This is an optimization exercise on Yosys and OpenROAD, whose aim is small area and a short achievable clock period, not a production implementation.
Where RTL was checked, it was by simulation tests only, not by an equivalence proof against the original.
Not every run is shown, and edits may drop behaviour that the tests do not exercise.
Only the layout flow was run in runs 1, 2 and 16; the RTL was not checked for function there.
Power is estimated from default activity; no workload was simulated.

run_1/placement.png
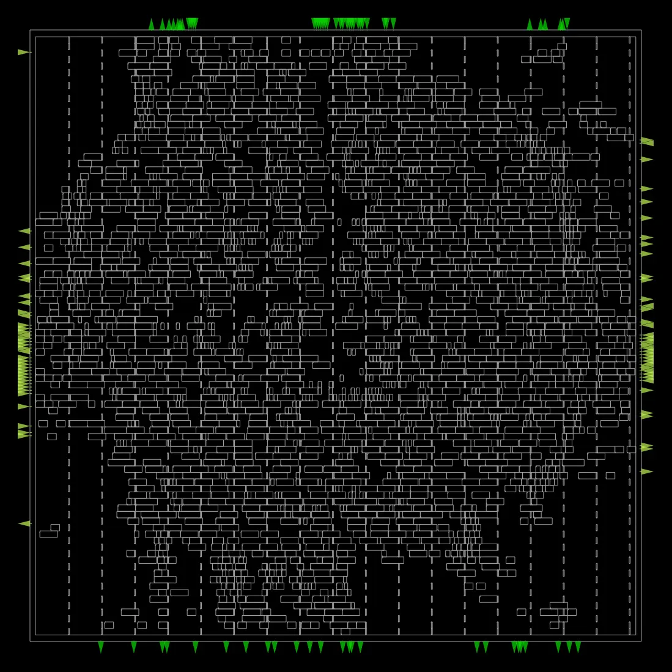
run_1/layer_met1.png
(2 px per µm)
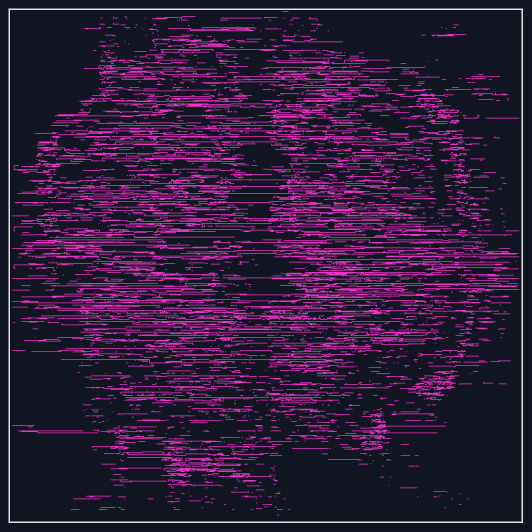
run_1/layer_met3.png
(2 px per µm)
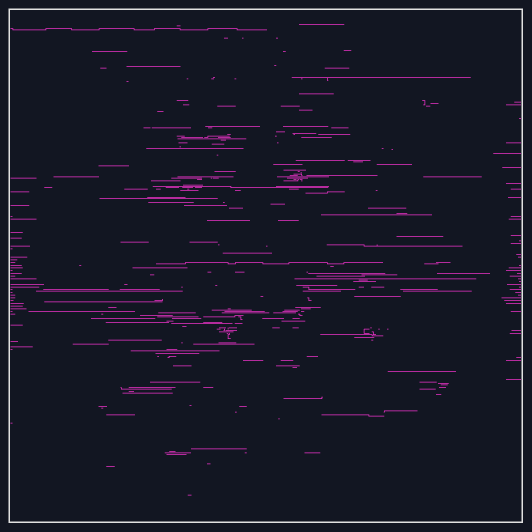
==> flow/design.v, too long to show whole: its modules and the start of the top module <==
// module matrix_multiplier: 1565 lines
// module mm_fa: 4 lines
// module mm_xn: 3 lines
// module mm_or: 3 lines
module matrix_multiplier #(
  parameter int DATA_WIDTH = 8,
  parameter int A_ROWS = 2,
  parameter int B_COLUMNS = 2,
  parameter int A_COLUMNS_B_ROWS = 2,
  parameter int C_DATA_WIDTH = (2 * DATA_WIDTH) + $clog2(A_COLUMNS_B_ROWS)
) (
  input                           clk_i,
  input                           reset_i,
  input                           valid_i,
  output logic                    valid_o,
  input        [A_ROWS * A_COLUMNS_B_ROWS * DATA_WIDTH-1:0]   a_i,
  input        [A_COLUMNS_B_ROWS * B_COLUMNS * DATA_WIDTH-1:0] b_i,
  output logic [A_ROWS * B_COLUMNS * C_DATA_WIDTH-1:0]         c_o
);
  // ...
==> flow/run.sh <==
#!/bin/bash
# synth_recipe.tcl (not shown) runs the flow's synth.tcl, then flattens the netlist and writes it again
# the make line also repeats each setting of config.mk as NAME=value (left out here)
make -C /OpenROAD-flow-scripts/flow DESIGN_CONFIG=/design/flow/config.mk WORK_HOME=/design/flow/orfs CLKGATE_MAP_FILE= SYNTH_SCRIPT=/design/flow/synth_recipe.tcl finish
==> flow/config.mk <==
export PLATFORM = sky130hd
export DESIGN_NAME = matrix_multiplier
export DESIGN_NICKNAME = matrix_multiplier
export VERILOG_FILES = /design/flow/design.v
export SDC_FILE = /design/flow/constraint.sdc
export NUM_CORES = 4
export LEC_CHECK = 0
export CAP_MARGIN = 20
export CORE_MARGIN = 2
export CORE_UTILIZATION = 40
export SLEW_MARGIN = 20
export SYNTH_HIERARCHICAL = 1
==> flow/constraint.sdc <==
create_clock -name core_clock -period 6.8 [get_ports {clk_i}]
set_input_delay 1.3600 -clock core_clock [delete_from_list [all_inputs] [get_ports {clk_i}]]
set_output_delay 1.3600 -clock core_clock [all_outputs]
set_load 0.01 [all_outputs]
==> impl_metrics.json, run 1 <==
{
  "status": "no timing/DRC/antenna violations",
  "num-nonclk-inverters": 31,
  "hold_ws_ps": 326.3,
  "seq_area_um2": 11690,
  "hold_viol_final": 0,
  "multi_input_area_share_pct": 44.35,
  "cts-root-buf": "clkbuf_16",
  "placedInstanceArea_um2": 27310,
  "p_total_w": 0.01300,
  "track_usage_pct": 18.74,
  "pre_cts_ws_ps": 4154,
  "tightestPinTransition_ps": 1087,
  "final_common_cell": "dfxtp_1",
  "netlist.top_cell.by_area": "dfxtp_1",
  "slew_headroom_pct": 27.42,
  "synth_nets": 2616,
  "finalNetCount": 2687,
  "drtPass1Iterations": 5,
  "finalSetupViolCount": 0,
  "synth_top_family_by_area": "adder cells",
  "post-route-cell-area_um2": 29450,
  "globalplace.congestion": 0.8416,
  "die-area_um2": 65440,
  "crit_path_max_fanout": 1,
  "switching_power_w": 0.004361,
  "yosysSeqAreaShare_pct": 46.10,
  "yosysMostFrequentCell": "dfxtp_1",
  "antenna_left": 0,
  "dr_wl_met2_um": 28150,
  "io_pins": 136,
  "synth_xor_area_share_pct": 3.004,
  "cp-start-kind": "flop",
  "critPathTopFamily": "buffers and inverters",
  "path_cells": "clkdlybuf4s50_1",
  "synth_edf_count": 0,
  "multiInputGateArea_um2": 13060,
  "cp.arrival_ps": 1490,
  "combPwrFrac_pct": 37.0,
  "fillers": 5640,
  "fin_crit_sh_pct": 41.92,
  "grt.busiest_layer": "met2",
  "clk_share_pct": 7.228,
  "max_stage_delay_ps": 540
}
## Picture notes: placement.png
Seq area share: 39.70%
seq_cells: 584
Tapcell Cnt: 846
Final Instance Count excl. Fillers: 3060

## Picture notes: layer_met1.png
main direction = horizontal
nets with wire on the layer = 2454

## Picture notes: layer_met3.png
wire length on this layer = 3650 µm
longest straight run = 90.6 µm
main direction = horizontal
share of all routed wire = 6.1%
nets with wire on the layer = 214

run_1/sizes.png
(2 px per µm)
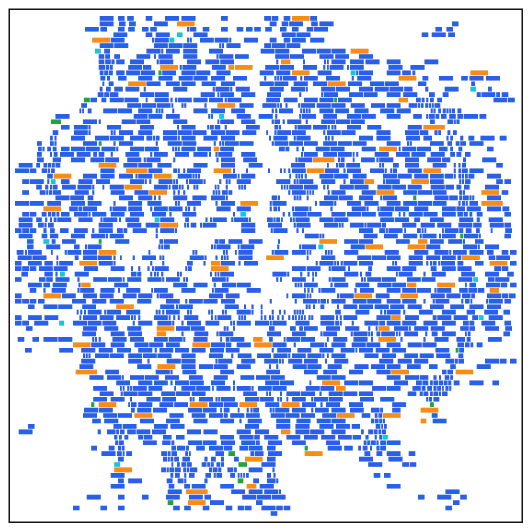

## Run 2: large edit since run 1, in outline
flow/design.v: 1576 -> 1284 lines; modules unchanged: 3
  matrix_multiplier: edited, 1565 -> 1273 lines
--- a/flow/config.mk
+++ b/flow/config.mk
@@ -6,7 +6,9 @@
 export NUM_CORES = 4
 export LEC_CHECK = 0
+export ABC_CLOCK_PERIOD_IN_PS = 3200
 export CAP_MARGIN = 20
 export CORE_MARGIN = 2
 export CORE_UTILIZATION = 40
+export SETUP_SLACK_MARGIN = 3.6
 export SLEW_MARGIN = 20
 export SYNTH_HIERARCHICAL = 1
run_2/sizes.png
(3 px per µm)
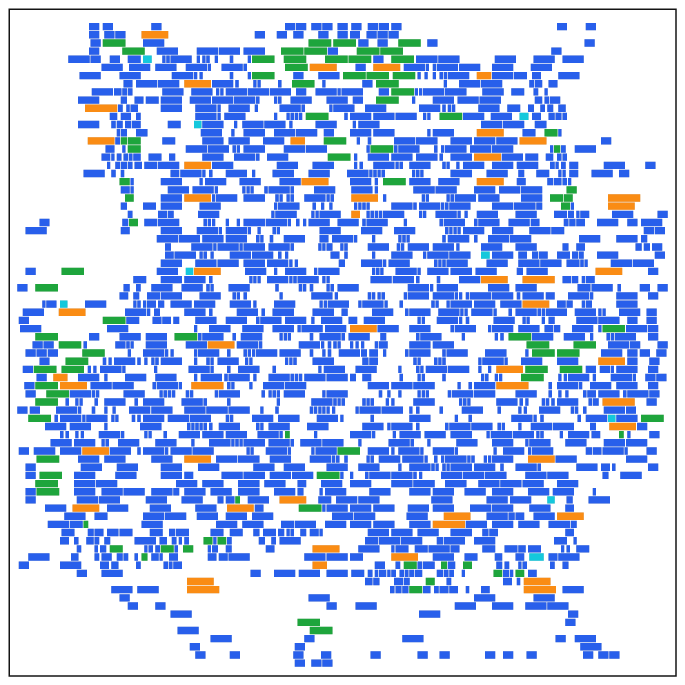
orange -> _6 and larger  # cells 51, share 2.9%, most used clkbuf_16
green -> _2 cells  # cells 91, share 5.1%, most used dfxtp_2
cyan -> _3 and _4 cells  # cells 9, share 0.51%, most used clkinvlp_4
blue -> _0 and _1 cells  # cells 1621, share 91%, most used nand2_1
fin area: 22020 µm²
Area Overhead vs Synth: 16.06%
number of signal-net buffers in the layout: 136
worst setup margin: 3717 ps

run_2/clocks.png
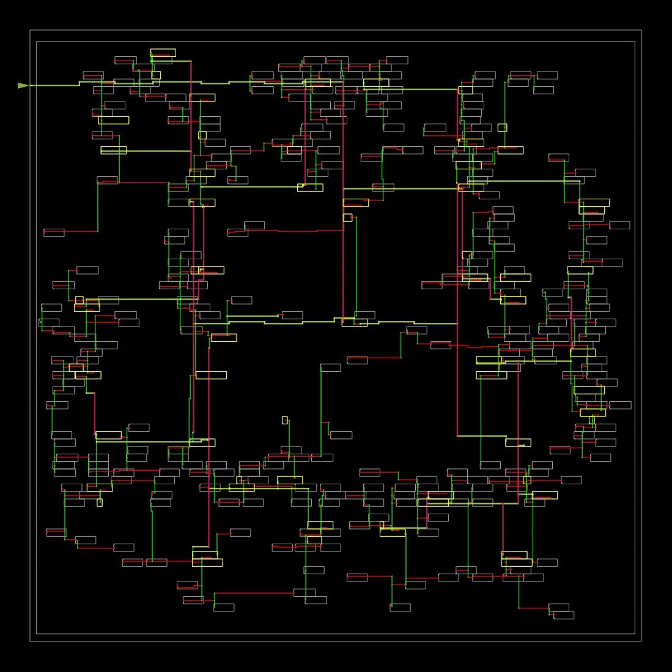
final-layout clock buffer total: 42
worst-skew pair later-pin latency: 550 ps

run_2/placement.png
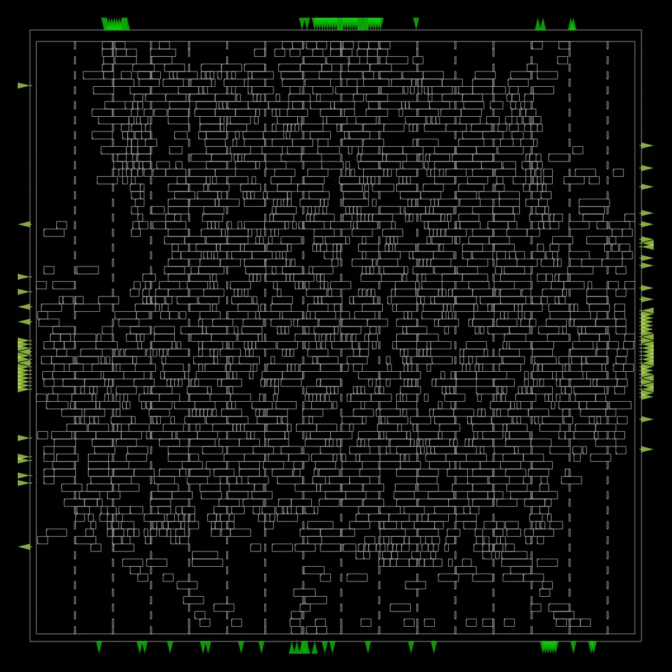
site row count: 79
Final Util: 47.19%
Layout fillers: 4243
Seq area share: 26.45%

==> run 2 against run 1 <==
Net effect: worst hold slack gained 30 ps; wire length fell by 25%; cell area is 25% lower; first-iteration DRC count shrank 18%; sequential share of layout area down 13 points; synthesized cell count fell by 19%; clock skew is 10 ps lower; critical path depth rose by 4; maximum frequency down 7.5%; register-to-register slack got worse by 440 ps.
==> impl_metrics.json, run 2 <==
{
  "combPwrFrac_pct": 57.7,
  "irDropWorstVdd_mv": 0.3072,
  "final_common_cell": "nand2_1",
  "finalSetupViolCount": 0,
  "cp.depth": 5,
  "seq_cells": 287,
  "cap_viol_max_count": 0,
  "synth_edf_count": 0,
  "cp.arrival_ps": 3500,
  "dr_wl_met2_um": 21930,
  "cp-start-kind": "flop",
  "synthSimpleGateAreaFrac_pct": 13.67,
  "critPathTopFamily": "adder cells",
  "die-area_um2": 49190,
  "slew_headroom_pct": 50.17,
  "yosysMostFrequentCell": "nand2_1",
  "path_cells": "nand2_1 -> fa_1 -> fa_1 -> fa_1 -> fa_1",
  "tightestPinTransition_ps": 746.4,
  "holdBufCountCts": 0,
  "io_pins": 136,
  "finalNetCount": 2265,
  "n_tap_cell": 607,
  "critical_path_class": "reg -> reg",
  "switching_power_w": 0.004678,
  "p_clk_w": 0.00215,
  "drv_slew": 0,
  "max_stage_delay_ps": 800,
  "p_total_w": 0.01161,
  "num-nonclk-inverters": 48,
  "track_usage_pct": 18.91,
  "core_area_um2": 46650,
  "synth_fa_ha_area_share_pct": 45.95,
  "largest_reg_flops": 68,
  "drt_iter0_drc": 805,
  "placedInstanceArea_um2": 20600,
  "synth_nets": 2222,
  "multiInputGateArea_um2": 12560,
  "pre_cts_ws_ps": 3511,
  "synth_top_family_by_area": "adder cells",
  "cts-root-buf": "clkbuf_16",
  "clk_share_pct": 6.086,
  "final_cells": 2379,
  "drtPass1Iterations": 18,
  "yosysSeqAreaShare_pct": 30.28,
  "hold_viol_final": 0,
  "antenna_left": 0,
  "seq_area_um2": 5823,
  "multi_input_area_share_pct": 57.03,
  "status": "no timing/DRC/antenna violations",
  "crit_path_max_fanout": 16,
  "synth_xor_area_share_pct": 2.908,
  "grt.busiest_layer": "met2",
  "hold_ws_ps": 356.2,
  "first_global_vias": 13500,
  "globalplace.congestion": 0.8264,
  "netlist.top_cell.by_area": "fa_1",
  "fin_crit_sh_pct": 45.34,
  "place.port_buffers": 135,
  "syn-cell-area_um2": 18970
}
run_2/layer_met1.png
(3 px per µm)
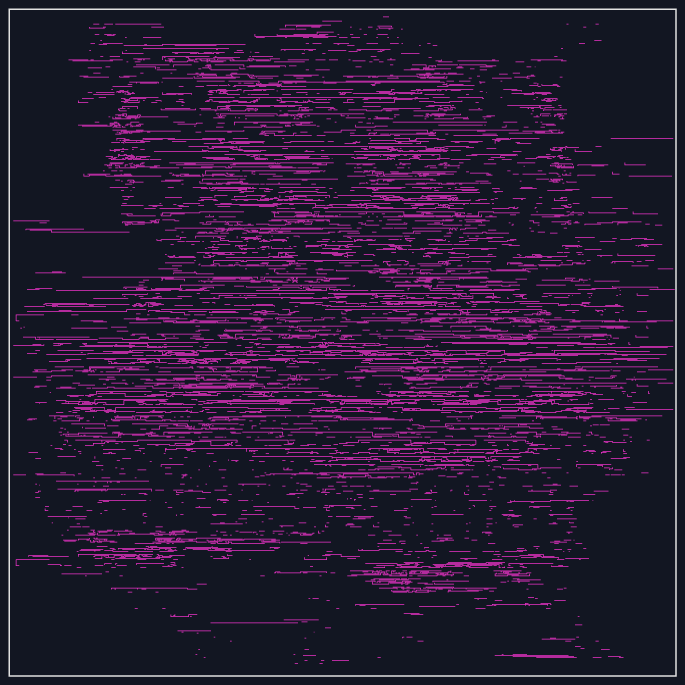

## Run 3: large edit since run 2, in outline
flow/design.v: 1284 -> 1446 lines; modules unchanged: 3
  matrix_multiplier: edited, 1273 -> 1435 lines
--- a/flow/config.mk
+++ b/flow/config.mk
@@ -6,9 +6,9 @@
 export NUM_CORES = 4
 export LEC_CHECK = 0
-export ABC_CLOCK_PERIOD_IN_PS = 3200
+export ABC_CLOCK_PERIOD_IN_PS = 2200
 export CAP_MARGIN = 20
 export CORE_MARGIN = 2
 export CORE_UTILIZATION = 40
-export SETUP_SLACK_MARGIN = 3.6
+export SETUP_SLACK_MARGIN = 4.6
 export SLEW_MARGIN = 20
 export SYNTH_HIERARCHICAL = 1
run_3/layer_met1.png
(3 px per µm)
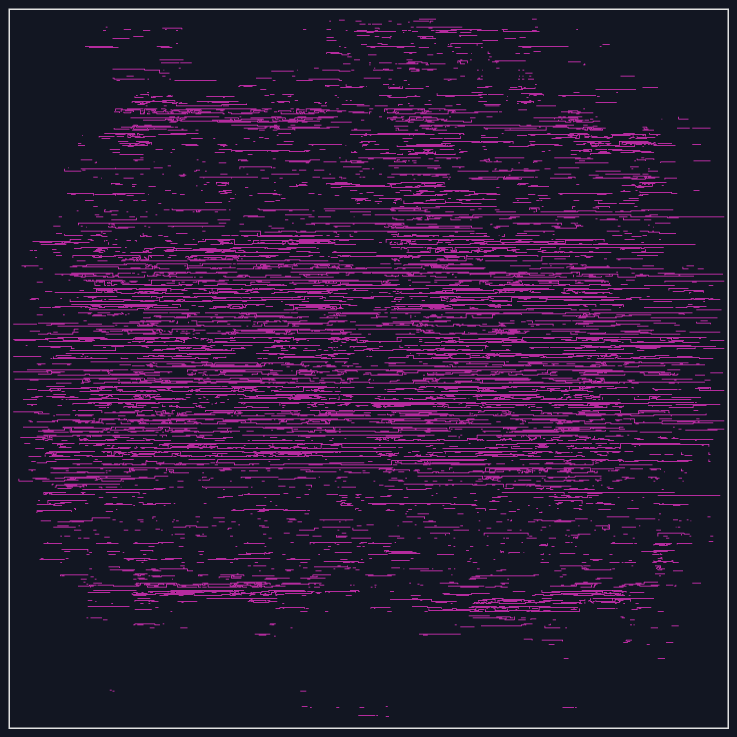
longest straight run = 114 µm
main direction = horizontal
nets with wire on the layer = 2389
wire length on this layer = 23.0 mm
final wirelength: 61350 µm
GR Layer Usage met1: 27.59%
Via Count: 15003

run_3/layer_met3.png
(2 px per µm)
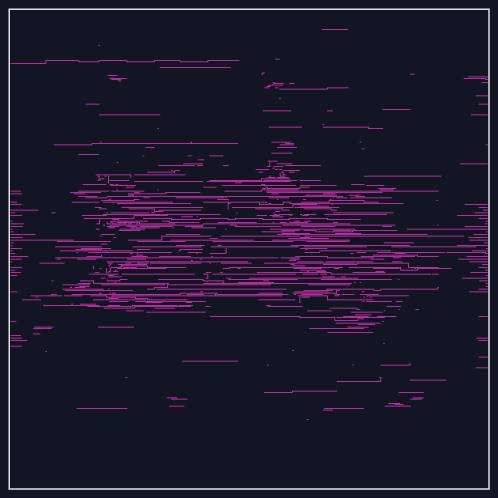
wire length on this layer = 7520 µm
main direction = horizontal
longest straight run = 118 µm
nets with wire on the layer = 333
GR Layer Usage met3: 6.882%

run_3/clocks.png
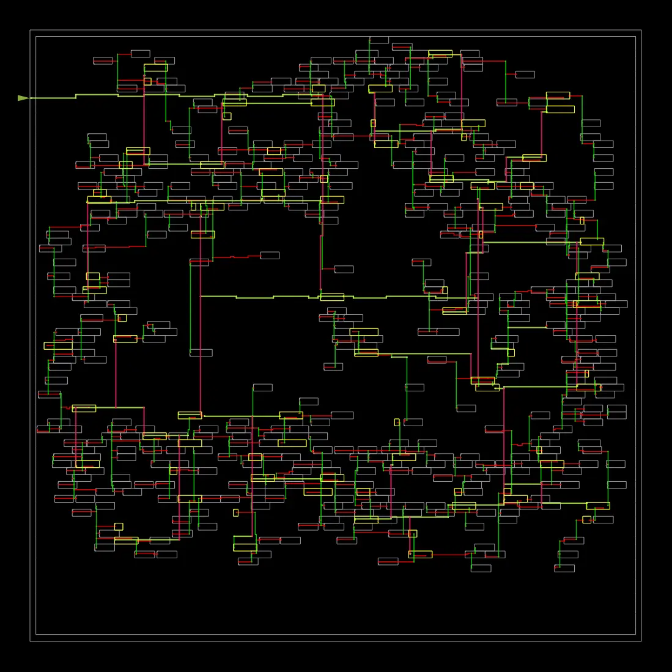
Clk. pwr: 0.00266 W
final-layout clock buffer total: 61
worst-skew pair later-pin latency: 580 ps
Worst Skew: 15.89 ps

==> run 3 against run 2 <==
Net effect: still clean on timing, DRC and antenna; first-iteration DRC count rose by 100%; power fell by 2.7%; die area rose by 16%; wire length rose by 36%; sequential power rose by 44%; clock power rose by 24%; clock-buffer cell count rose by 19; critical path type is now reg -> out; critical endpoint is now c_o[34].
==> impl_metrics.json, run 3 <==
{
  "status": "no timing/DRC/antenna violations",
  "combPwrFrac_pct": 41.3,
  "syn-cell-area_um2": 22120,
  "num-nonclk-buffers": 364,
  "core_area_um2": 54880,
  "finalNetCount": 2664,
  "crit_path_max_fanout": 1,
  "drt_iter0_drc": 1608,
  "utilization_pct": 53.80,
  "fin_crit_sh_pct": 35.00,
  "synth_fa_ha_area_share_pct": 39.28,
  "holdBufCountCts": 0,
  "pre_cts_ws_ps": 3950,
  "seq_share_pct": 31.11,
  "cp-start-kind": "flop",
  "max_stage_delay_ps": 310,
  "post-route-cell-area_um2": 29520,
  "num-nonclk-inverters": 37,
  "hold_ws_ps": 326.2,
  "cp.arrival_ps": 1020,
  "netlist.top_cell.by_area": "dfxtp_1",
  "place.port_buffers": 135,
  "cap_viol_max_count": 0,
  "dr_wl_met2_um": 28650,
  "clk_share_pct": 5.505,
  "synth_top_family_by_area": "adder cells",
  "multi_input_area_share_pct": 44.89,
  "io_pins": 136,
  "slew_headroom_pct": 60.66,
  "fillers": 4463,
  "yosysMostFrequentCell": "nand2_1",
  "cts-root-buf": "clkbuf_16",
  "final_cells": 2884,
  "track_usage_pct": 21.52,
  "irDropWorstVdd_mv": 0.2190,
  "seq_cells": 444,
  "p_total_w": 0.01130,
  "yosysSeqAreaShare_pct": 40.19,
  "path_cells": "buf_2",
  "placedInstanceArea_um2": 24100,
  "first_global_vias": 16248
}
run_3/placement.png
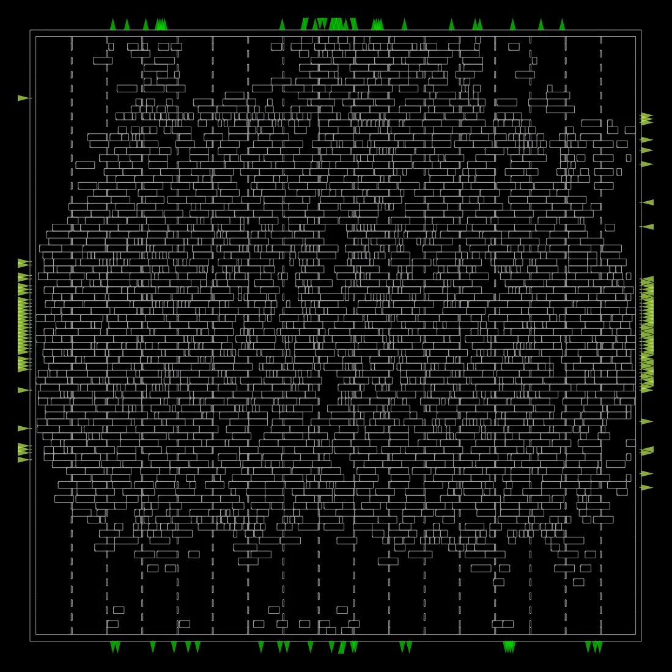

==> run 4: changes to the inputs <==
--- a/flow/config.mk
+++ b/flow/config.mk
@@ -5,10 +5,8 @@
 export SDC_FILE = /design/flow/constraint.sdc
 export NUM_CORES = 4
 export LEC_CHECK = 0
-export ABC_CLOCK_PERIOD_IN_PS = 2200
 export CAP_MARGIN = 20
 export CORE_MARGIN = 2
 export CORE_UTILIZATION = 40
-export SETUP_SLACK_MARGIN = 4.6
 export SLEW_MARGIN = 20
 export SYNTH_HIERARCHICAL = 1
run_4/placement.png
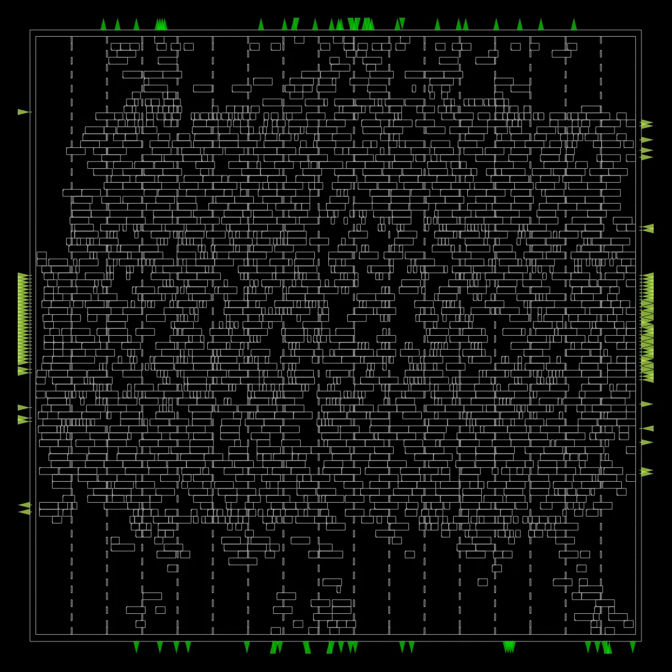
Core ar.: 54880 µm²
Layout fillers: 5006
seq_cells: 444

run_4/layer_met1.png
(3 px per µm)
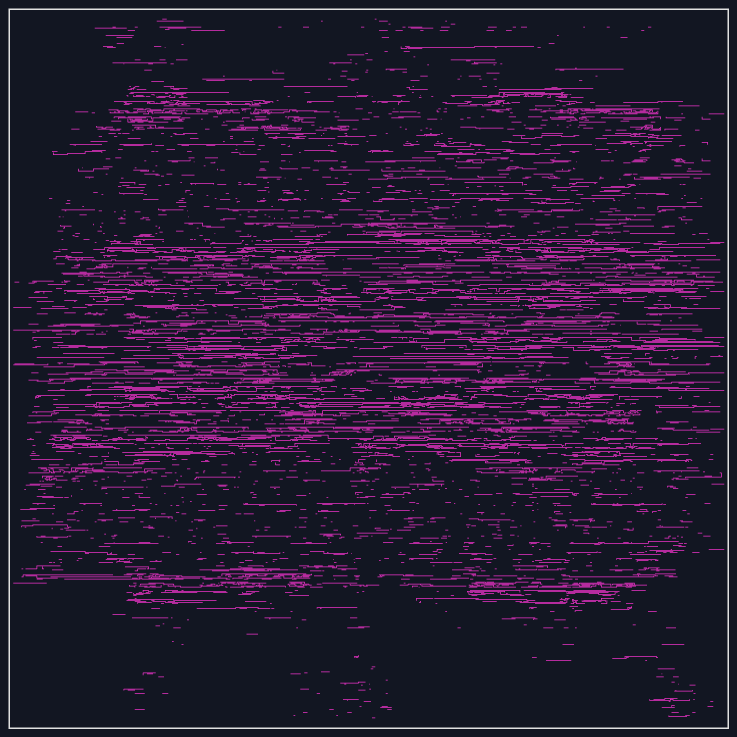
wire length on this layer = 19800 µm
nets with wire on the layer = 2128
longest straight run = 66.7 µm
share of all routed wire = 41%
main direction = horizontal
GR Layer Usage met1: 22.77%
final wirelength: 48660 µm
Via Count: 13379

==> run 4 against run 3 <==
Net effect: maximum frequency fell by 16%; critical path depth did not move; sequential power rose by 1%; largest cell class unchanged; register-to-register slack got worse by 460 ps; critical endpoint is now c_o[17]; still clean on timing, DRC and antenna; clock skew rose by 6.5 ps; global-route usage fell by 3.7 points; utilization fell by 7.2 points.
==> impl_metrics.json, run 4 <==
{
  "max_stage_delay_ps": 540,
  "utilization_pct": 46.56,
  "nClkBuffers": 73,
  "track_usage_pct": 17.78,
  "finClkSkew_ps": 22.43,
  "post-route-cell-area_um2": 25550,
  "cp-start-kind": "flop",
  "num-nonclk-inverters": 37,
  "syn-cell-area_um2": 22120,
  "place.port_buffers": 135,
  "slew_headroom_pct": 40.95,
  "cap_viol_max_count": 0,
  "seq_share_pct": 34.79,
  "netlist.top_cell.by_area": "dfxtp_1",
  "combPwrFrac_pct": 38.8,
  "yosysSeqAreaShare_pct": 40.19,
  "p_total_w": 0.01095,
  "final_cells": 2661,
  "cts-root-buf": "clkbuf_16",
  "p_clk_w": 0.00269,
  "ys_warn_count": 7,
  "finalNetCount": 2439,
  "yosysMostFrequentCell": "nand2_1",
  "crit_path_max_fanout": 1,
  "cp.arrival_ps": 1460,
  "status": "no timing/DRC/antenna violations",
  "pre_cts_ws_ps": 3990,
  "drt_iter0_drc": 980,
  "first_global_vias": 15030,
  "hold_ws_ps": 314.6,
  "num-nonclk-buffers": 137,
  "irDropWorstVdd_mv": 0.2076
}
run_4/layer_met3.png
(2 px per µm)
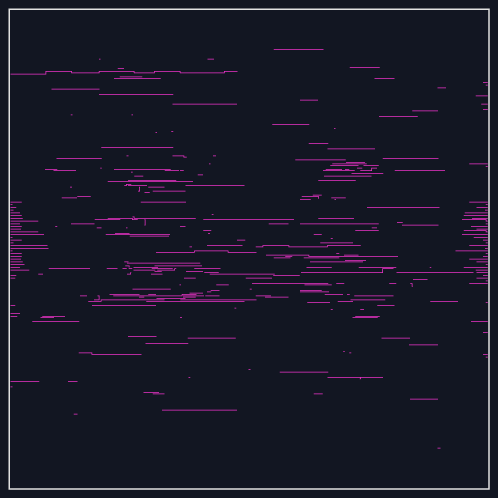
main direction = horizontal
longest straight run = 48.8 µm
GR Layer Usage met3: 2.979%

run_4/detail.png
Region (164, 45) to (194, 75) µm. Cells in grey, sequential cells in the stronger grey; small squares are vias.
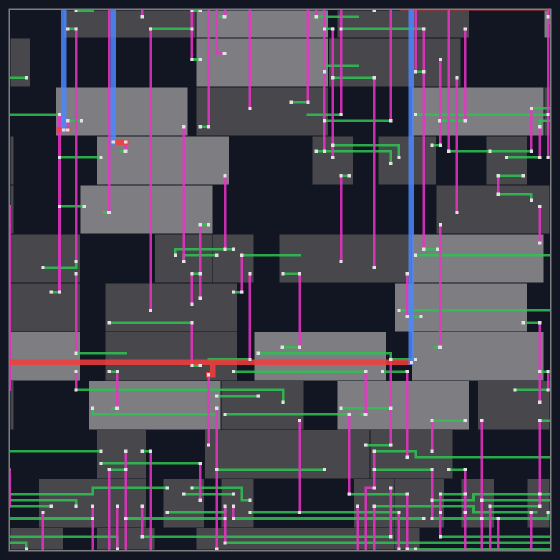

==> run 5: changes to the inputs <==
--- a/flow/config.mk
+++ b/flow/config.mk
@@ -5,8 +5,10 @@
 export SDC_FILE = /design/flow/constraint.sdc
 export NUM_CORES = 4
 export LEC_CHECK = 0
+export ABC_CLOCK_PERIOD_IN_PS = 2600
 export CAP_MARGIN = 20
 export CORE_MARGIN = 2
 export CORE_UTILIZATION = 40
+export SETUP_SLACK_MARGIN = 4.2
 export SLEW_MARGIN = 20
 export SYNTH_HIERARCHICAL = 1
run_5/detail.png
Region (164, 45) to (194, 75) µm. Cells in grey, sequential cells in the stronger grey; small squares are vias.
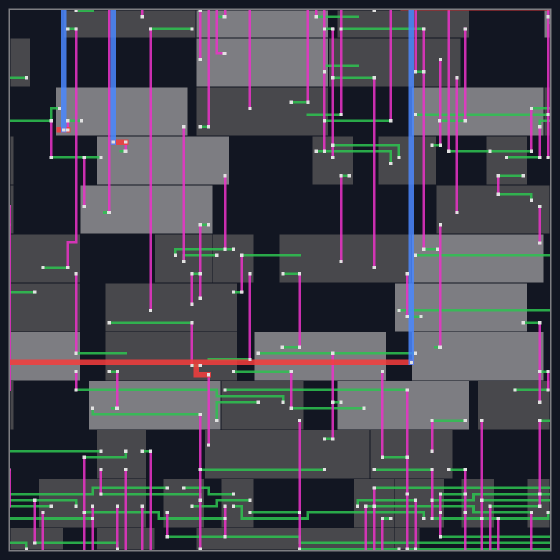
magenta -> metal 2
blue -> metal 4
red -> metal 3
green -> metal 1
sequential cells in the window = 13
cells with their middle in the window = 39
most frequent = dfxtp_1 (13), fa_1 (9)

run_5/layer_met1.png
(3 px per µm)
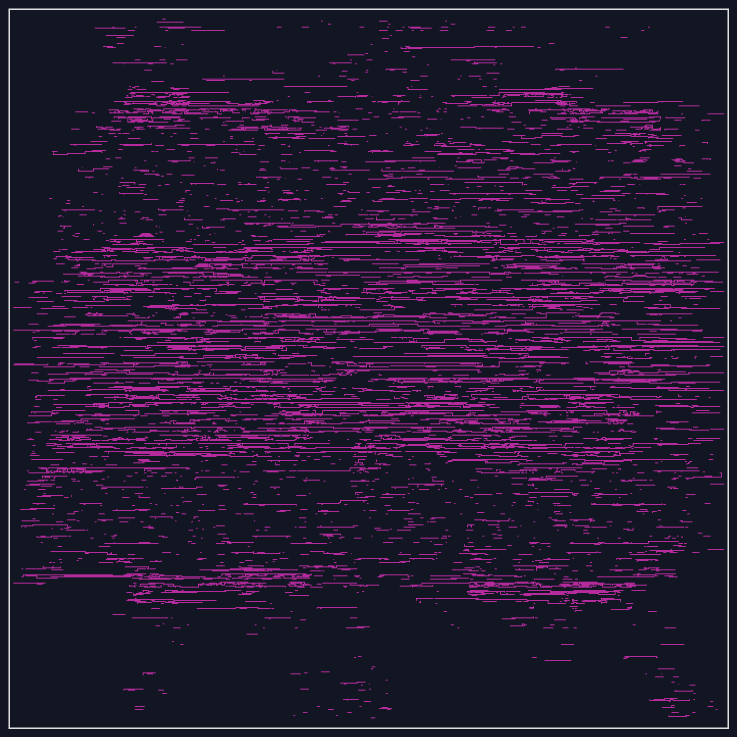
wire length on this layer = 20.0 mm
nets with wire on the layer = 2129
longest straight run = 61.6 µm
final wirelength: 48690 µm
GR Layer Usage met1: 22.76%

run_5/clocks.png
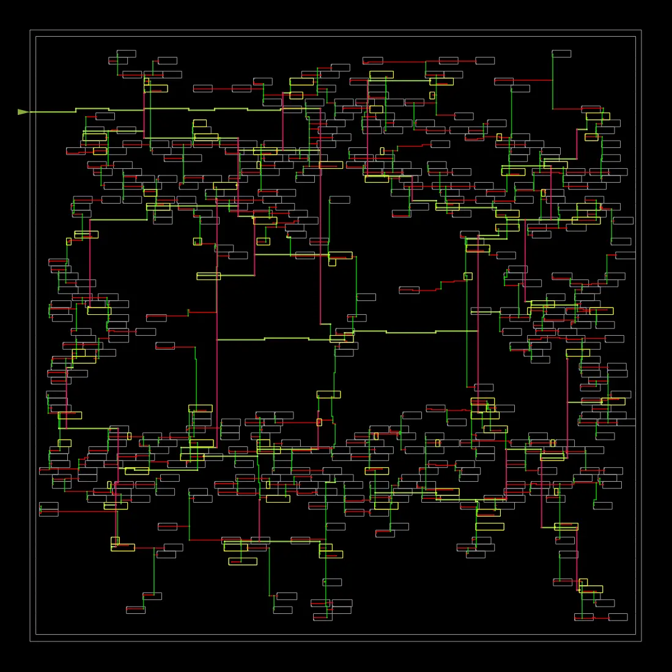
Worst Skew: 24.37 ps
final-layout clock buffer total: 73
# clock sinks: 444

==> run 5 against run 4 <==
Net effect: still clean on timing, DRC and antenna; die area unchanged; wire length about the same; via count decreased by 0.30%; worst setup slack improved by 280 ps; maximum frequency increased by 11%; utilization about the same; sequential share of layout area increased by 0.31 points; synthesized cell count unchanged; critical endpoint unchanged; highest routed layer unchanged.
==> impl_metrics.json, run 5 <==
{
  "status": "no timing/DRC/antenna violations",
  "pre_cts_ws_ps": 3990,
  "max_stage_delay_ps": 320,
  "wire_per_inst_um": 18.30,
  "final_cells": 2661,
  "syn-cell-area_um2": 22120,
  "ys_warn_count": 7,
  "p_clk_w": 0.00269,
  "seq_area_um2": 8966,
  "vias": 13339,
  "yosysMostFrequentCell": "nand2_1",
  "slew_headroom_pct": 68.11,
  "met3_usage_pct": 2.979,
  "finalNetCount": 2439,
  "p_total_w": 0.01082,
  "num-nonclk-inverters": 37,
  "cp.arrival_ps": 1180,
  "first_global_vias": 15061,
  "num-nonclk-buffers": 137,
  "netlist.top_cell.by_area": "dfxtp_1",
  "fillers": 5029,
  "yosysSeqAreaShare_pct": 40.19,
  "m1WireLength_um": 20010,
  "combPwrFrac_pct": 38.1,
  "synth_edf_count": 0,
  "crit_path_max_fanout": 1,
  "drt_iter0_drc": 925,
  "cts-root-buf": "clkbuf_16",
  "irDropWorstVdd_mv": 0.2072,
  "cts_buffer_depth": 3,
  "hold_ws_ps": 313.5,
  "place.port_buffers": 135,
  "track_usage_pct": 17.80,
  "core_area_um2": 54880
}
run_5/sizes.png
(3 px per µm)
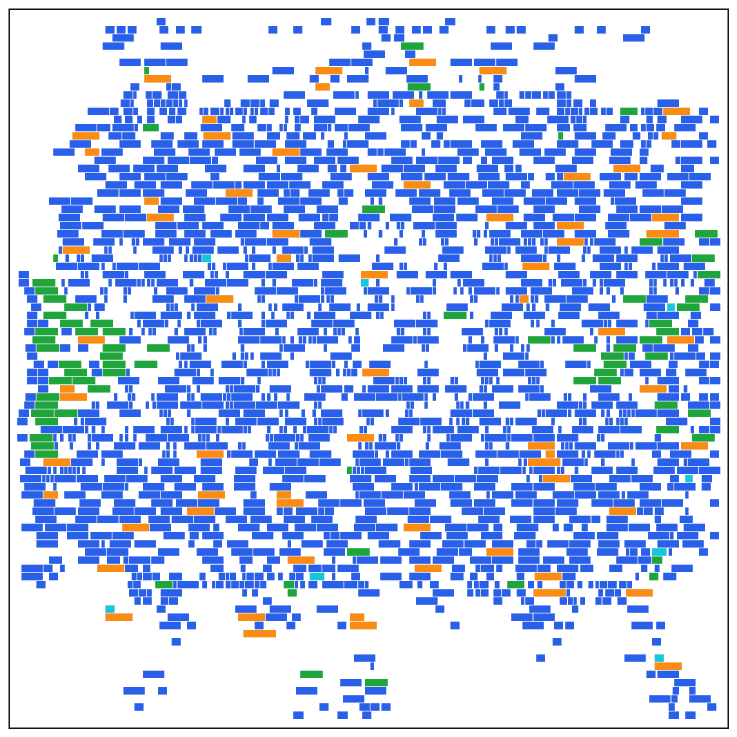

==> run 6: changes to the inputs <==
==> flow/flow/run.sh (new file) <==
#!/bin/bash
# Own flow: the standard layout (standard.sh), with the ports buffered by
# plain buf_1 cells instead of the delay-buffer cell buffer_ports picks itself.
# Every input and output port still gets its own buffer.
set -euo pipefail
export BUFFER_PORTS_ARGS="-buffer_cell sky130_fd_sc_hd__buf_1"
bash standard.sh > standard.log 2>&1
==> flow/standard.sh (new file) <==
#!/bin/bash
# synth_recipe.tcl (not shown) runs the flow's synth.tcl, then flattens the netlist and writes it again
# the make line also repeats each setting of config.mk as NAME=value (left out here)
make -C /OpenROAD-flow-scripts/flow DESIGN_CONFIG=/design/flow/config.mk WORK_HOME=/design/flow/orfs CLKGATE_MAP_FILE= SYNTH_SCRIPT=/design/flow/synth_recipe.tcl "${@:-finish}"
removed: flow/run.sh
run_6/sizes.png
(3 px per µm)
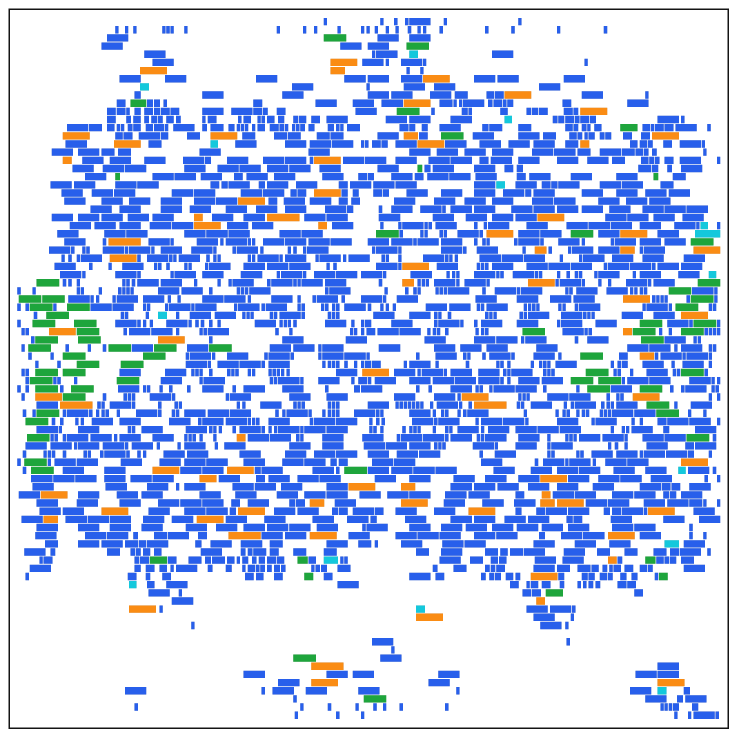
green -> _2 cells  # cells 72, share 3.7%, most used dfxtp_2
blue -> _0 and _1 cells  # cells 1799, share 92%, most used nand2_1
orange -> _6 and larger  # cells 76, share 3.9%, most used clkbuf_16
cyan -> _3 and _4 cells  # cells 15, share 0.76%, most used clkinv_4

run_6/clocks.png
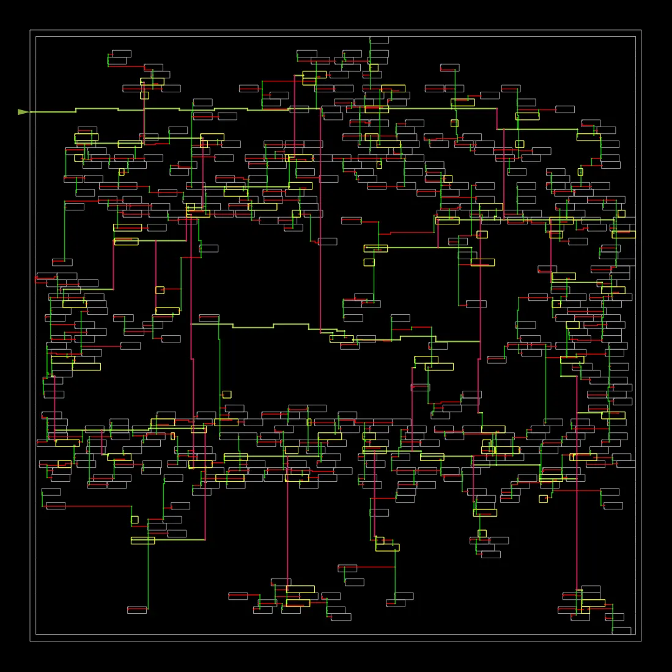
CTS buffer count: 50
final-layout clock buffer total: 62

==> run 6 against run 5 <==
Net effect: still clean on timing, DRC and antenna; area after synthesis unchanged; maximum frequency up 1.8%; combinational power down 3%; clock-buffer cell count down 11; largest cell class unchanged.
==> impl_metrics.json, run 6 <==
{
  "status": "no timing/DRC/antenna violations",
  "first_global_vias": 14999,
  "use_met1_pct": 21.82,
  "combPwrFrac_pct": 36.9,
  "irDropWorstVdd_mv": 0.2523,
  "yosysSeqAreaShare_pct": 40.19,
  "dr_wl_met2_um": 23430,
  "ys_warn_count": 7,
  "die_w_um": 239.2,
  "drive_gt1_share_pct": 8.308,
  "area_growth_pct": 12.54,
  "hold_ws_ps": 324.5,
  "slew_headroom_pct": 65.24,
  "place.port_buffers": 135,
  "comb.multi_input.count": 1251,
  "syn-cell-area_um2": 22120,
  "max_stage_delay_ps": 630,
  "cts_buffer_depth": 3,
  "drt_iter0_drc": 1067,
  "vias": 13475,
  "grt.overflow.total": 0,
  "critPathTopFamily": "adder cells",
  "antenna_found_initial": 0,
  "seq_area_um2": 8969,
  "seqPwrFrac_pct": 37.0,
  "cts_sinks": 444,
  "dp_hpwl_um": 35460,
  "internal_power_w": 0.007097,
  "cts-root-buf": "clkbuf_16",
  "p_clk_w": 0.00283,
  "cp.arrival_ps": 2970,
  "comb_power_w": 0.00400,
  "finalWirelength_um": 48080,
  "met3_usage_pct": 4.561,
  "use_met2_pct": 29.16,
  "finClkSkew_ps": 22.13,
  "synth_edf_count": 0,
  "yosysMostFrequentCell": "nand2_1",
  "synth_fa_ha_area_share_pct": 39.28,
  "num-nonclk-buffers": 137,
  "required_ps": 7280,
  "core_area_um2": 54880,
  "r2r_slack_ps": 4310,
  "crit_top_cell": "fa_1",
  "num-nonclk-inverters": 37,
  "pre_cts_ws_ps": 3992,
  "grt.busiest_layer": "met2",
  "wire_per_inst_um": 18.03,
  "p_total_w": 0.01084,
  "m1WireLength_um": 18800,
  "crit_path_max_fanout": 16,
  "netlist.top_cell.by_area": "dfxtp_1",
  "synth_xor_area_share_pct": 2.772,
  "path_cells": "nand2_1 -> fa_1 -> fa_1 -> fa_1",
  "finalNetCount": 2440,
  "track_usage_pct": 17.57,
  "clkLatencyLatePin_ps": 600,
  "globalplace.congestion": 0.8561
}
run_6/placement.png
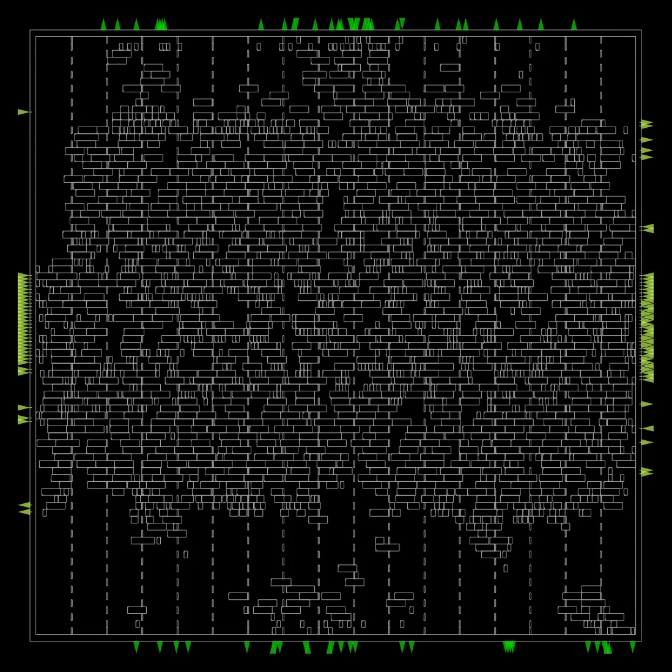
site row count: 86
Seq area share: 36.03%
Tapcell Cnt: 704
Final Instance Count excl. Fillers: 2666
Layout fillers: 5003

run_6/layer_met1.png
(3 px per µm)
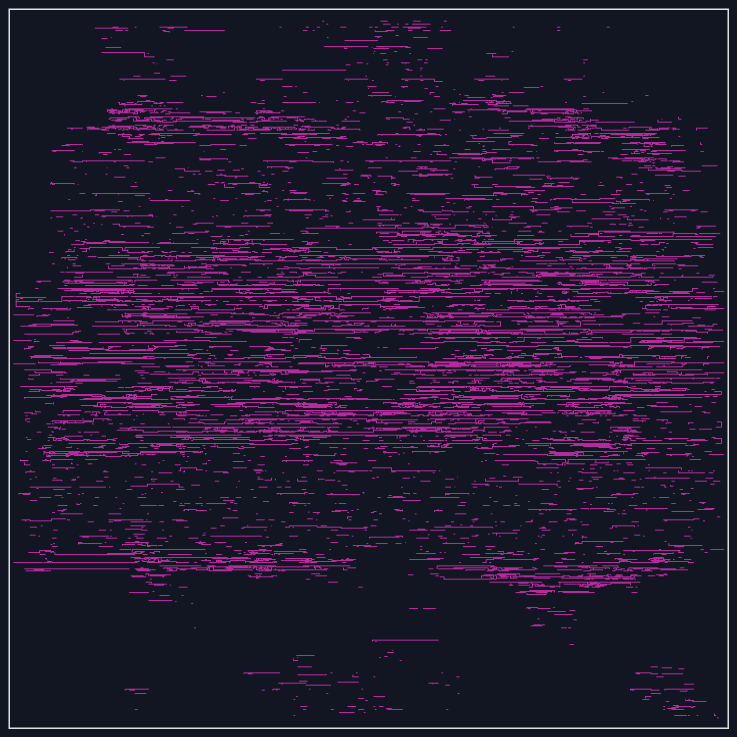

==> run 7: changes to the inputs <==
--- a/flow/config.mk
+++ b/flow/config.mk
@@ -5,10 +5,12 @@
 export SDC_FILE = /design/flow/constraint.sdc
 export NUM_CORES = 4
 export LEC_CHECK = 0
-export ABC_CLOCK_PERIOD_IN_PS = 2600
+export ABC_CLOCK_PERIOD_IN_PS = 2500
 export CAP_MARGIN = 20
 export CORE_MARGIN = 2
 export CORE_UTILIZATION = 40
-export SETUP_SLACK_MARGIN = 4.2
+export CTS_CLUSTER_DIAMETER = 80
+export CTS_CLUSTER_SIZE = 28
+export SETUP_SLACK_MARGIN = 4.3
 export SLEW_MARGIN = 20
 export SYNTH_HIERARCHICAL = 1
run_7/layer_met1.png
(3 px per µm)
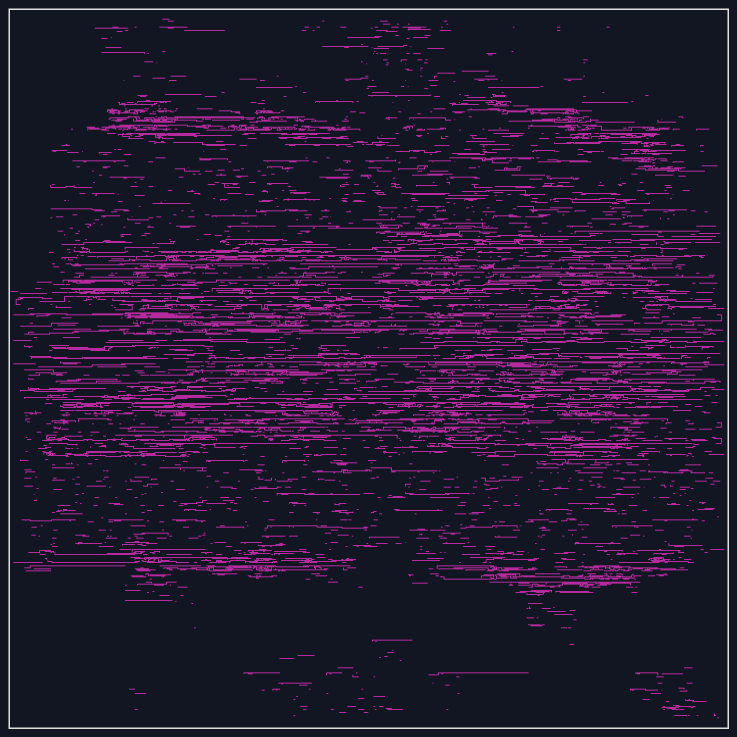
share of all routed wire = 39%
nets with wire on the layer = 2108
GR Layer Usage met1: 21.78%
Via Count: 13245
final wirelength: 47610 µm

run_7/detail.png
Region (164, 45) to (194, 75) µm. Cells in grey, sequential cells in the stronger grey; small squares are vias.
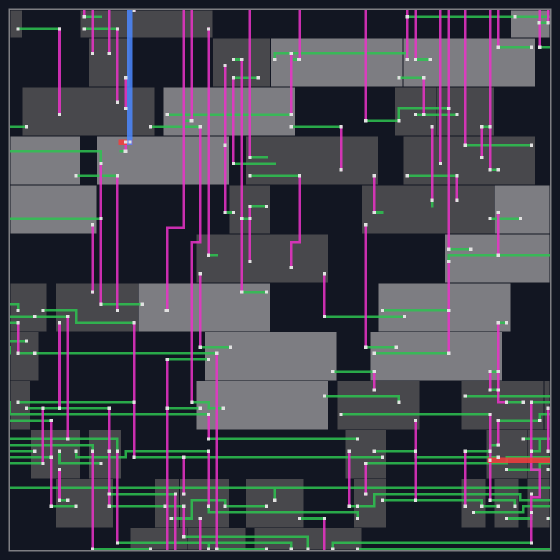
magenta -> metal 2
red -> metal 3
blue -> metal 4
green -> metal 1
sequential cells in the window = 12
most frequent = dfxtp_1 (12), fa_1 (6), xnor2_1 (4)
cells with their middle in the window = 41

==> run 7 against run 6 <==
Net effect: flip-flop and latch count did not move; worst hold slack gained 8.8 ps; power shrank 6.7%; non-clock buffer count did not move; combinational power barely moved; clock-buffer cell count fell by 32; utilization fell by 0.84 points; area after synthesis unchanged; critical path depth unchanged; critical path type unchanged; highest routed layer unchanged.
==> impl_metrics.json, run 7 <==
{
  "cts-root-buf": "clkbuf_16",
  "yosysSeqAreaShare_pct": 40.19,
  "fillers": 5027,
  "synth_fa_ha_area_share_pct": 39.28,
  "slew_headroom_pct": 65.51,
  "area_growth_pct": 10.45,
  "path_cells": "nand2_1 -> fa_1 -> fa_1 -> fa_1",
  "m1WireLength_um": 18620,
  "cts_sinks": 444,
  "seqPwrFrac_pct": 39.5,
  "crit_path_max_fanout": 16,
  "num-nonclk-inverters": 37,
  "met3_usage_pct": 4.192,
  "num-nonclk-buffers": 137,
  "combPwrFrac_pct": 39.9,
  "r2r_slack_ps": 4340,
  "cp.arrival_ps": 2950,
  "antenna_found_initial": 0,
  "seq_area_um2": 9039,
  "finClkSkew_ps": 21.26,
  "status": "no timing/DRC/antenna violations",
  "hold_ws_ps": 333.3,
  "clkLatencyLatePin_ps": 620,
  "n_tap_cell": 704,
  "critPathTopFamily": "adder cells",
  "pre_cts_ws_ps": 3992,
  "p_total_w": 0.01011,
  "drive_gt1_share_pct": 8.850,
  "ys_warn_count": 7,
  "core_area_um2": 54880,
  "num_rows": 86,
  "crit_top_cell": "fa_1",
  "track_usage_pct": 17.23,
  "cts_buffer_depth": 3,
  "place.port_buffers": 135,
  "globalplace.congestion": 0.8561,
  "comb.multi_input.count": 1251,
  "grt.busiest_layer": "met2",
  "internal_power_w": 0.006378,
  "irDropWorstVdd_mv": 0.2262,
  "nClkBuffers": 30,
  "netlist.top_cell.by_area": "dfxtp_1",
  "synth_xor_area_share_pct": 2.772,
  "synth_edf_count": 0,
  "first_global_vias": 14703,
  "dp_hpwl_um": 35460,
  "required_ps": 7290,
  "p_clk_w": 0.00208,
  "grt.overflow.total": 0
}
run_7/placement.png
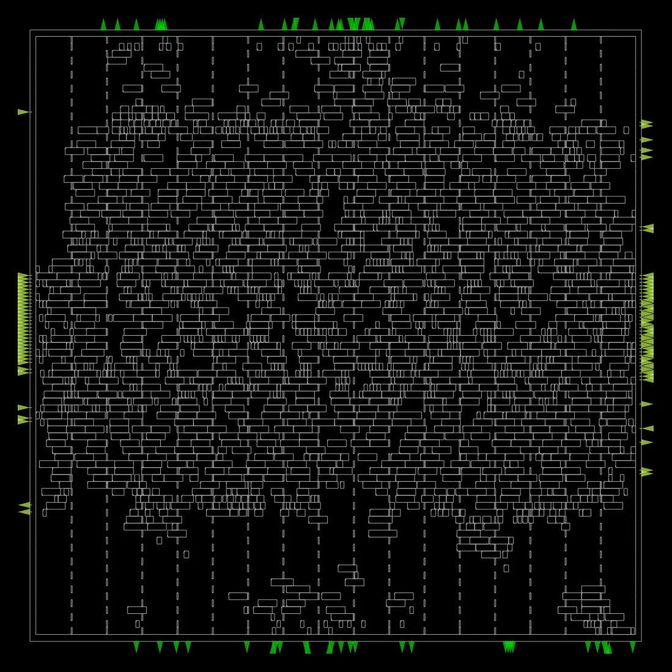
Seq area share: 37.00%
Final Util: 44.52%
Final Instance Count excl. Fillers: 2625

run_7/sizes.png
(3 px per µm)
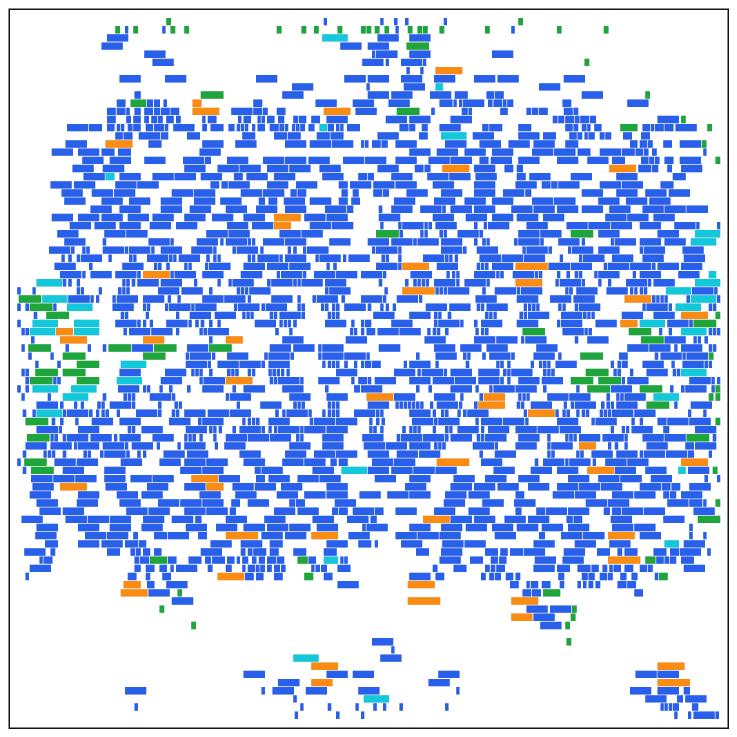

==> run 8: changes to the inputs <==
--- a/flow/config.mk
+++ b/flow/config.mk
@@ -5,12 +5,12 @@
 export SDC_FILE = /design/flow/constraint.sdc
 export NUM_CORES = 4
 export LEC_CHECK = 0
-export ABC_CLOCK_PERIOD_IN_PS = 2500
+export ABC_CLOCK_PERIOD_IN_PS = 2350
 export CAP_MARGIN = 20
 export CORE_MARGIN = 2
 export CORE_UTILIZATION = 40
 export CTS_CLUSTER_DIAMETER = 80
 export CTS_CLUSTER_SIZE = 28
-export SETUP_SLACK_MARGIN = 4.3
+export SETUP_SLACK_MARGIN = 4.45
 export SLEW_MARGIN = 20
 export SYNTH_HIERARCHICAL = 1
run_8/sizes.png
(3 px per µm)
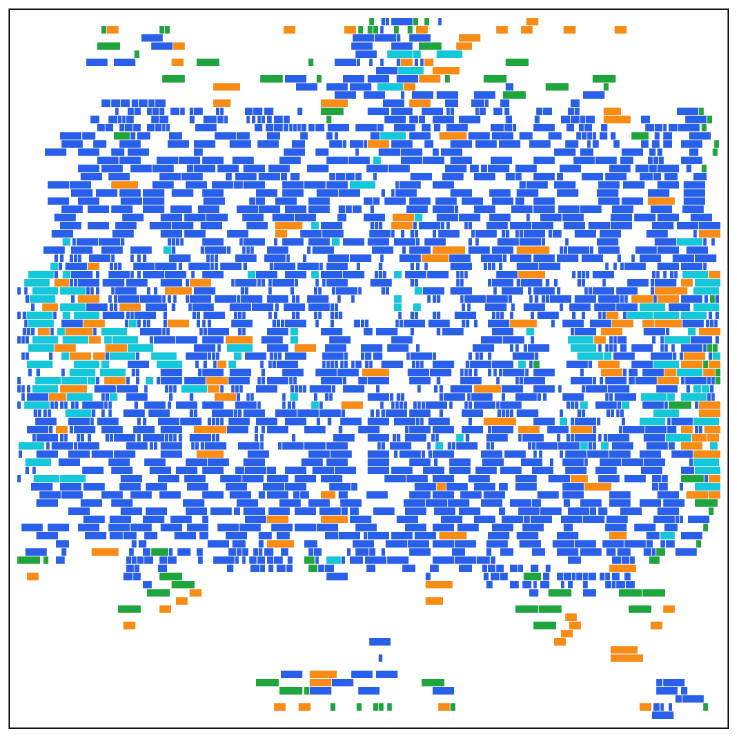
blue -> _0 and _1 cells  # cells 1694, share 84%, most used nand2_1
cyan -> _3 and _4 cells  # cells 113, share 5.6%, most used dfxtp_4
green -> _2 cells  # cells 79, share 3.9%, most used buf_2
orange -> _6 and larger  # cells 135, share 6.7%, most used buf_6

run_8/layer_met1.png
(3 px per µm)
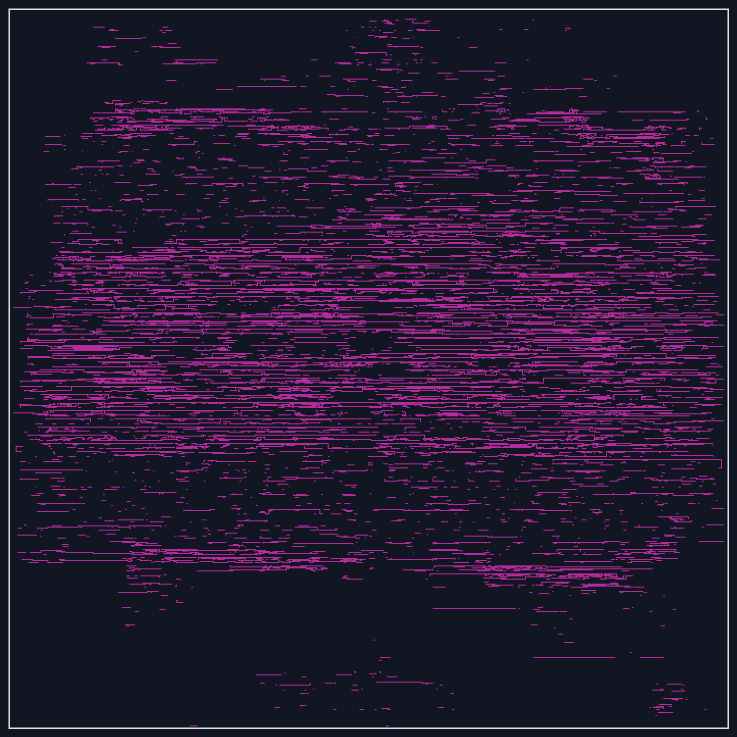
wire length on this layer = 20.9 mm
share of all routed wire = 39%
longest straight run = 89.2 µm

run_8/placement.png
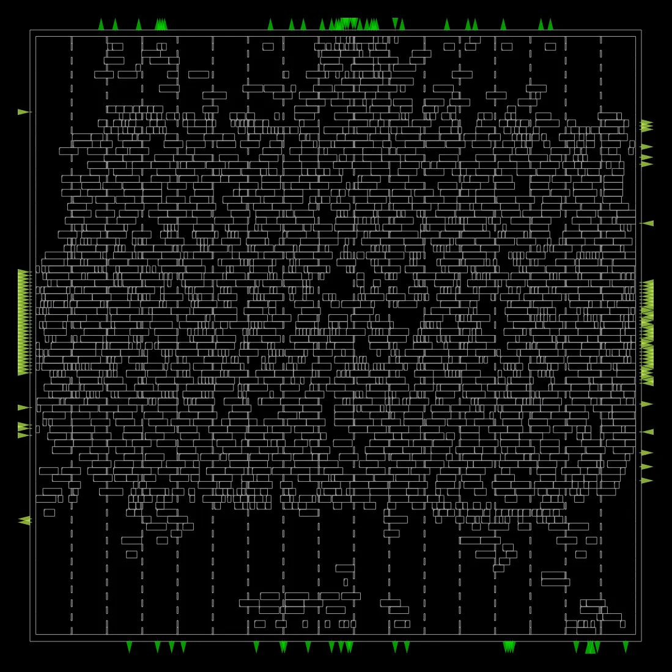
Final Instance Count excl. Fillers: 2725
Final Util: 47.40%
Layout fillers: 4860
Seq area share: 35.24%

==> run 8 against run 7 <==
Net effect: still clean on timing, DRC and antenna; critical path depth decreased by 3; sequential share of layout area down 1.8 points; non-clock buffer count grew 101; area after synthesis did not move; clock power hardly changed; global-route usage grew 0.38 points; final cell count grew 3.8%; via count rose by 5.6%; worst setup slack worse by 13 ps; maximum frequency decreased by 0.52%; clock skew grew 12 ps.
==> impl_metrics.json, run 8 <==
{
  "num_rows": 86,
  "seqPwrFrac_pct": 38.6,
  "track_usage_pct": 17.61,
  "num-nonclk-inverters": 37,
  "critPathTopFamily": "flip-flops",
  "nClkBuffers": 31,
  "met3_usage_pct": 3.580,
  "hold_ws_ps": 314.6,
  "r2r_slack_ps": 4440,
  "drive_gt1_share_pct": 16.18,
  "p_total_w": 0.01031,
  "antenna_found_initial": 0,
  "dp_hpwl_um": 35530,
  "comb.multi_input.count": 1251,
  "cts-root-buf": "clkbuf_16",
  "status": "no timing/DRC/antenna violations",
  "combPwrFrac_pct": 41.6,
  "yosysSeqAreaShare_pct": 40.19,
  "synth_edf_count": 0,
  "pre_cts_ws_ps": 4008,
  "synth_xor_area_share_pct": 2.772,
  "ys_warn_count": 7,
  "seq_area_um2": 9165,
  "required_ps": 5440,
  "p_clk_w": 0.00205,
  "place.port_buffers": 135,
  "area_growth_pct": 17.59,
  "vias": 13986,
  "path_cells": "buf_2",
  "num-nonclk-buffers": 238,
  "internal_power_w": 0.006584,
  "synth_fa_ha_area_share_pct": 39.28,
  "grt.overflow.total": 0
}
run_8/detail.png
Region (164, 45) to (194, 75) µm. Cells in grey, sequential cells in the stronger grey; small squares are vias.
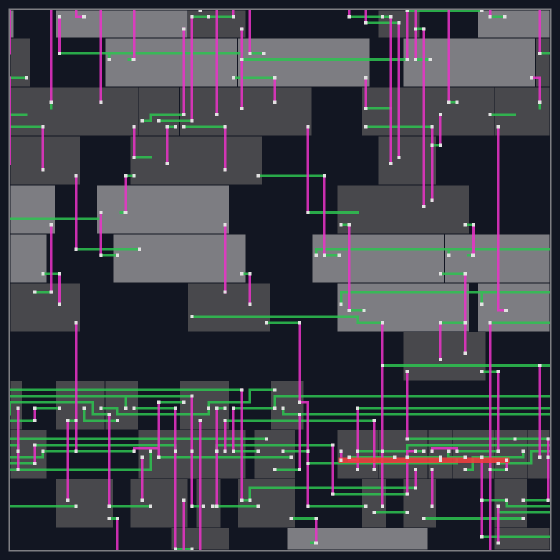

==> run 9: changes to the inputs <==
==> flow/config.mk (replaced) <==
export PLATFORM = sky130hd
export DESIGN_NAME = matrix_multiplier
export DESIGN_NICKNAME = matrix_multiplier
export VERILOG_FILES = /design/flow/design.v
export SDC_FILE = /design/flow/constraint.sdc
export NUM_CORES = 4
export LEC_CHECK = 0
export ABC_CLOCK_PERIOD_IN_PS = 2400
export CAP_MARGIN = 20
export CORE_MARGIN = 2
export CORE_UTILIZATION = 70
export PLACE_DENSITY = 0.8
export SETUP_SLACK_MARGIN = 4.4
export SLEW_MARGIN = 20
export SYNTH_HIERARCHICAL = 1
run_9/detail.png
Region (121, 30) to (151, 60) µm. Cells in grey, sequential cells in the stronger grey; small squares are vias.
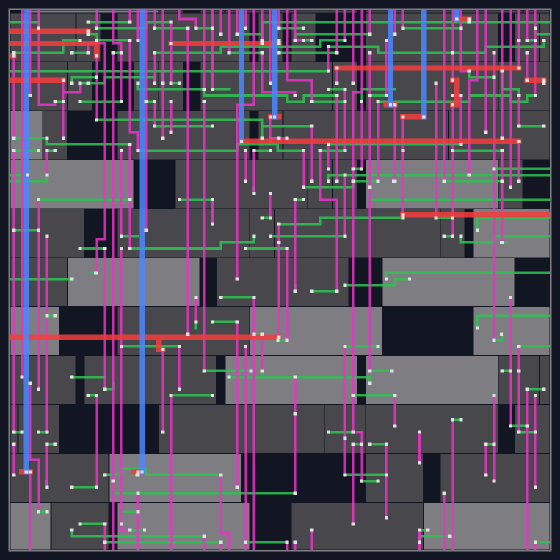
magenta -> metal 2
green -> metal 1
red -> metal 3
blue -> metal 4
cells with their middle in the window = 52
most frequent = nand2_1 (15), fa_1 (15), dfxtp_1 (12)
sequential cells in the window = 12

run_9/placement.png
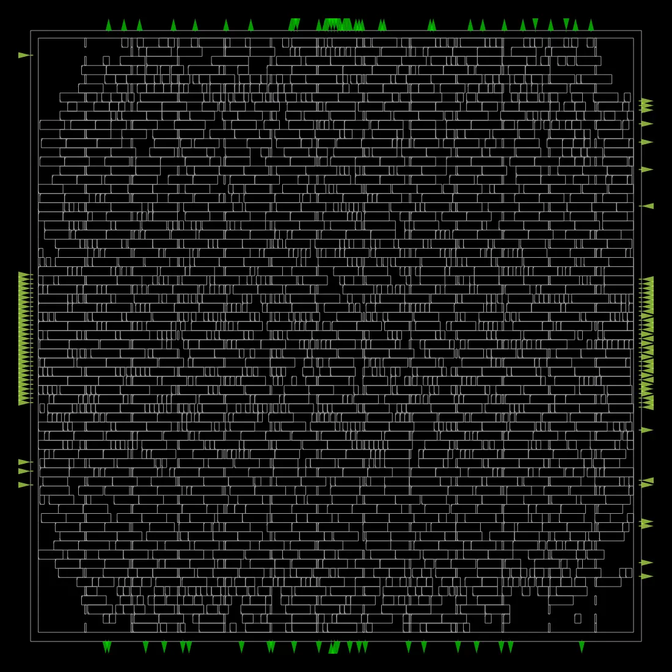
Final Util: 78.81%
Seq area share: 36.96%
site row count: 65
Core ar.: 31310 µm²
Tapcell Cnt: 402

run_9/layer_met1.png
(4 px per µm)
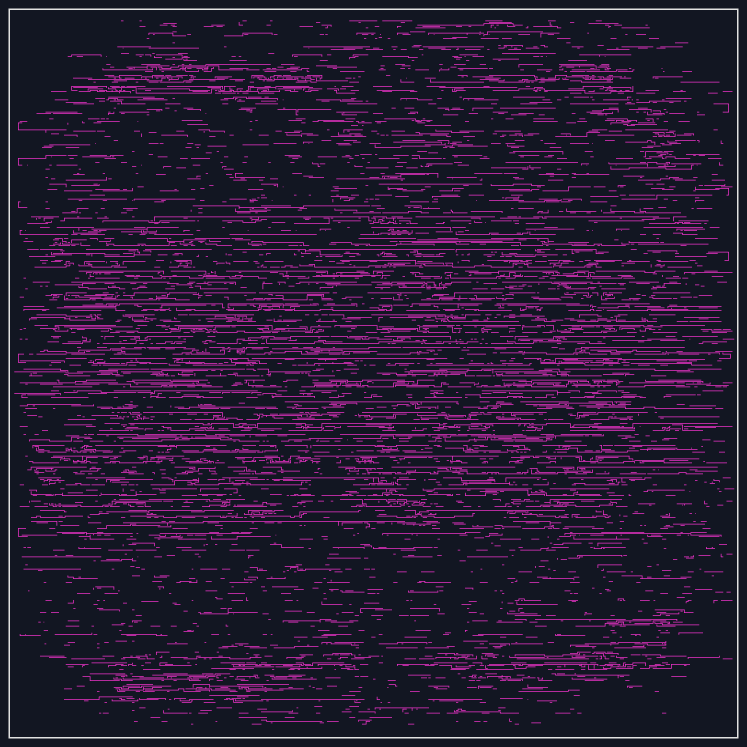
share of all routed wire = 34%
main direction = horizontal
longest straight run = 53.6 µm
wire length on this layer = 16900 µm
nets with wire on the layer = 2203

==> run 9 against run 8 <==
Net effect: worst hold slack better by 3.4 ps; power increased by 4.5%; flip-flop and latch count did not move; die area fell by 42%; via count increased by 0.79%; sequential power hardly changed; worst setup slack improved by 51 ps; global-route usage up 13 points; critical endpoint is now c_o[2]; largest power group unchanged.
==> impl_metrics.json, run 9 <==
{
  "status": "no timing/DRC/antenna violations",
  "required_ps": 5440,
  "place.port_buffers": 135,
  "yosysSeqAreaShare_pct": 40.19,
  "final_cells": 2361,
  "pre_cts_ws_ps": 4026,
  "grt.overflow.total": 0,
  "p_total_w": 0.01078,
  "antenna_found_initial": 0,
  "nClkBuffers": 61,
  "drive_gt1_share_pct": 11.43,
  "hold_ws_ps": 318.0,
  "ys_warn_count": 7,
  "track_usage_pct": 30.53,
  "seqPwrFrac_pct": 37.2,
  "internal_power_w": 0.007080,
  "area_growth_pct": 11.56,
  "comb.multi_input.count": 1251,
  "fillers": 1828,
  "synth_edf_count": 0,
  "num-nonclk-inverters": 37,
  "synth_xor_area_share_pct": 2.772,
  "seq_area_um2": 9120,
  "r2r_slack_ps": 4380,
  "p_clk_w": 0.00264,
  "combPwrFrac_pct": 38.3,
  "die-area_um2": 33040,
  "dp_hpwl_um": 32720,
  "vias": 14096,
  "cts-root-buf": "clkbuf_16",
  "holdCritPathClass": "reg -> reg",
  "num-nonclk-buffers": 144
}
run_9/sizes.png
(4 px per µm)
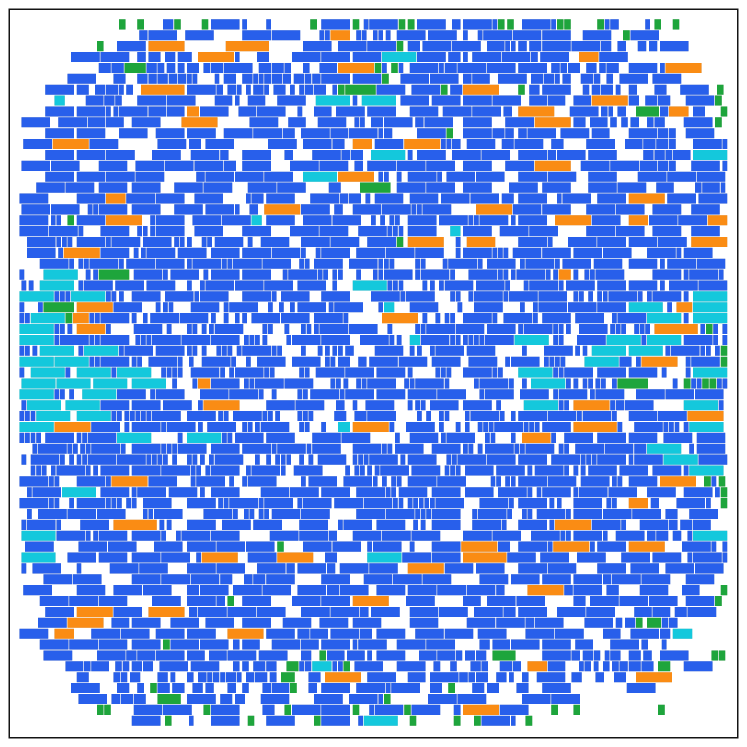

==> run 10: changes to the inputs <==
--- a/flow/config.mk
+++ b/flow/config.mk
@@ -8,8 +8,7 @@
 export ABC_CLOCK_PERIOD_IN_PS = 2400
 export CAP_MARGIN = 20
 export CORE_MARGIN = 2
-export CORE_UTILIZATION = 70
-export PLACE_DENSITY = 0.8
+export CORE_UTILIZATION = 60
 export SETUP_SLACK_MARGIN = 4.4
 export SLEW_MARGIN = 20
 export SYNTH_HIERARCHICAL = 1
run_10/sizes.png
(3 px per µm)
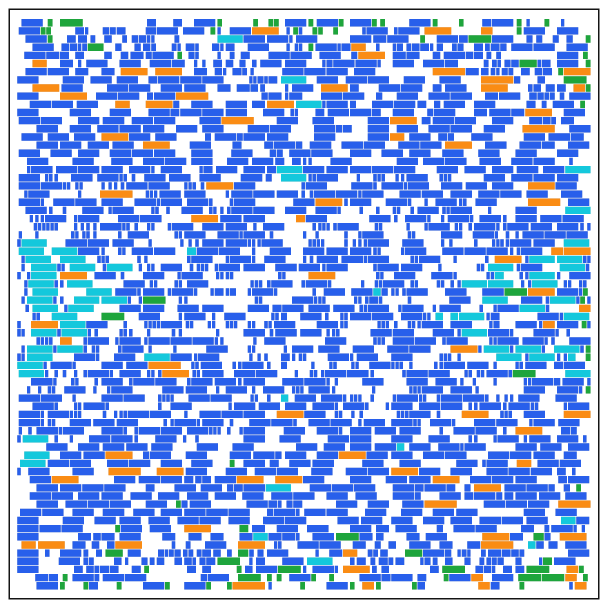
green -> _2 cells  # cells 85, share 4.3%, most used buf_2
cyan -> _3 and _4 cells  # cells 72, share 3.7%, most used dfxtp_4
orange -> _6 and larger  # cells 82, share 4.2%, most used clkbuf_16
blue -> _0 and _1 cells  # cells 1718, share 88%, most used nand2_1
worst setup margin: 4424 ps
fin area: 24980 µm²

run_10/layer_met1.png
(3 px per µm)
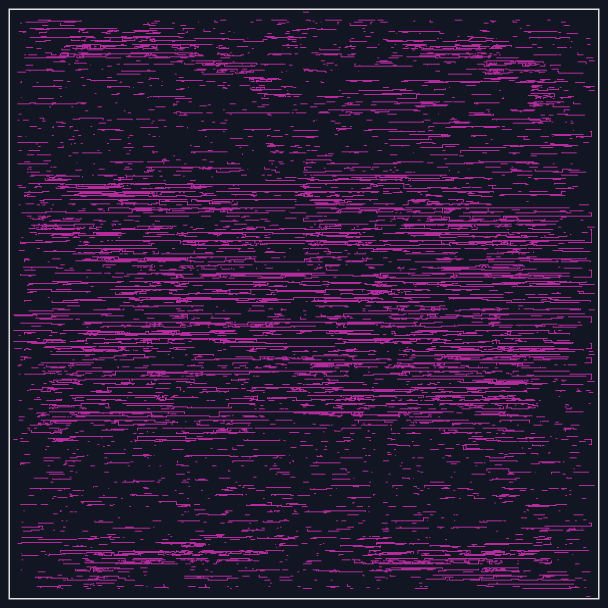
longest straight run = 61.2 µm
nets with wire on the layer = 2183
main direction = horizontal
wire length on this layer = 18300 µm
GR Layer Usage met1: 32.33%
final wirelength: 46650 µm

==> run 10 against run 9 <==
Net effect: utilization decreased by 10 points; clock power increased by 11%; via count decreased by 5.9%.
==> impl_metrics.json, run 10 <==
{
  "fillers": 2695,
  "antenna_found_initial": 0,
  "comb.multi_input.count": 1251,
  "tightestPinTransition_ps": 473.1,
  "grt.overflow.total": 0,
  "track_usage_pct": 25.62,
  "hold_depth": 0,
  "clk_pin_slew_worst_paths_ps": 60,
  "place.port_buffers": 135,
  "status": "no timing/DRC/antenna violations",
  "synth_xor_area_share_pct": 2.772,
  "core_area_um2": 36430,
  "utilization_pct": 68.56,
  "num-nonclk-buffers": 139,
  "synth_edf_count": 0,
  "wire_per_inst_um": 19.24,
  "crit_path_max_fanout": 1,
  "p_clk_w": 0.00294,
  "n_tap_cell": 468,
  "setup_tns_ps": 0,
  "die_h_um": 196,
  "nClkBuffers": 62,
  "hold_ws_ps": 320.4,
  "slew_headroom_pct": 68.19,
  "num_rows": 70,
  "holdCritPathClass": "reg -> reg",
  "fin_crit_sh_pct": 34.94,
  "dp_hpwl_um": 33600,
  "die-area_um2": 38420,
  "period_needed_ps": 2376,
  "avgSynthCellArea_um2": 11.89,
  "pre_cts_ws_ps": 4065,
  "num-nonclk-inverters": 37,
  "drive_gt1_share_pct": 12.21,
  "grt.busiest_layer": "met2",
  "seq_share_pct": 36.58,
  "yosysSeqAreaShare_pct": 40.19,
  "internal_power_w": 0.007367,
  "seqPwrFrac_pct": 36.4,
  "p_total_w": 0.01100,
  "required_ps": 5440,
  "cts-root-buf": "clkbuf_16",
  "final_cells": 2425,
  "seq_area_um2": 9136,
  "r2r_slack_ps": 4450,
  "ys_warn_count": 7
}
run_10/detail.png
Region (132, 34) to (162, 64) µm. Cells in grey, sequential cells in the stronger grey; small squares are vias.
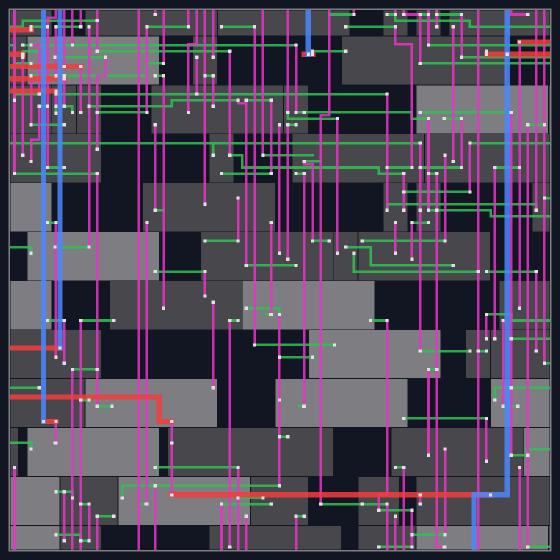
blue -> metal 4
magenta -> metal 2
red -> metal 3
green -> metal 1
cells with their middle in the window = 45
most frequent = fa_1 (14), nand2_1 (13), dfxtp_1 (10)
sequential cells in the window = 10

run_10/layer_met3.png
(3 px per µm)
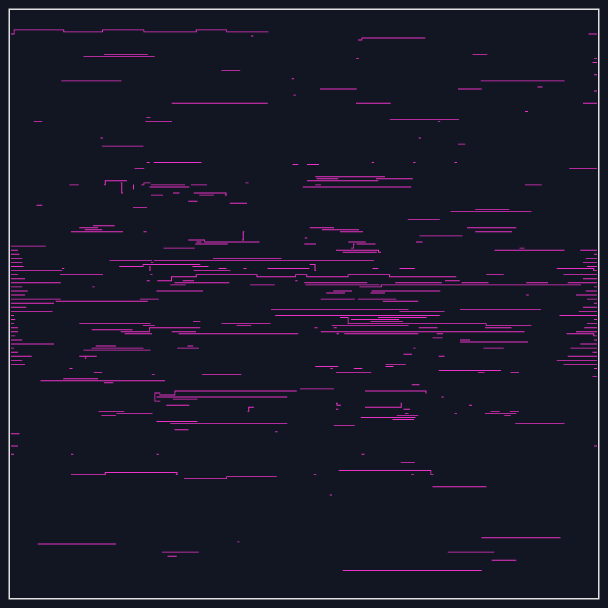

==> run 11: changes to the inputs <==
--- a/flow/config.mk
+++ b/flow/config.mk
@@ -8,7 +8,8 @@
 export ABC_CLOCK_PERIOD_IN_PS = 2400
 export CAP_MARGIN = 20
 export CORE_MARGIN = 2
-export CORE_UTILIZATION = 60
+export CORE_UTILIZATION = 40
+export CTS_BUF_LIST = sky130_fd_sc_hd__clkbuf_8
 export SETUP_SLACK_MARGIN = 4.4
 export SLEW_MARGIN = 20
 export SYNTH_HIERARCHICAL = 1
run_11/layer_met3.png
(2 px per µm)
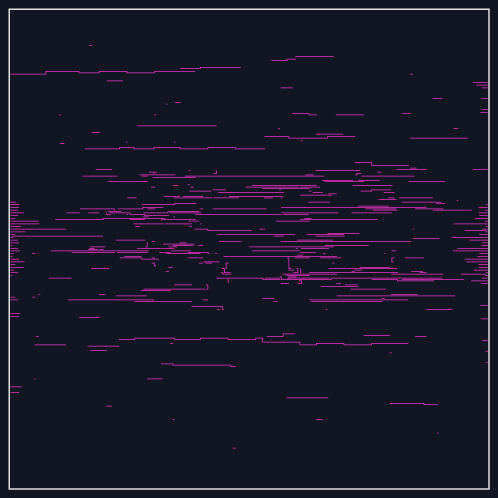
share of all routed wire = 8.3%
main direction = horizontal
nets with wire on the layer = 201
wire length on this layer = 4080 µm
GR Layer Usage met3: 5.035%
final wirelength: 49220 µm
Via Count: 13601

run_11/sizes.png
(3 px per µm)
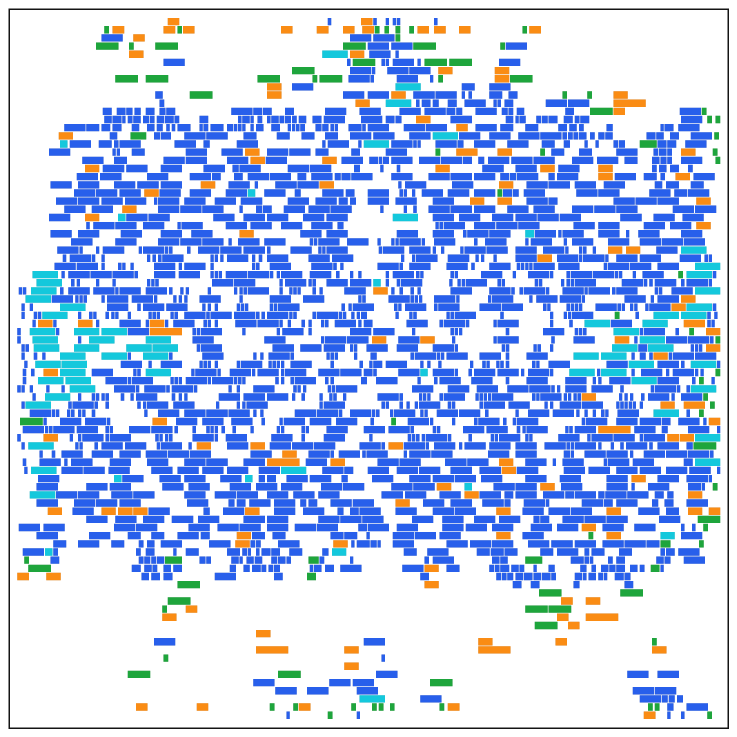
green -> _2 cells  # cells 89, share 4.4%, most used buf_2
orange -> _6 and larger  # cells 132, share 6.6%, most used clkbuf_8
cyan -> _3 and _4 cells  # cells 75, share 3.7%, most used dfxtp_4
blue -> _0 and _1 cells  # cells 1713, share 85%, most used nand2_1

==> run 11 against run 10 <==
Net effect: still clean on timing, DRC and antenna; die area rose by 49%; wire length rose by 5.5%; worst hold slack got worse by 16 ps; cell area rose by 1.3%; clock-buffer cell count rose by 29; critical endpoint is now c_o[51]; largest power group unchanged.
==> impl_metrics.json, run 11 <==
{
  "synth_xor_area_share_pct": 2.772,
  "hold_depth": 0,
  "required_ps": 5440,
  "p_total_w": 0.01076,
  "use_met1_pct": 21.71,
  "final_cells": 2713,
  "r2r_slack_ps": 4470,
  "cts-root-buf": "clkbuf_8",
  "die-area_um2": 57190,
  "crit_path_max_fanout": 1,
  "track_usage_pct": 17.76,
  "drive_gt1_share_pct": 14.73,
  "grt.busiest_layer": "met2",
  "core_area_um2": 54880,
  "yosysSeqAreaShare_pct": 40.19,
  "seqPwrFrac_pct": 37.4,
  "nClkBuffers": 91,
  "holdCritPathClass": "reg -> reg",
  "internal_power_w": 0.007044,
  "n_tap_cell": 704,
  "clk_pin_slew_worst_paths_ps": 60,
  "place.port_buffers": 135,
  "num-nonclk-inverters": 37,
  "antenna_found_initial": 0,
  "die_h_um": 239.2,
  "pre_cts_ws_ps": 4032,
  "status": "no timing/DRC/antenna violations"
}
run_11/detail.png
Region (164, 45) to (194, 75) µm. Cells in grey, sequential cells in the stronger grey; small squares are vias.
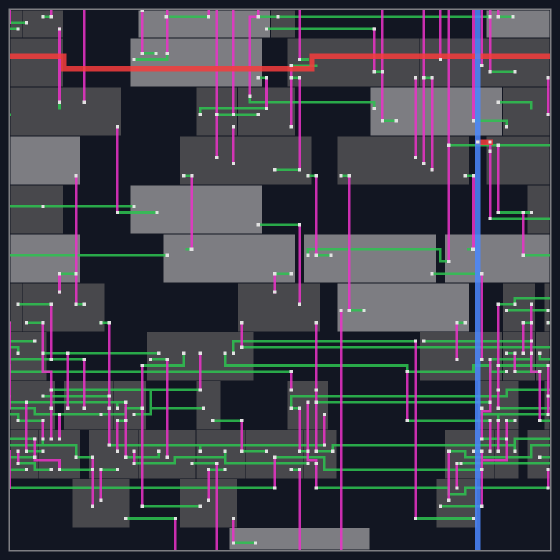
green -> metal 1
red -> metal 3
blue -> metal 4
magenta -> metal 2
sequential cells in the window = 10
cells with their middle in the window = 49
most frequent = dfxtp_1 (10), fa_1 (5), xnor2_1 (4)

run_11/clocks.png
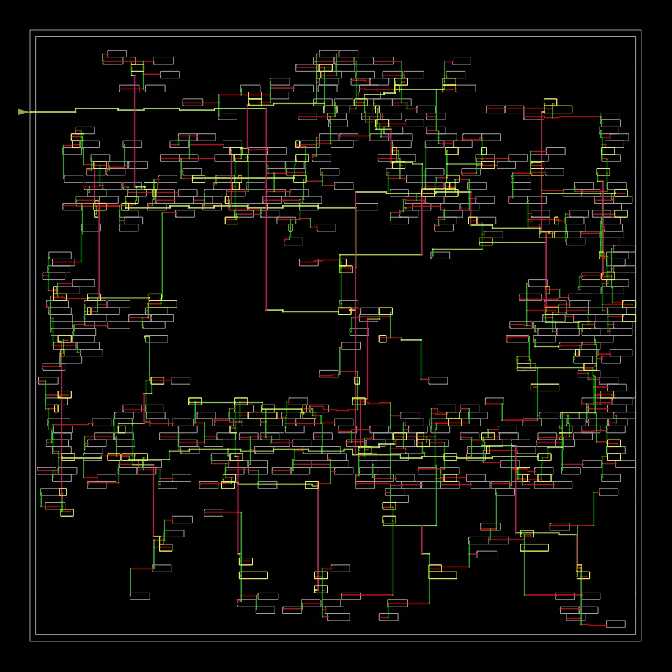

==> run 12: changes to the inputs <==
--- a/flow/config.mk
+++ b/flow/config.mk
@@ -5,11 +5,11 @@
 export SDC_FILE = /design/flow/constraint.sdc
 export NUM_CORES = 4
 export LEC_CHECK = 0
+export ABC_AREA = 1
 export ABC_CLOCK_PERIOD_IN_PS = 2400
 export CAP_MARGIN = 20
 export CORE_MARGIN = 2
 export CORE_UTILIZATION = 40
-export CTS_BUF_LIST = sky130_fd_sc_hd__clkbuf_8
 export SETUP_SLACK_MARGIN = 4.4
 export SLEW_MARGIN = 20
 export SYNTH_HIERARCHICAL = 1
run_12/clocks.png
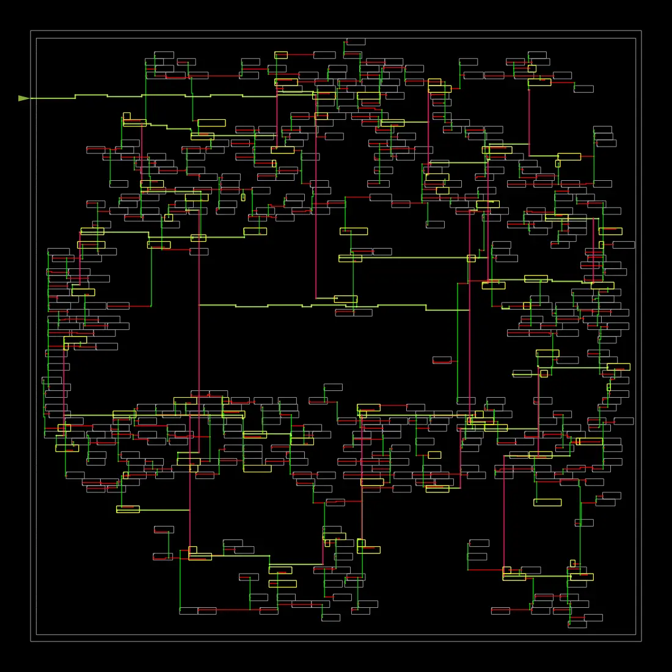
Clk. pwr: 0.00274 W
final-layout clock buffer total: 61
worst-skew pair later-pin latency: 600 ps
Worst Skew: 28.40 ps

run_12/layer_met1.png
(3 px per µm)
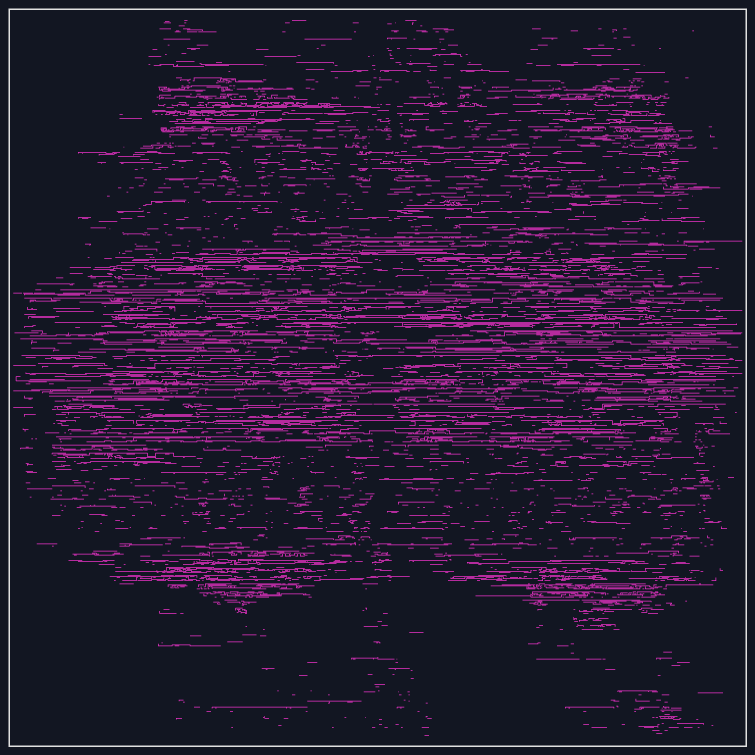
nets with wire on the layer = 2577
wire length on this layer = 20.3 mm
main direction = horizontal
final wirelength: 51220 µm
Via Count: 15164
GR Layer Usage met1: 22.02%

run_12/layer_met3.png
(2 px per µm)
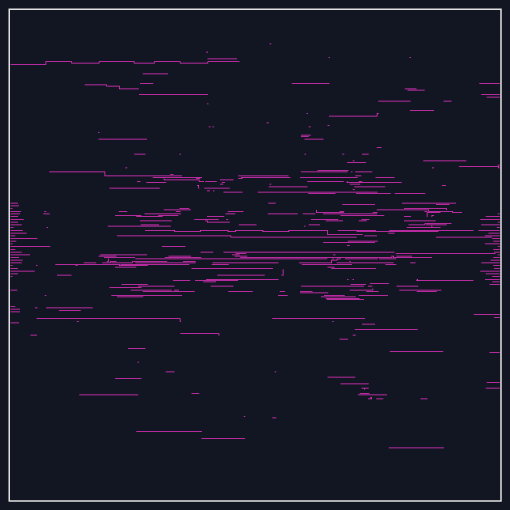
wire length on this layer = 4000 µm
share of all routed wire = 7.8%
main direction = horizontal
nets with wire on the layer = 201
longest straight run = 95.7 µm

==> run 12 against run 11 <==
Net effect: cell area increased by 4.9%; power increased by 4.4%; clock-buffer cell count decreased by 30; worst hold slack improved by 1.4 ps; first-iteration DRC count increased by 2.4%; register-to-register slack got worse by 20 ps; critical path type unchanged; sequential power about the same; non-clock buffer count unchanged; global-route usage decreased by 0.12 points; worst setup slack improved by 56 ps; final cell count increased by 18%.
==> impl_metrics.json, run 12 <==
{
  "synth_nets": 2843,
  "met3_usage_pct": 3.827,
  "crit_path_max_fanout": 1,
  "seqPwrFrac_pct": 35.8,
  "cts-root-buf": "clkbuf_16",
  "initial_core_util_pct": 40.39,
  "path_cells": "buf_6",
  "power_leakage_nw": 11.57,
  "cts_sinks": 444,
  "r2r_slack_ps": 4450,
  "status": "no timing/DRC/antenna violations",
  "avgSynthCellArea_um2": 10.01,
  "fillers": 5266,
  "required_ps": 5440,
  "die_h_um": 245.1,
  "holdBufCountCts": 0,
  "hold_viol_final": 0,
  "yosys_register_bits": 444,
  "p_total_w": 0.01123,
  "synth_xor_area_share_pct": 0.7531,
  "die_w_um": 245.1,
  "pre_cts_ws_ps": 4044,
  "max_stage_delay_ps": 320,
  "utilization_pct": 46.11,
  "holdCritPathClass": "reg -> reg",
  "grt.busiest_layer": "met2",
  "num-nonclk-inverters": 272,
  "cts_buffer_depth": 3,
  "clk_pin_slew_worst_paths_ps": 60,
  "drive_gt1_share_pct": 10.93,
  "grt.overflow.total": 0,
  "cp.depth": 1,
  "die-area_um2": 60090,
  "antenna_found_initial": 0,
  "yosysSeqAreaShare_pct": 38.21,
  "n_tap_cell": 765,
  "highest-signal-layer": "met4",
  "synthSimpleGateAreaFrac_pct": 16.49,
  "final_cells": 3190,
  "internal_power_w": 0.007129,
  "area_growth_pct": 14.15,
  "track_usage_pct": 17.64,
  "switching_share_pct": 36.51,
  "finalNetCount": 2908,
  "core_area_um2": 57590
}
run_12/placement.png
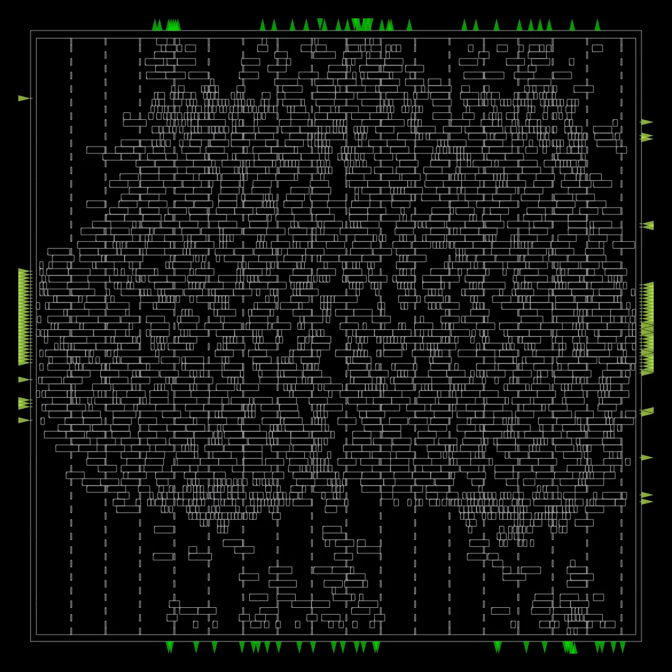

==> run 13: changes to the inputs <==
--- a/flow/config.mk
+++ b/flow/config.mk
@@ -5,7 +5,6 @@
 export SDC_FILE = /design/flow/constraint.sdc
 export NUM_CORES = 4
 export LEC_CHECK = 0
-export ABC_AREA = 1
 export ABC_CLOCK_PERIOD_IN_PS = 2400
 export CAP_MARGIN = 20
 export CORE_MARGIN = 2
run_13/placement.png
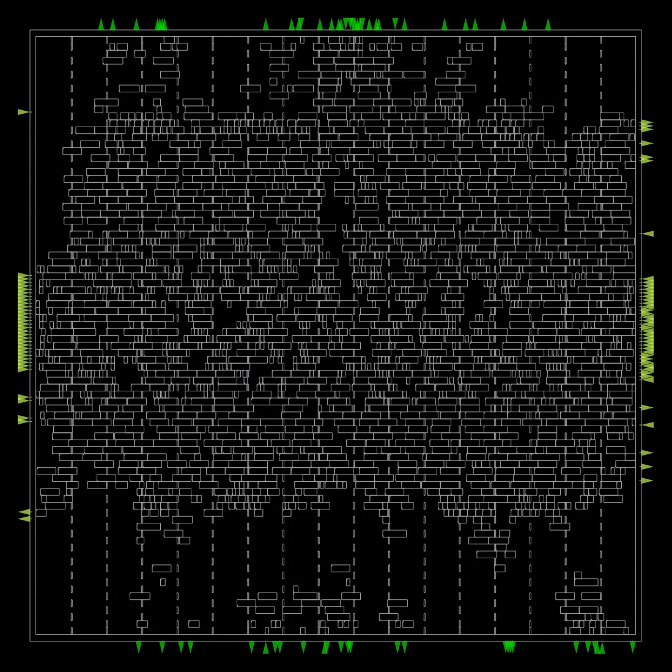
site row count: 86
Final Util: 46.13%

run_13/detail.png
Region (164, 45) to (194, 75) µm. Cells in grey, sequential cells in the stronger grey; small squares are vias.
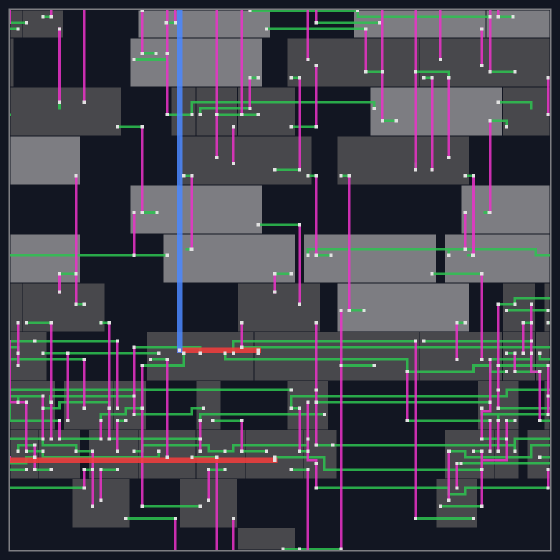
red -> metal 3
magenta -> metal 2
green -> metal 1
blue -> metal 4
sequential cells in the window = 12
most frequent = dfxtp_1 (12), fa_1 (5), xnor2_1 (4)
cells with their middle in the window = 48

==> run 13 against run 12 <==
Net effect: still clean on timing, DRC and antenna; worst setup slack gained 7.3 ps; sequential share of layout area grew 1.7 points; first-iteration DRC count shrank 1.3%; combinational power shrank 7.6%; register-to-register slack is essentially flat; synthesized cell count shrank 20%; clock skew grew 2.4 ps; non-clock buffer count shrank 6; flip-flop and latch count is the same; global-route usage is essentially flat; critical endpoint is now c_o[44].
==> impl_metrics.json, run 13 <==
{
  "cts_buffer_depth": 3,
  "die_h_um": 239.2,
  "die_w_um": 239.2,
  "clkLatencyLatePin_ps": 600,
  "r2r_slack_ps": 4440,
  "finalWirelength_um": 48190,
  "die-area_um2": 57190,
  "fillers": 4989,
  "num-nonclk-inverters": 37,
  "fin_crit_sh_pct": 35.03,
  "yosys_register_bits": 444,
  "pre_cts_ws_ps": 4032,
  "p_total_w": 0.01101,
  "crit_path_max_fanout": 1,
  "synthSimpleGateAreaFrac_pct": 11.80,
  "antenna_found_initial": 0,
  "met3_usage_pct": 3.395,
  "nClkBuffers": 61,
  "use_met1_pct": 22.06,
  "antenna_left": 0,
  "max_stage_delay_ps": 320,
  "drv_slew": 0,
  "track_usage_pct": 17.59,
  "synth_nets": 2379,
  "status": "no timing/DRC/antenna violations",
  "highest-signal-layer": "met4",
  "n_tap_cell": 704,
  "avgSynthCellArea_um2": 11.89,
  "finalNetCount": 2437,
  "grt.busiest_layer": "met2",
  "holdBufCountCts": 0,
  "seqPwrFrac_pct": 36.6,
  "power_leakage_nw": 9.553,
  "holdCritPathClass": "reg -> reg",
  "synth_xor_area_share_pct": 2.772,
  "required_ps": 5440,
  "internal_power_w": 0.007300,
  "cp.depth": 1,
  "final_cells": 2662,
  "core_area_um2": 54880
}
run_13/clocks.png
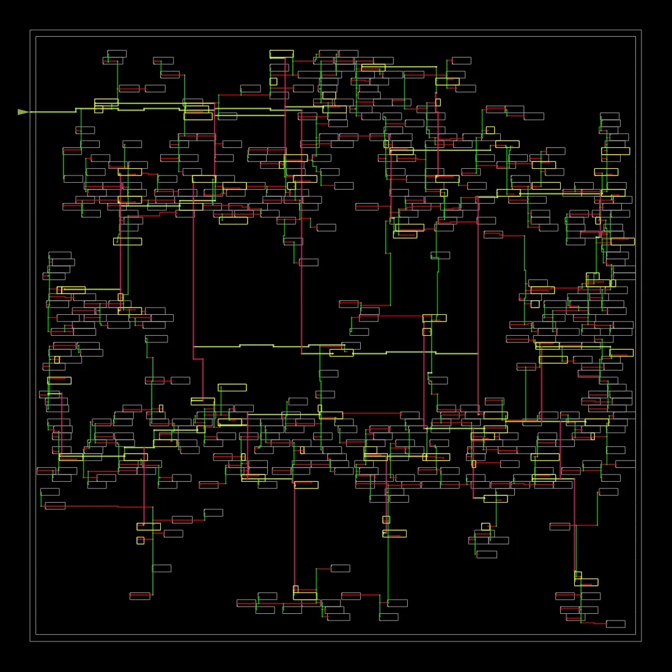
Clk. pwr: 0.00284 W
Worst Skew: 30.83 ps

run_13/sizes.png
(3 px per µm)
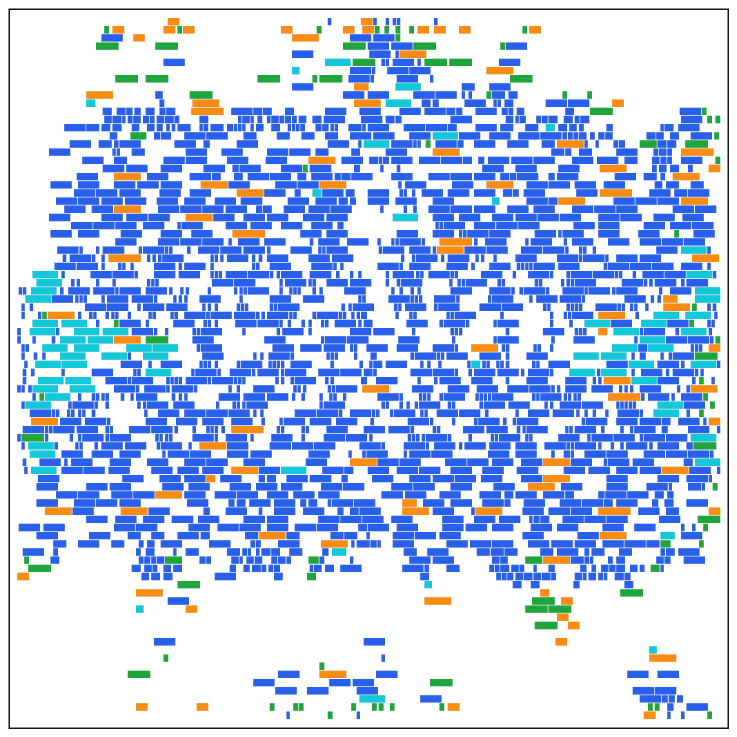

==> run 14: changes to the inputs <==
--- a/flow/config.mk
+++ b/flow/config.mk
@@ -9,6 +9,7 @@
 export CAP_MARGIN = 20
 export CORE_MARGIN = 2
 export CORE_UTILIZATION = 40
+export CTS_BUF_LIST = sky130_fd_sc_hd__clkbuf_4 sky130_fd_sc_hd__clkbuf_8 sky130_fd_sc_hd__clkbuf_16
 export SETUP_SLACK_MARGIN = 4.4
 export SLEW_MARGIN = 20
 export SYNTH_HIERARCHICAL = 1
run_14/sizes.png
(3 px per µm)
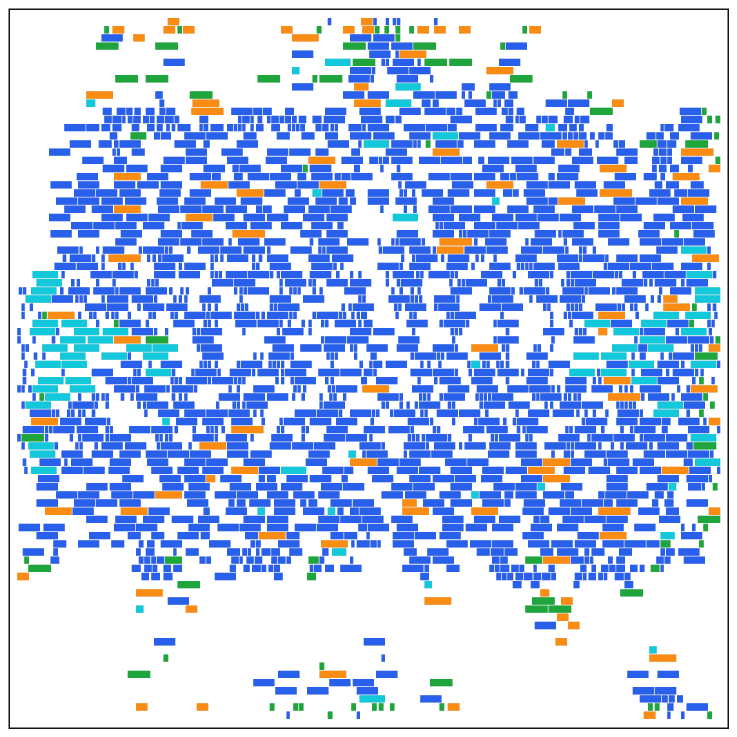
green -> _2 cells  # cells 86, share 4.4%, most used buf_2
blue -> _0 and _1 cells  # cells 1698, share 87%, most used nand2_1
orange -> _6 and larger  # cells 94, share 4.8%, most used clkbuf_16
cyan -> _3 and _4 cells  # cells 80, share 4.1%, most used dfxtp_4
fin area: 25340 µm²
number of signal-net buffers in the layout: 135

run_14/clocks.png
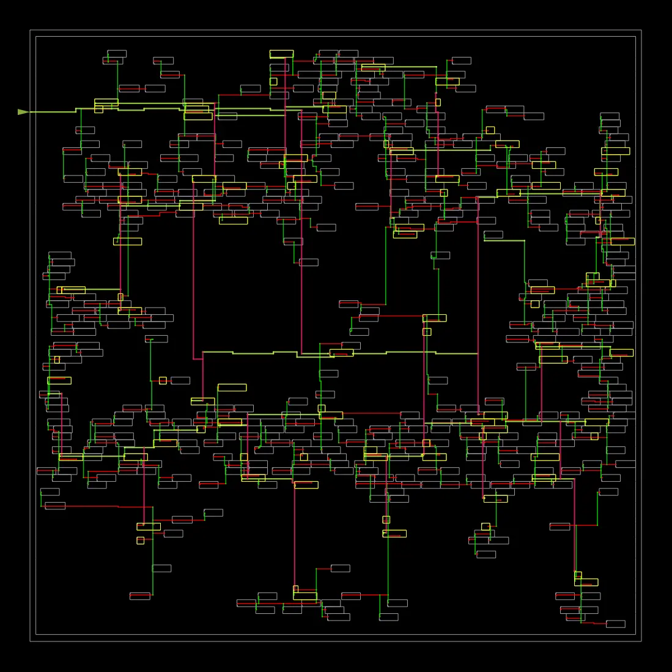
Clk. pwr: 0.00287 W
Worst Skew: 31.36 ps
CTS buffer count: 49

run_14/detail.png
Region (164, 45) to (194, 75) µm. Cells in grey, sequential cells in the stronger grey; small squares are vias.
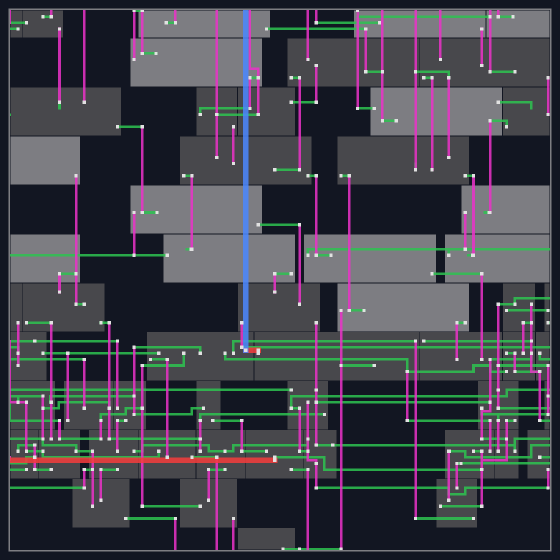
red -> metal 3
magenta -> metal 2
green -> metal 1
blue -> metal 4
cells with their middle in the window = 47
sequential cells in the window = 12
most frequent = dfxtp_1 (12), fa_1 (5), xnor2_1 (4)

==> run 14 against run 13 <==
Net effect: power is 0.24% higher; sequential share of layout area about the same; worst setup slack is essentially flat; register-to-register slack about the same; flip-flop and latch count unchanged; critical path depth is the same; critical endpoint unchanged; worst hold slack about the same; still clean; utilization about the same; area after synthesis stayed put; clock-buffer cell count stayed put; final cell count unchanged; die area is the same.
==> impl_metrics.json, run 14 <==
{
  "num_antenna_cells": 0,
  "fmax_mhz": 419.9,
  "die-area_um2": 57190,
  "clkLatencyLatePin_ps": 600,
  "pre_cts_ws_ps": 4032,
  "power_leakage_nw": 9.577,
  "num_rows": 86,
  "antenna_found_initial": 0,
  "synth_xor_area_share_pct": 2.772,
  "use_met2_pct": 30.31,
  "max_stage_delay_ps": 320,
  "holdCritPathClass": "reg -> reg",
  "finalWirelength_um": 48040,
  "multi_input_area_share_pct": 49.77,
  "holdBufCountCts": 0,
  "synthSimpleGateAreaFrac_pct": 11.80,
  "crit_path_max_fanout": 1,
  "drv_slew": 0,
  "seqPwrFrac_pct": 36.5,
  "status": "no timing/DRC/antenna violations",
  "num-nonclk-inverters": 37,
  "fin_crit_sh_pct": 35.02,
  "ys_top_cells_by_area": "dfxtp_1 (40%), fa_1 (37%), nand2_1 (8.8%)",
  "die_w_um": 239.2,
  "use_met1_pct": 21.95,
  "nClkBuffers": 61,
  "track_usage_pct": 17.56,
  "dp.cells": 2571,
  "p_total_w": 0.01103,
  "seq_share_pct": 36.13,
  "required_ps": 5440,
  "cts_buffer_depth": 3,
  "power_frac_clock_pct": 26.0,
  "internal_power_w": 0.007327,
  "r2r_slack_ps": 4440,
  "avgSynthCellArea_um2": 11.89,
  "final_cells": 2662,
  "die_h_um": 239.2,
  "core_area_um2": 54880,
  "yosysSeqAreaShare_pct": 40.19,
  "cts-root-buf": "clkbuf_16",
  "largest_reg_flops": 68,
  "met3_usage_pct": 3.464,
  "yosys_register_bits": 444,
  "utilization_pct": 46.17,
  "fillers": 4984,
  "cp.depth": 1,
  "highest-signal-layer": "met4",
  "drc": 0
}
run_14/layer_met1.png
(3 px per µm)
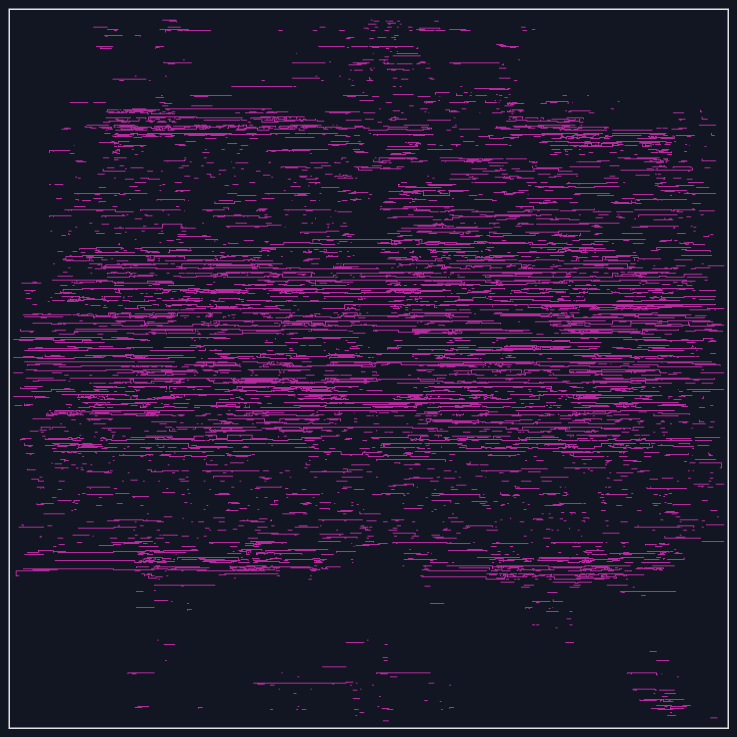

==> run 15: changes to the inputs <==
==> flow/flow/run.sh (replaced) <==
#!/bin/bash
# Own flow: the standard layout (standard.sh), with the ports buffered by
# plain buf_1 cells instead of the delay-buffer cell buffer_ports picks itself
# (every input and output port still gets its own buffer), and a clock tree
# built without dummy loads.
set -euo pipefail
export BUFFER_PORTS_ARGS="-buffer_cell sky130_fd_sc_hd__buf_1"
export CTS_ARGS="-sink_clustering_enable -repair_clock_nets -sink_clustering_size 28 -sink_clustering_max_diameter 80 -dont_use_dummy_load"
bash standard.sh > standard.log 2>&1
==> flow/config.mk (replaced) <==
export PLATFORM = sky130hd
export DESIGN_NAME = matrix_multiplier
export DESIGN_NICKNAME = matrix_multiplier
export VERILOG_FILES = /design/flow/design.v
export SDC_FILE = /design/flow/constraint.sdc
export NUM_CORES = 4
export LEC_CHECK = 0
export ABC_CLOCK_PERIOD_IN_PS = 2350
export CAP_MARGIN = 20
export CORE_MARGIN = 2
export CORE_UTILIZATION = 40
export CTS_CLUSTER_DIAMETER = 80
export CTS_CLUSTER_SIZE = 28
export SETUP_SLACK_MARGIN = 4.45
export SLEW_MARGIN = 20
export SYNTH_HIERARCHICAL = 1
run_15/layer_met1.png
(3 px per µm)
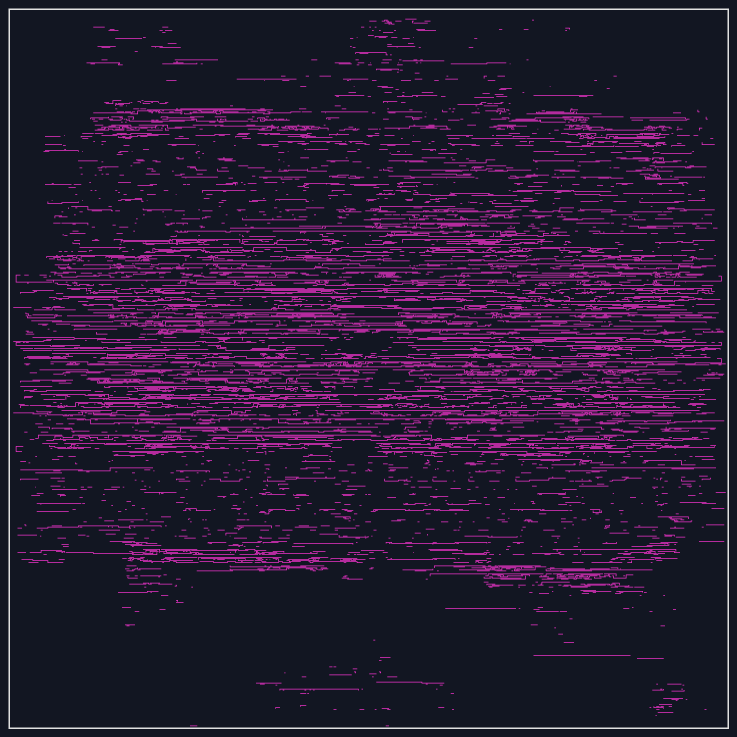
longest straight run = 109 µm
nets with wire on the layer = 2213
main direction = horizontal
Via Count: 14042
final wirelength: 53560 µm
GR Layer Usage met1: 22.49%

run_15/layer_met3.png
(2 px per µm)
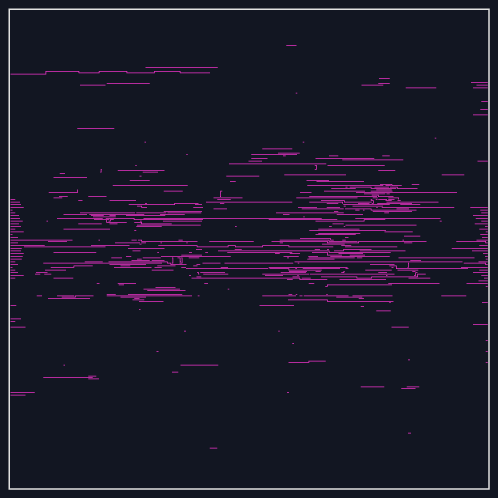
share of all routed wire = 9.2%
longest straight run = 88.8 µm
main direction = horizontal

==> run 15 against run 14 <==
Net effect: still clean; register-to-register slack worse by 20 ps; wire length grew 11%; sequential share of layout area is 0.53 points lower; power down 11%; clock power fell by 45%; final cell count rose by 2.2%; maximum frequency fell by 2.9%; die area did not move; first-iteration DRC count increased by 18%.
==> impl_metrics.json, run 15 <==
{
  "final_cells": 2721,
  "die-area_um2": 57190,
  "core_area_um2": 54880,
  "dp.cells": 2571,
  "seqPwrFrac_pct": 40.4,
  "highest-signal-layer": "met4",
  "track_usage_pct": 17.52,
  "pre_cts_ws_ps": 4008,
  "use_met2_pct": 30.03,
  "status": "no timing/DRC/antenna violations",
  "largest_reg_flops": 68,
  "fmax_mhz": 407.6,
  "power_leakage_nw": 9.835,
  "max_stage_delay_ps": 350,
  "crit_path_max_fanout": 1,
  "nClkBuffers": 29,
  "fin_crit_sh_pct": 36.08,
  "finClkSkew_ps": 60.12,
  "die_h_um": 239.2,
  "holdBufCountCts": 0,
  "multi_input_area_share_pct": 49.02,
  "internal_power_w": 0.006371,
  "cts_buffer_depth": 3,
  "numCtsBuffers": 29,
  "antenna_found_initial": 0,
  "cts-root-buf": "clkbuf_16",
  "ys_top_cells_by_area": "dfxtp_1 (40%), fa_1 (37%), nand2_1 (8.8%)"
}
run_15/sizes.png
(3 px per µm)
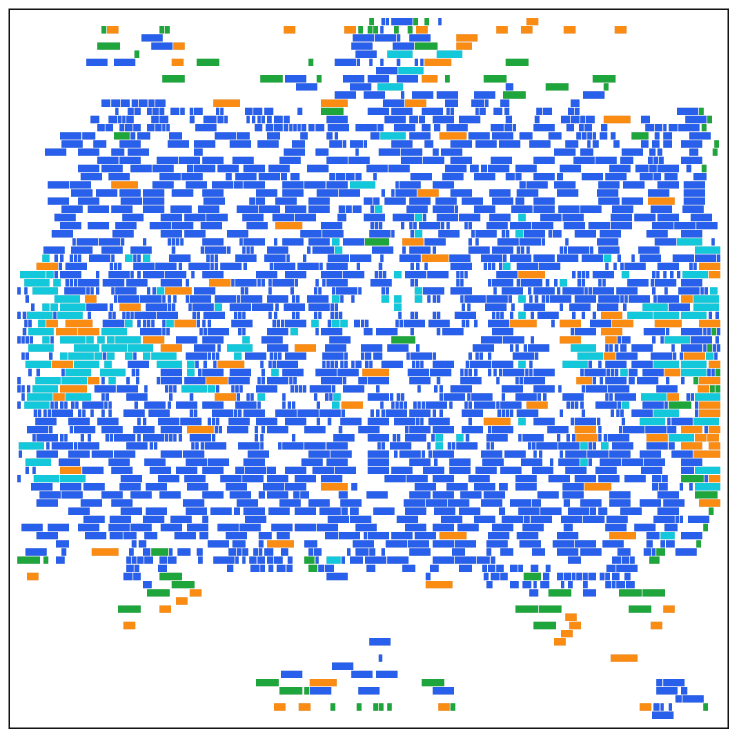
green -> _2 cells  # cells 79, share 3.9%, most used buf_2
blue -> _0 and _1 cells  # cells 1693, share 84%, most used nand2_1
orange -> _6 and larger  # cells 111, share 5.5%, most used buf_6
cyan -> _3 and _4 cells  # cells 134, share 6.6%
fin area: 25740 µm²
worst setup margin: 4347 ps
Area Overhead vs Synth: 16.36%
number of signal-net buffers in the layout: 256

run_15/clocks.png
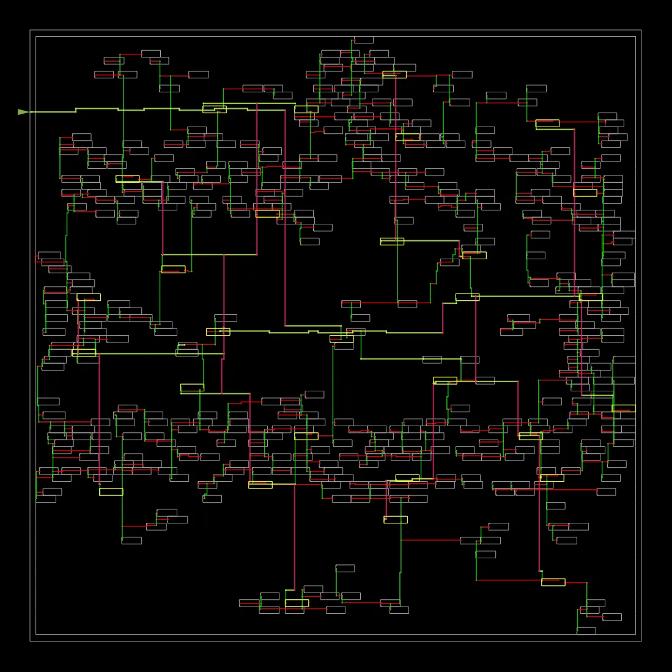

==> run 16: too many edits to list; what changed since run 15 <==
flow/design.v: 1446 -> 1754 lines; modules unchanged: 3
  matrix_multiplier: edited, 1435 -> 1743 lines
==> flow/flow/run.sh (replaced) <==
#!/bin/bash
# Own flow: the standard layout (standard.sh), with the ports buffered by
# plain buf_1 cells instead of the delay-buffer cell buffer_ports picks itself.
# Every input and output port still gets its own buffer.
set -euo pipefail
export BUFFER_PORTS_ARGS="-buffer_cell sky130_fd_sc_hd__buf_1"
bash standard.sh > standard.log 2>&1
==> flow/config.mk (replaced) <==
export PLATFORM = sky130hd
export DESIGN_NAME = matrix_multiplier
export DESIGN_NICKNAME = matrix_multiplier
export VERILOG_FILES = /design/flow/design.v
export SDC_FILE = /design/flow/constraint.sdc
export NUM_CORES = 4
export LEC_CHECK = 0
export ABC_CLOCK_PERIOD_IN_PS = 2400
export CAP_MARGIN = 20
export CORE_MARGIN = 2
export CORE_UTILIZATION = 40
export SETUP_SLACK_MARGIN = 4.4
export SLEW_MARGIN = 20
export SYNTH_HIERARCHICAL = 1
run_16/clocks.png
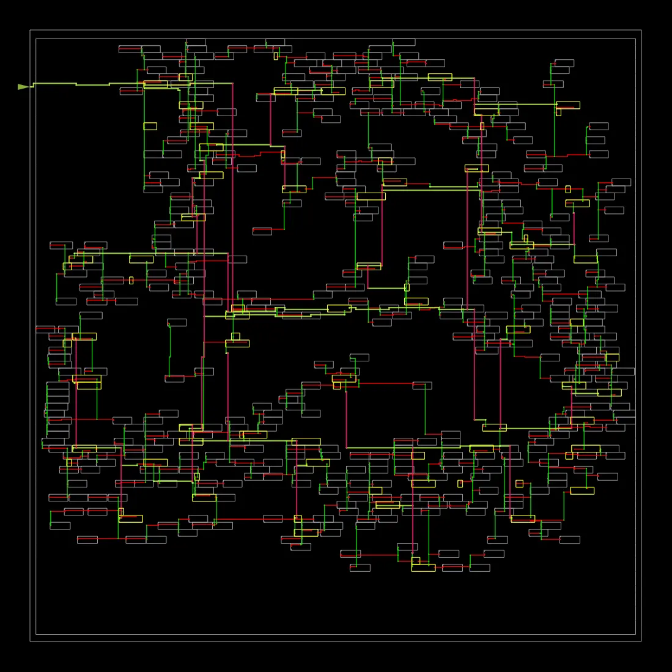
worst-skew pair later-pin latency: 580 ps
Clk. pwr: 0.00260 W

run_16/layer_met3.png
(2 px per µm)
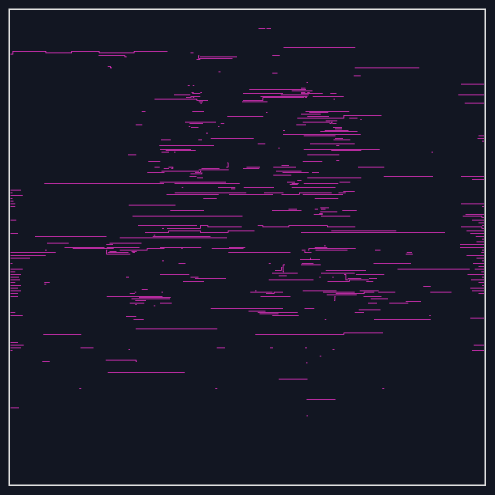
main direction = horizontal
nets with wire on the layer = 218

run_16/placement.png
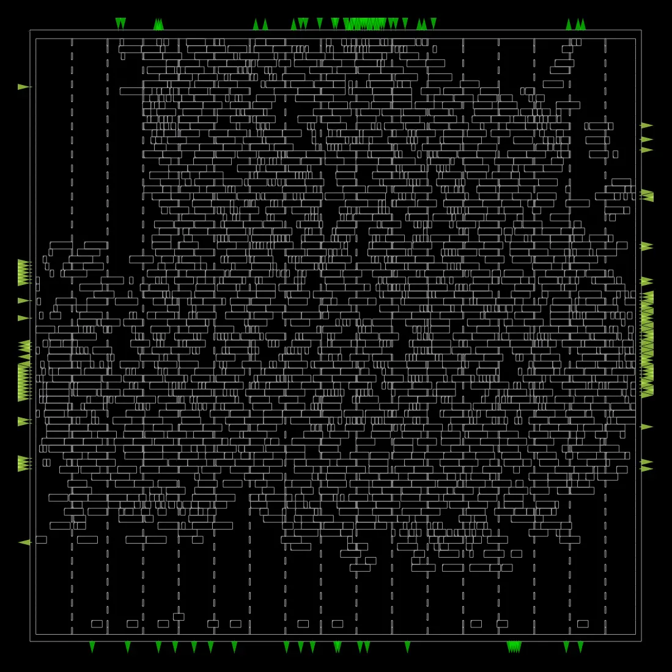
site row count: 85
Core ar.: 53810 µm²

==> run 16 against run 15 <==
Net effect: critical path type unchanged; first-iteration DRC count fell by 28%; clock power rose by 64%; register-to-register slack improved by 20 ps; area after synthesis fell by 1.6%; via count fell by 8.2%; global-route usage rose by 0.24 points; clock-buffer cell count rose by 34; largest cell class unchanged; non-clock buffer count fell by 118; synthesized cell count fell by 3.1%; worst hold slack improved by 5.3 ps; final cell count fell by 4.8%; power rose by 5.5%.
==> impl_metrics.json, run 16 <==
{
  "fmax_mhz": 421.9,
  "finalWirelength_um": 48420,
  "use_met2_pct": 28.97,
  "setup_slack_ps": 4430,
  "power_leakage_nw": 9.384,
  "clk_pin_slew_worst_paths_ps": 60,
  "finClkSkew_ps": 19.16,
  "largest_reg_flops": 68,
  "cts_buffer_depth": 3,
  "cts-root-buf": "clkbuf_16",
  "post-route-cell-area_um2": 24870,
  "async_flop_share_pct": 0,
  "nClkBuffers": 63,
  "crit_path_max_fanout": 1,
  "use_met1_pct": 22.93,
  "num-nonclk-buffers": 138,
  "final_cells": 2591,
  "multi_input_area_share_pct": 49.07,
  "seqPwrFrac_pct": 39.2,
  "track_usage_pct": 17.77,
  "numCtsBuffers": 47,
  "status": "no timing/DRC/antenna violations",
  "max_stage_delay_ps": 320,
  "antenna_found_initial": 1,
  "ys_top_cells_by_area": "dfxtp_1 (41%), fa_1 (38%), nand2_1 (9.0%)",
  "pre_cts_ws_ps": 4014,
  "highest-signal-layer": "met4",
  "vias": 12890,
  "fin_crit_sh_pct": 34.86,
  "holdBufCountCts": 0,
  "die_h_um": 237.3,
  "seq_power_w": 0.00408
}

==> layout pictures side by side <==
Placed standard cells.
shot_01.png
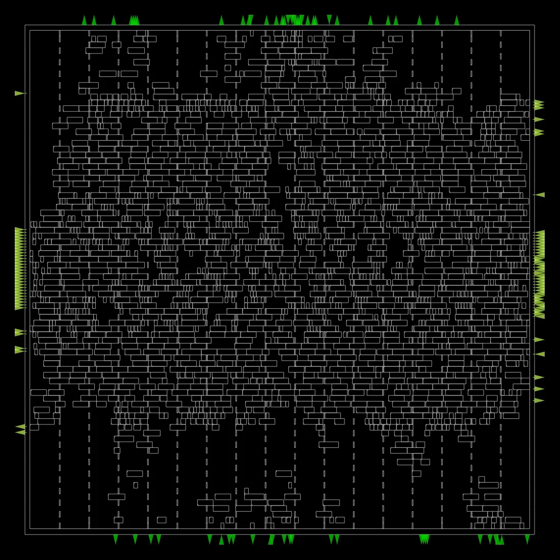
shot_02.png
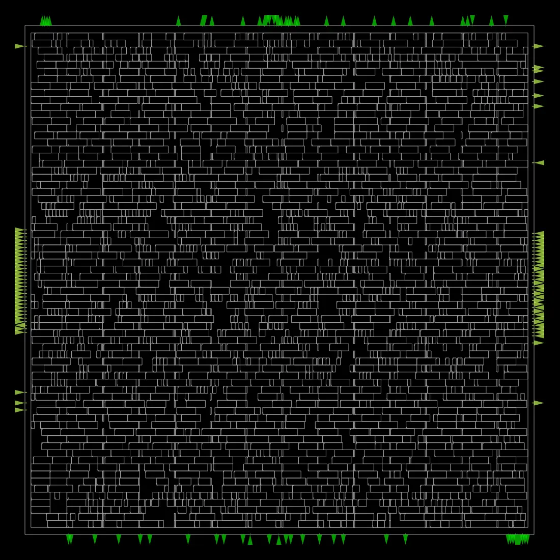
| picture | from |
|---|---|
| shot_02.png | run 10 |
| shot_01.png | run 14 |
Of these, highest utilization: shot_02.png


==> layout pictures side by side <==
Layout detail.
panel A
Region (164, 45) to (194, 75) µm. Cells in grey, sequential cells in the stronger grey; small squares are vias.
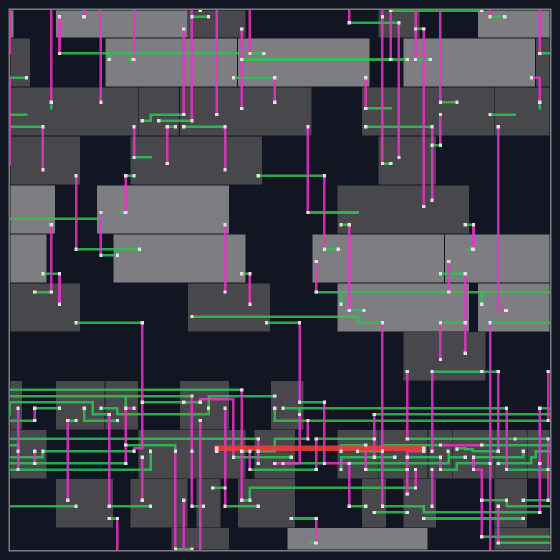
panel B
Region (164, 45) to (194, 75) µm. Cells in grey, sequential cells in the stronger grey; small squares are vias.
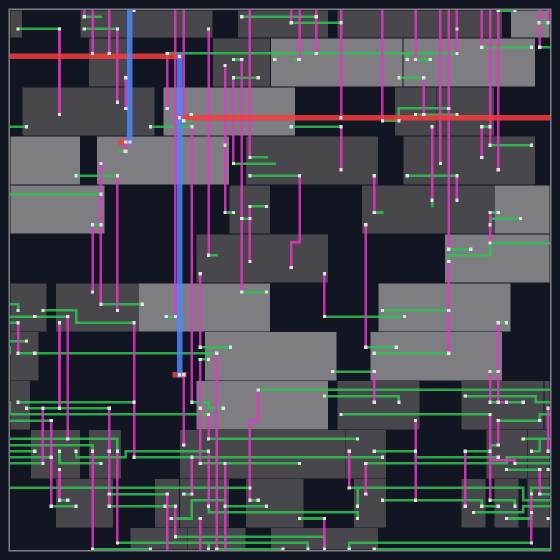
panel C
Region (163, 44) to (193, 74) µm. Cells in grey, sequential cells in the stronger grey; small squares are vias.
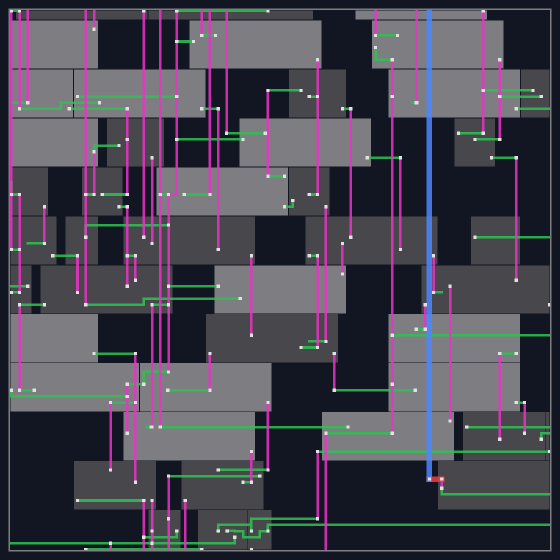
panel D
Region (169, 46) to (199, 76) µm. Cells in grey, sequential cells in the stronger grey; small squares are vias.
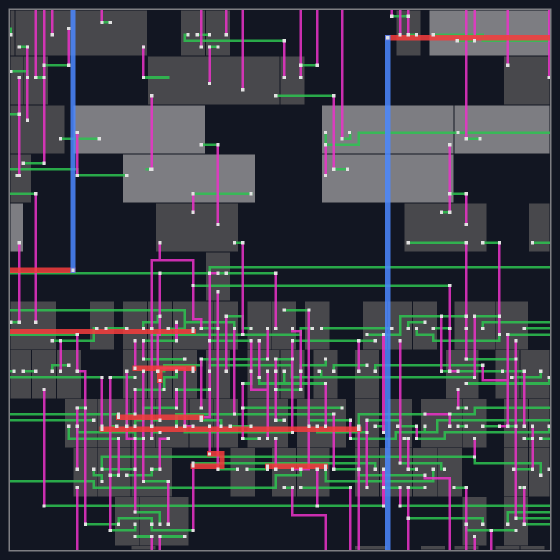
panel E
Region (164, 45) to (194, 75) µm. Cells in grey, sequential cells in the stronger grey; small squares are vias.
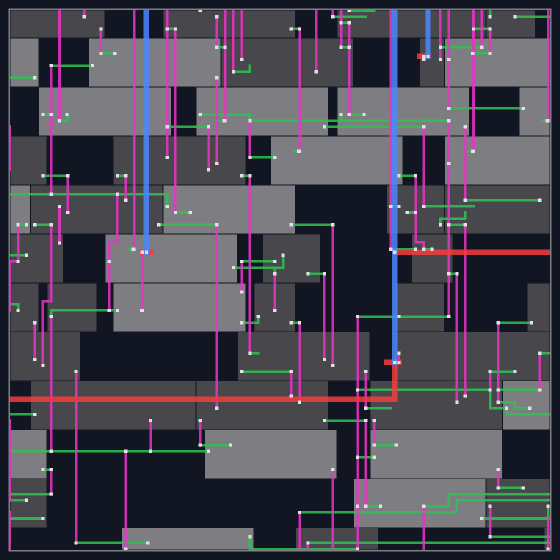
panel F
Region (177, 49) to (207, 79) µm. Cells in grey, sequential cells in the stronger grey; small squares are vias.
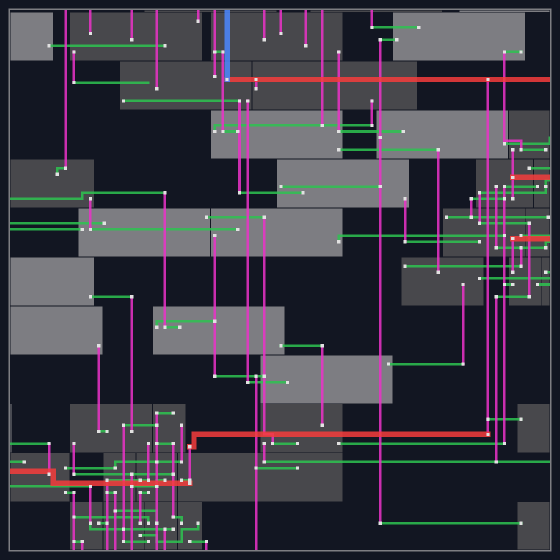
- panel C = run 16
- panel B = run 6
- panel A = run 15
- panel E = run 3
- panel F = run 1
- panel D = run 12

Key to panel F:
green -> metal 1
red -> metal 3
blue -> metal 4
magenta -> metal 2
sequential cells in the window = 10
most frequent = dfxtp_1 (10), ha_1 (5), fa_1 (4)
cells with their middle in the window = 32

-- afterwards: timing with drivers on the ports --
In the flow no input, the clock included, has a driving cell. The finished layouts below were timed again as built, in two steps. Step 1: set_driving_cell puts a clkbuf_16 on clk_i and a buf_2 on each other input, an assumption about the parent block. Step 2 times the ports against the registers' clock, not the clock port: input delays grow and output delays shrink by t, the midpoint of the rising clock arrivals with the driver on. a / b / c = ideal ports / drivers / drivers and shift; a / b = the first two.
run	t, ns	setup slack, ns	hold slack, ns	slew at the worst register clock pin (ns)	worst data-port slew with drivers (ns)
run 1	0.676	3.949 / 3.889 / 4.162	0.326 / 0.326 / 0.326	0.07 / 0.07	0.06
run 2	0.593	3.717 / 3.717 / 3.717	0.356 / 0.356 / 0.356	0.07 / 0.07	0.05
run 3	0.624	4.420 / 4.366 / 4.446	0.326 / 0.326 / 0.326	0.07 / 0.07	0.07
run 4	0.634	3.983 / 3.925 / 3.985	0.315 / 0.315 / 0.315	0.06 / 0.06	0.05
run 5	0.634	4.261 / 4.203 / 4.302	0.313 / 0.313 / 0.313	0.06 / 0.06	0.05
run 6	0.643	4.308 / 4.308 / 4.308	0.324 / 0.324 / 0.324	0.07 / 0.07	0.05
run 7	0.665	4.340 / 4.300 / 4.340	0.333 / 0.333 / 0.333	0.10 / 0.10	0.05
run 8	0.655	4.327 / 4.270 / 4.435	0.315 / 0.315 / 0.315	0.10 / 0.10	0.06
run 9	0.618	4.379 / 4.329 / 4.382	0.318 / 0.318 / 0.318	0.08 / 0.08	0.05
run 10	0.623	4.424 / 4.370 / 4.448	0.320 / 0.320 / 0.320	0.07 / 0.07	0.04
run 11	0.683	4.355 / 4.305 / 4.473	0.304 / 0.304 / 0.304	0.07 / 0.07	0.06
run 12	0.645	4.411 / 4.353 / 4.449	0.306 / 0.306 / 0.306	0.06 / 0.06	0.05
run 13	0.637	4.418 / 4.361 / 4.440	0.311 / 0.311 / 0.311	0.07 / 0.07	0.06
run 14	0.637	4.418 / 4.361 / 4.443	0.310 / 0.310 / 0.310	0.07 / 0.07	0.06
run 15	0.644	4.347 / 4.288 / 4.424	0.320 / 0.320 / 0.320	0.10 / 0.10	0.06
run 16	0.627	4.430 / 4.374 / 4.443	0.325 / 0.325 / 0.325	0.07 / 0.07	0.03
After both steps every run listed still meets setup and hold.
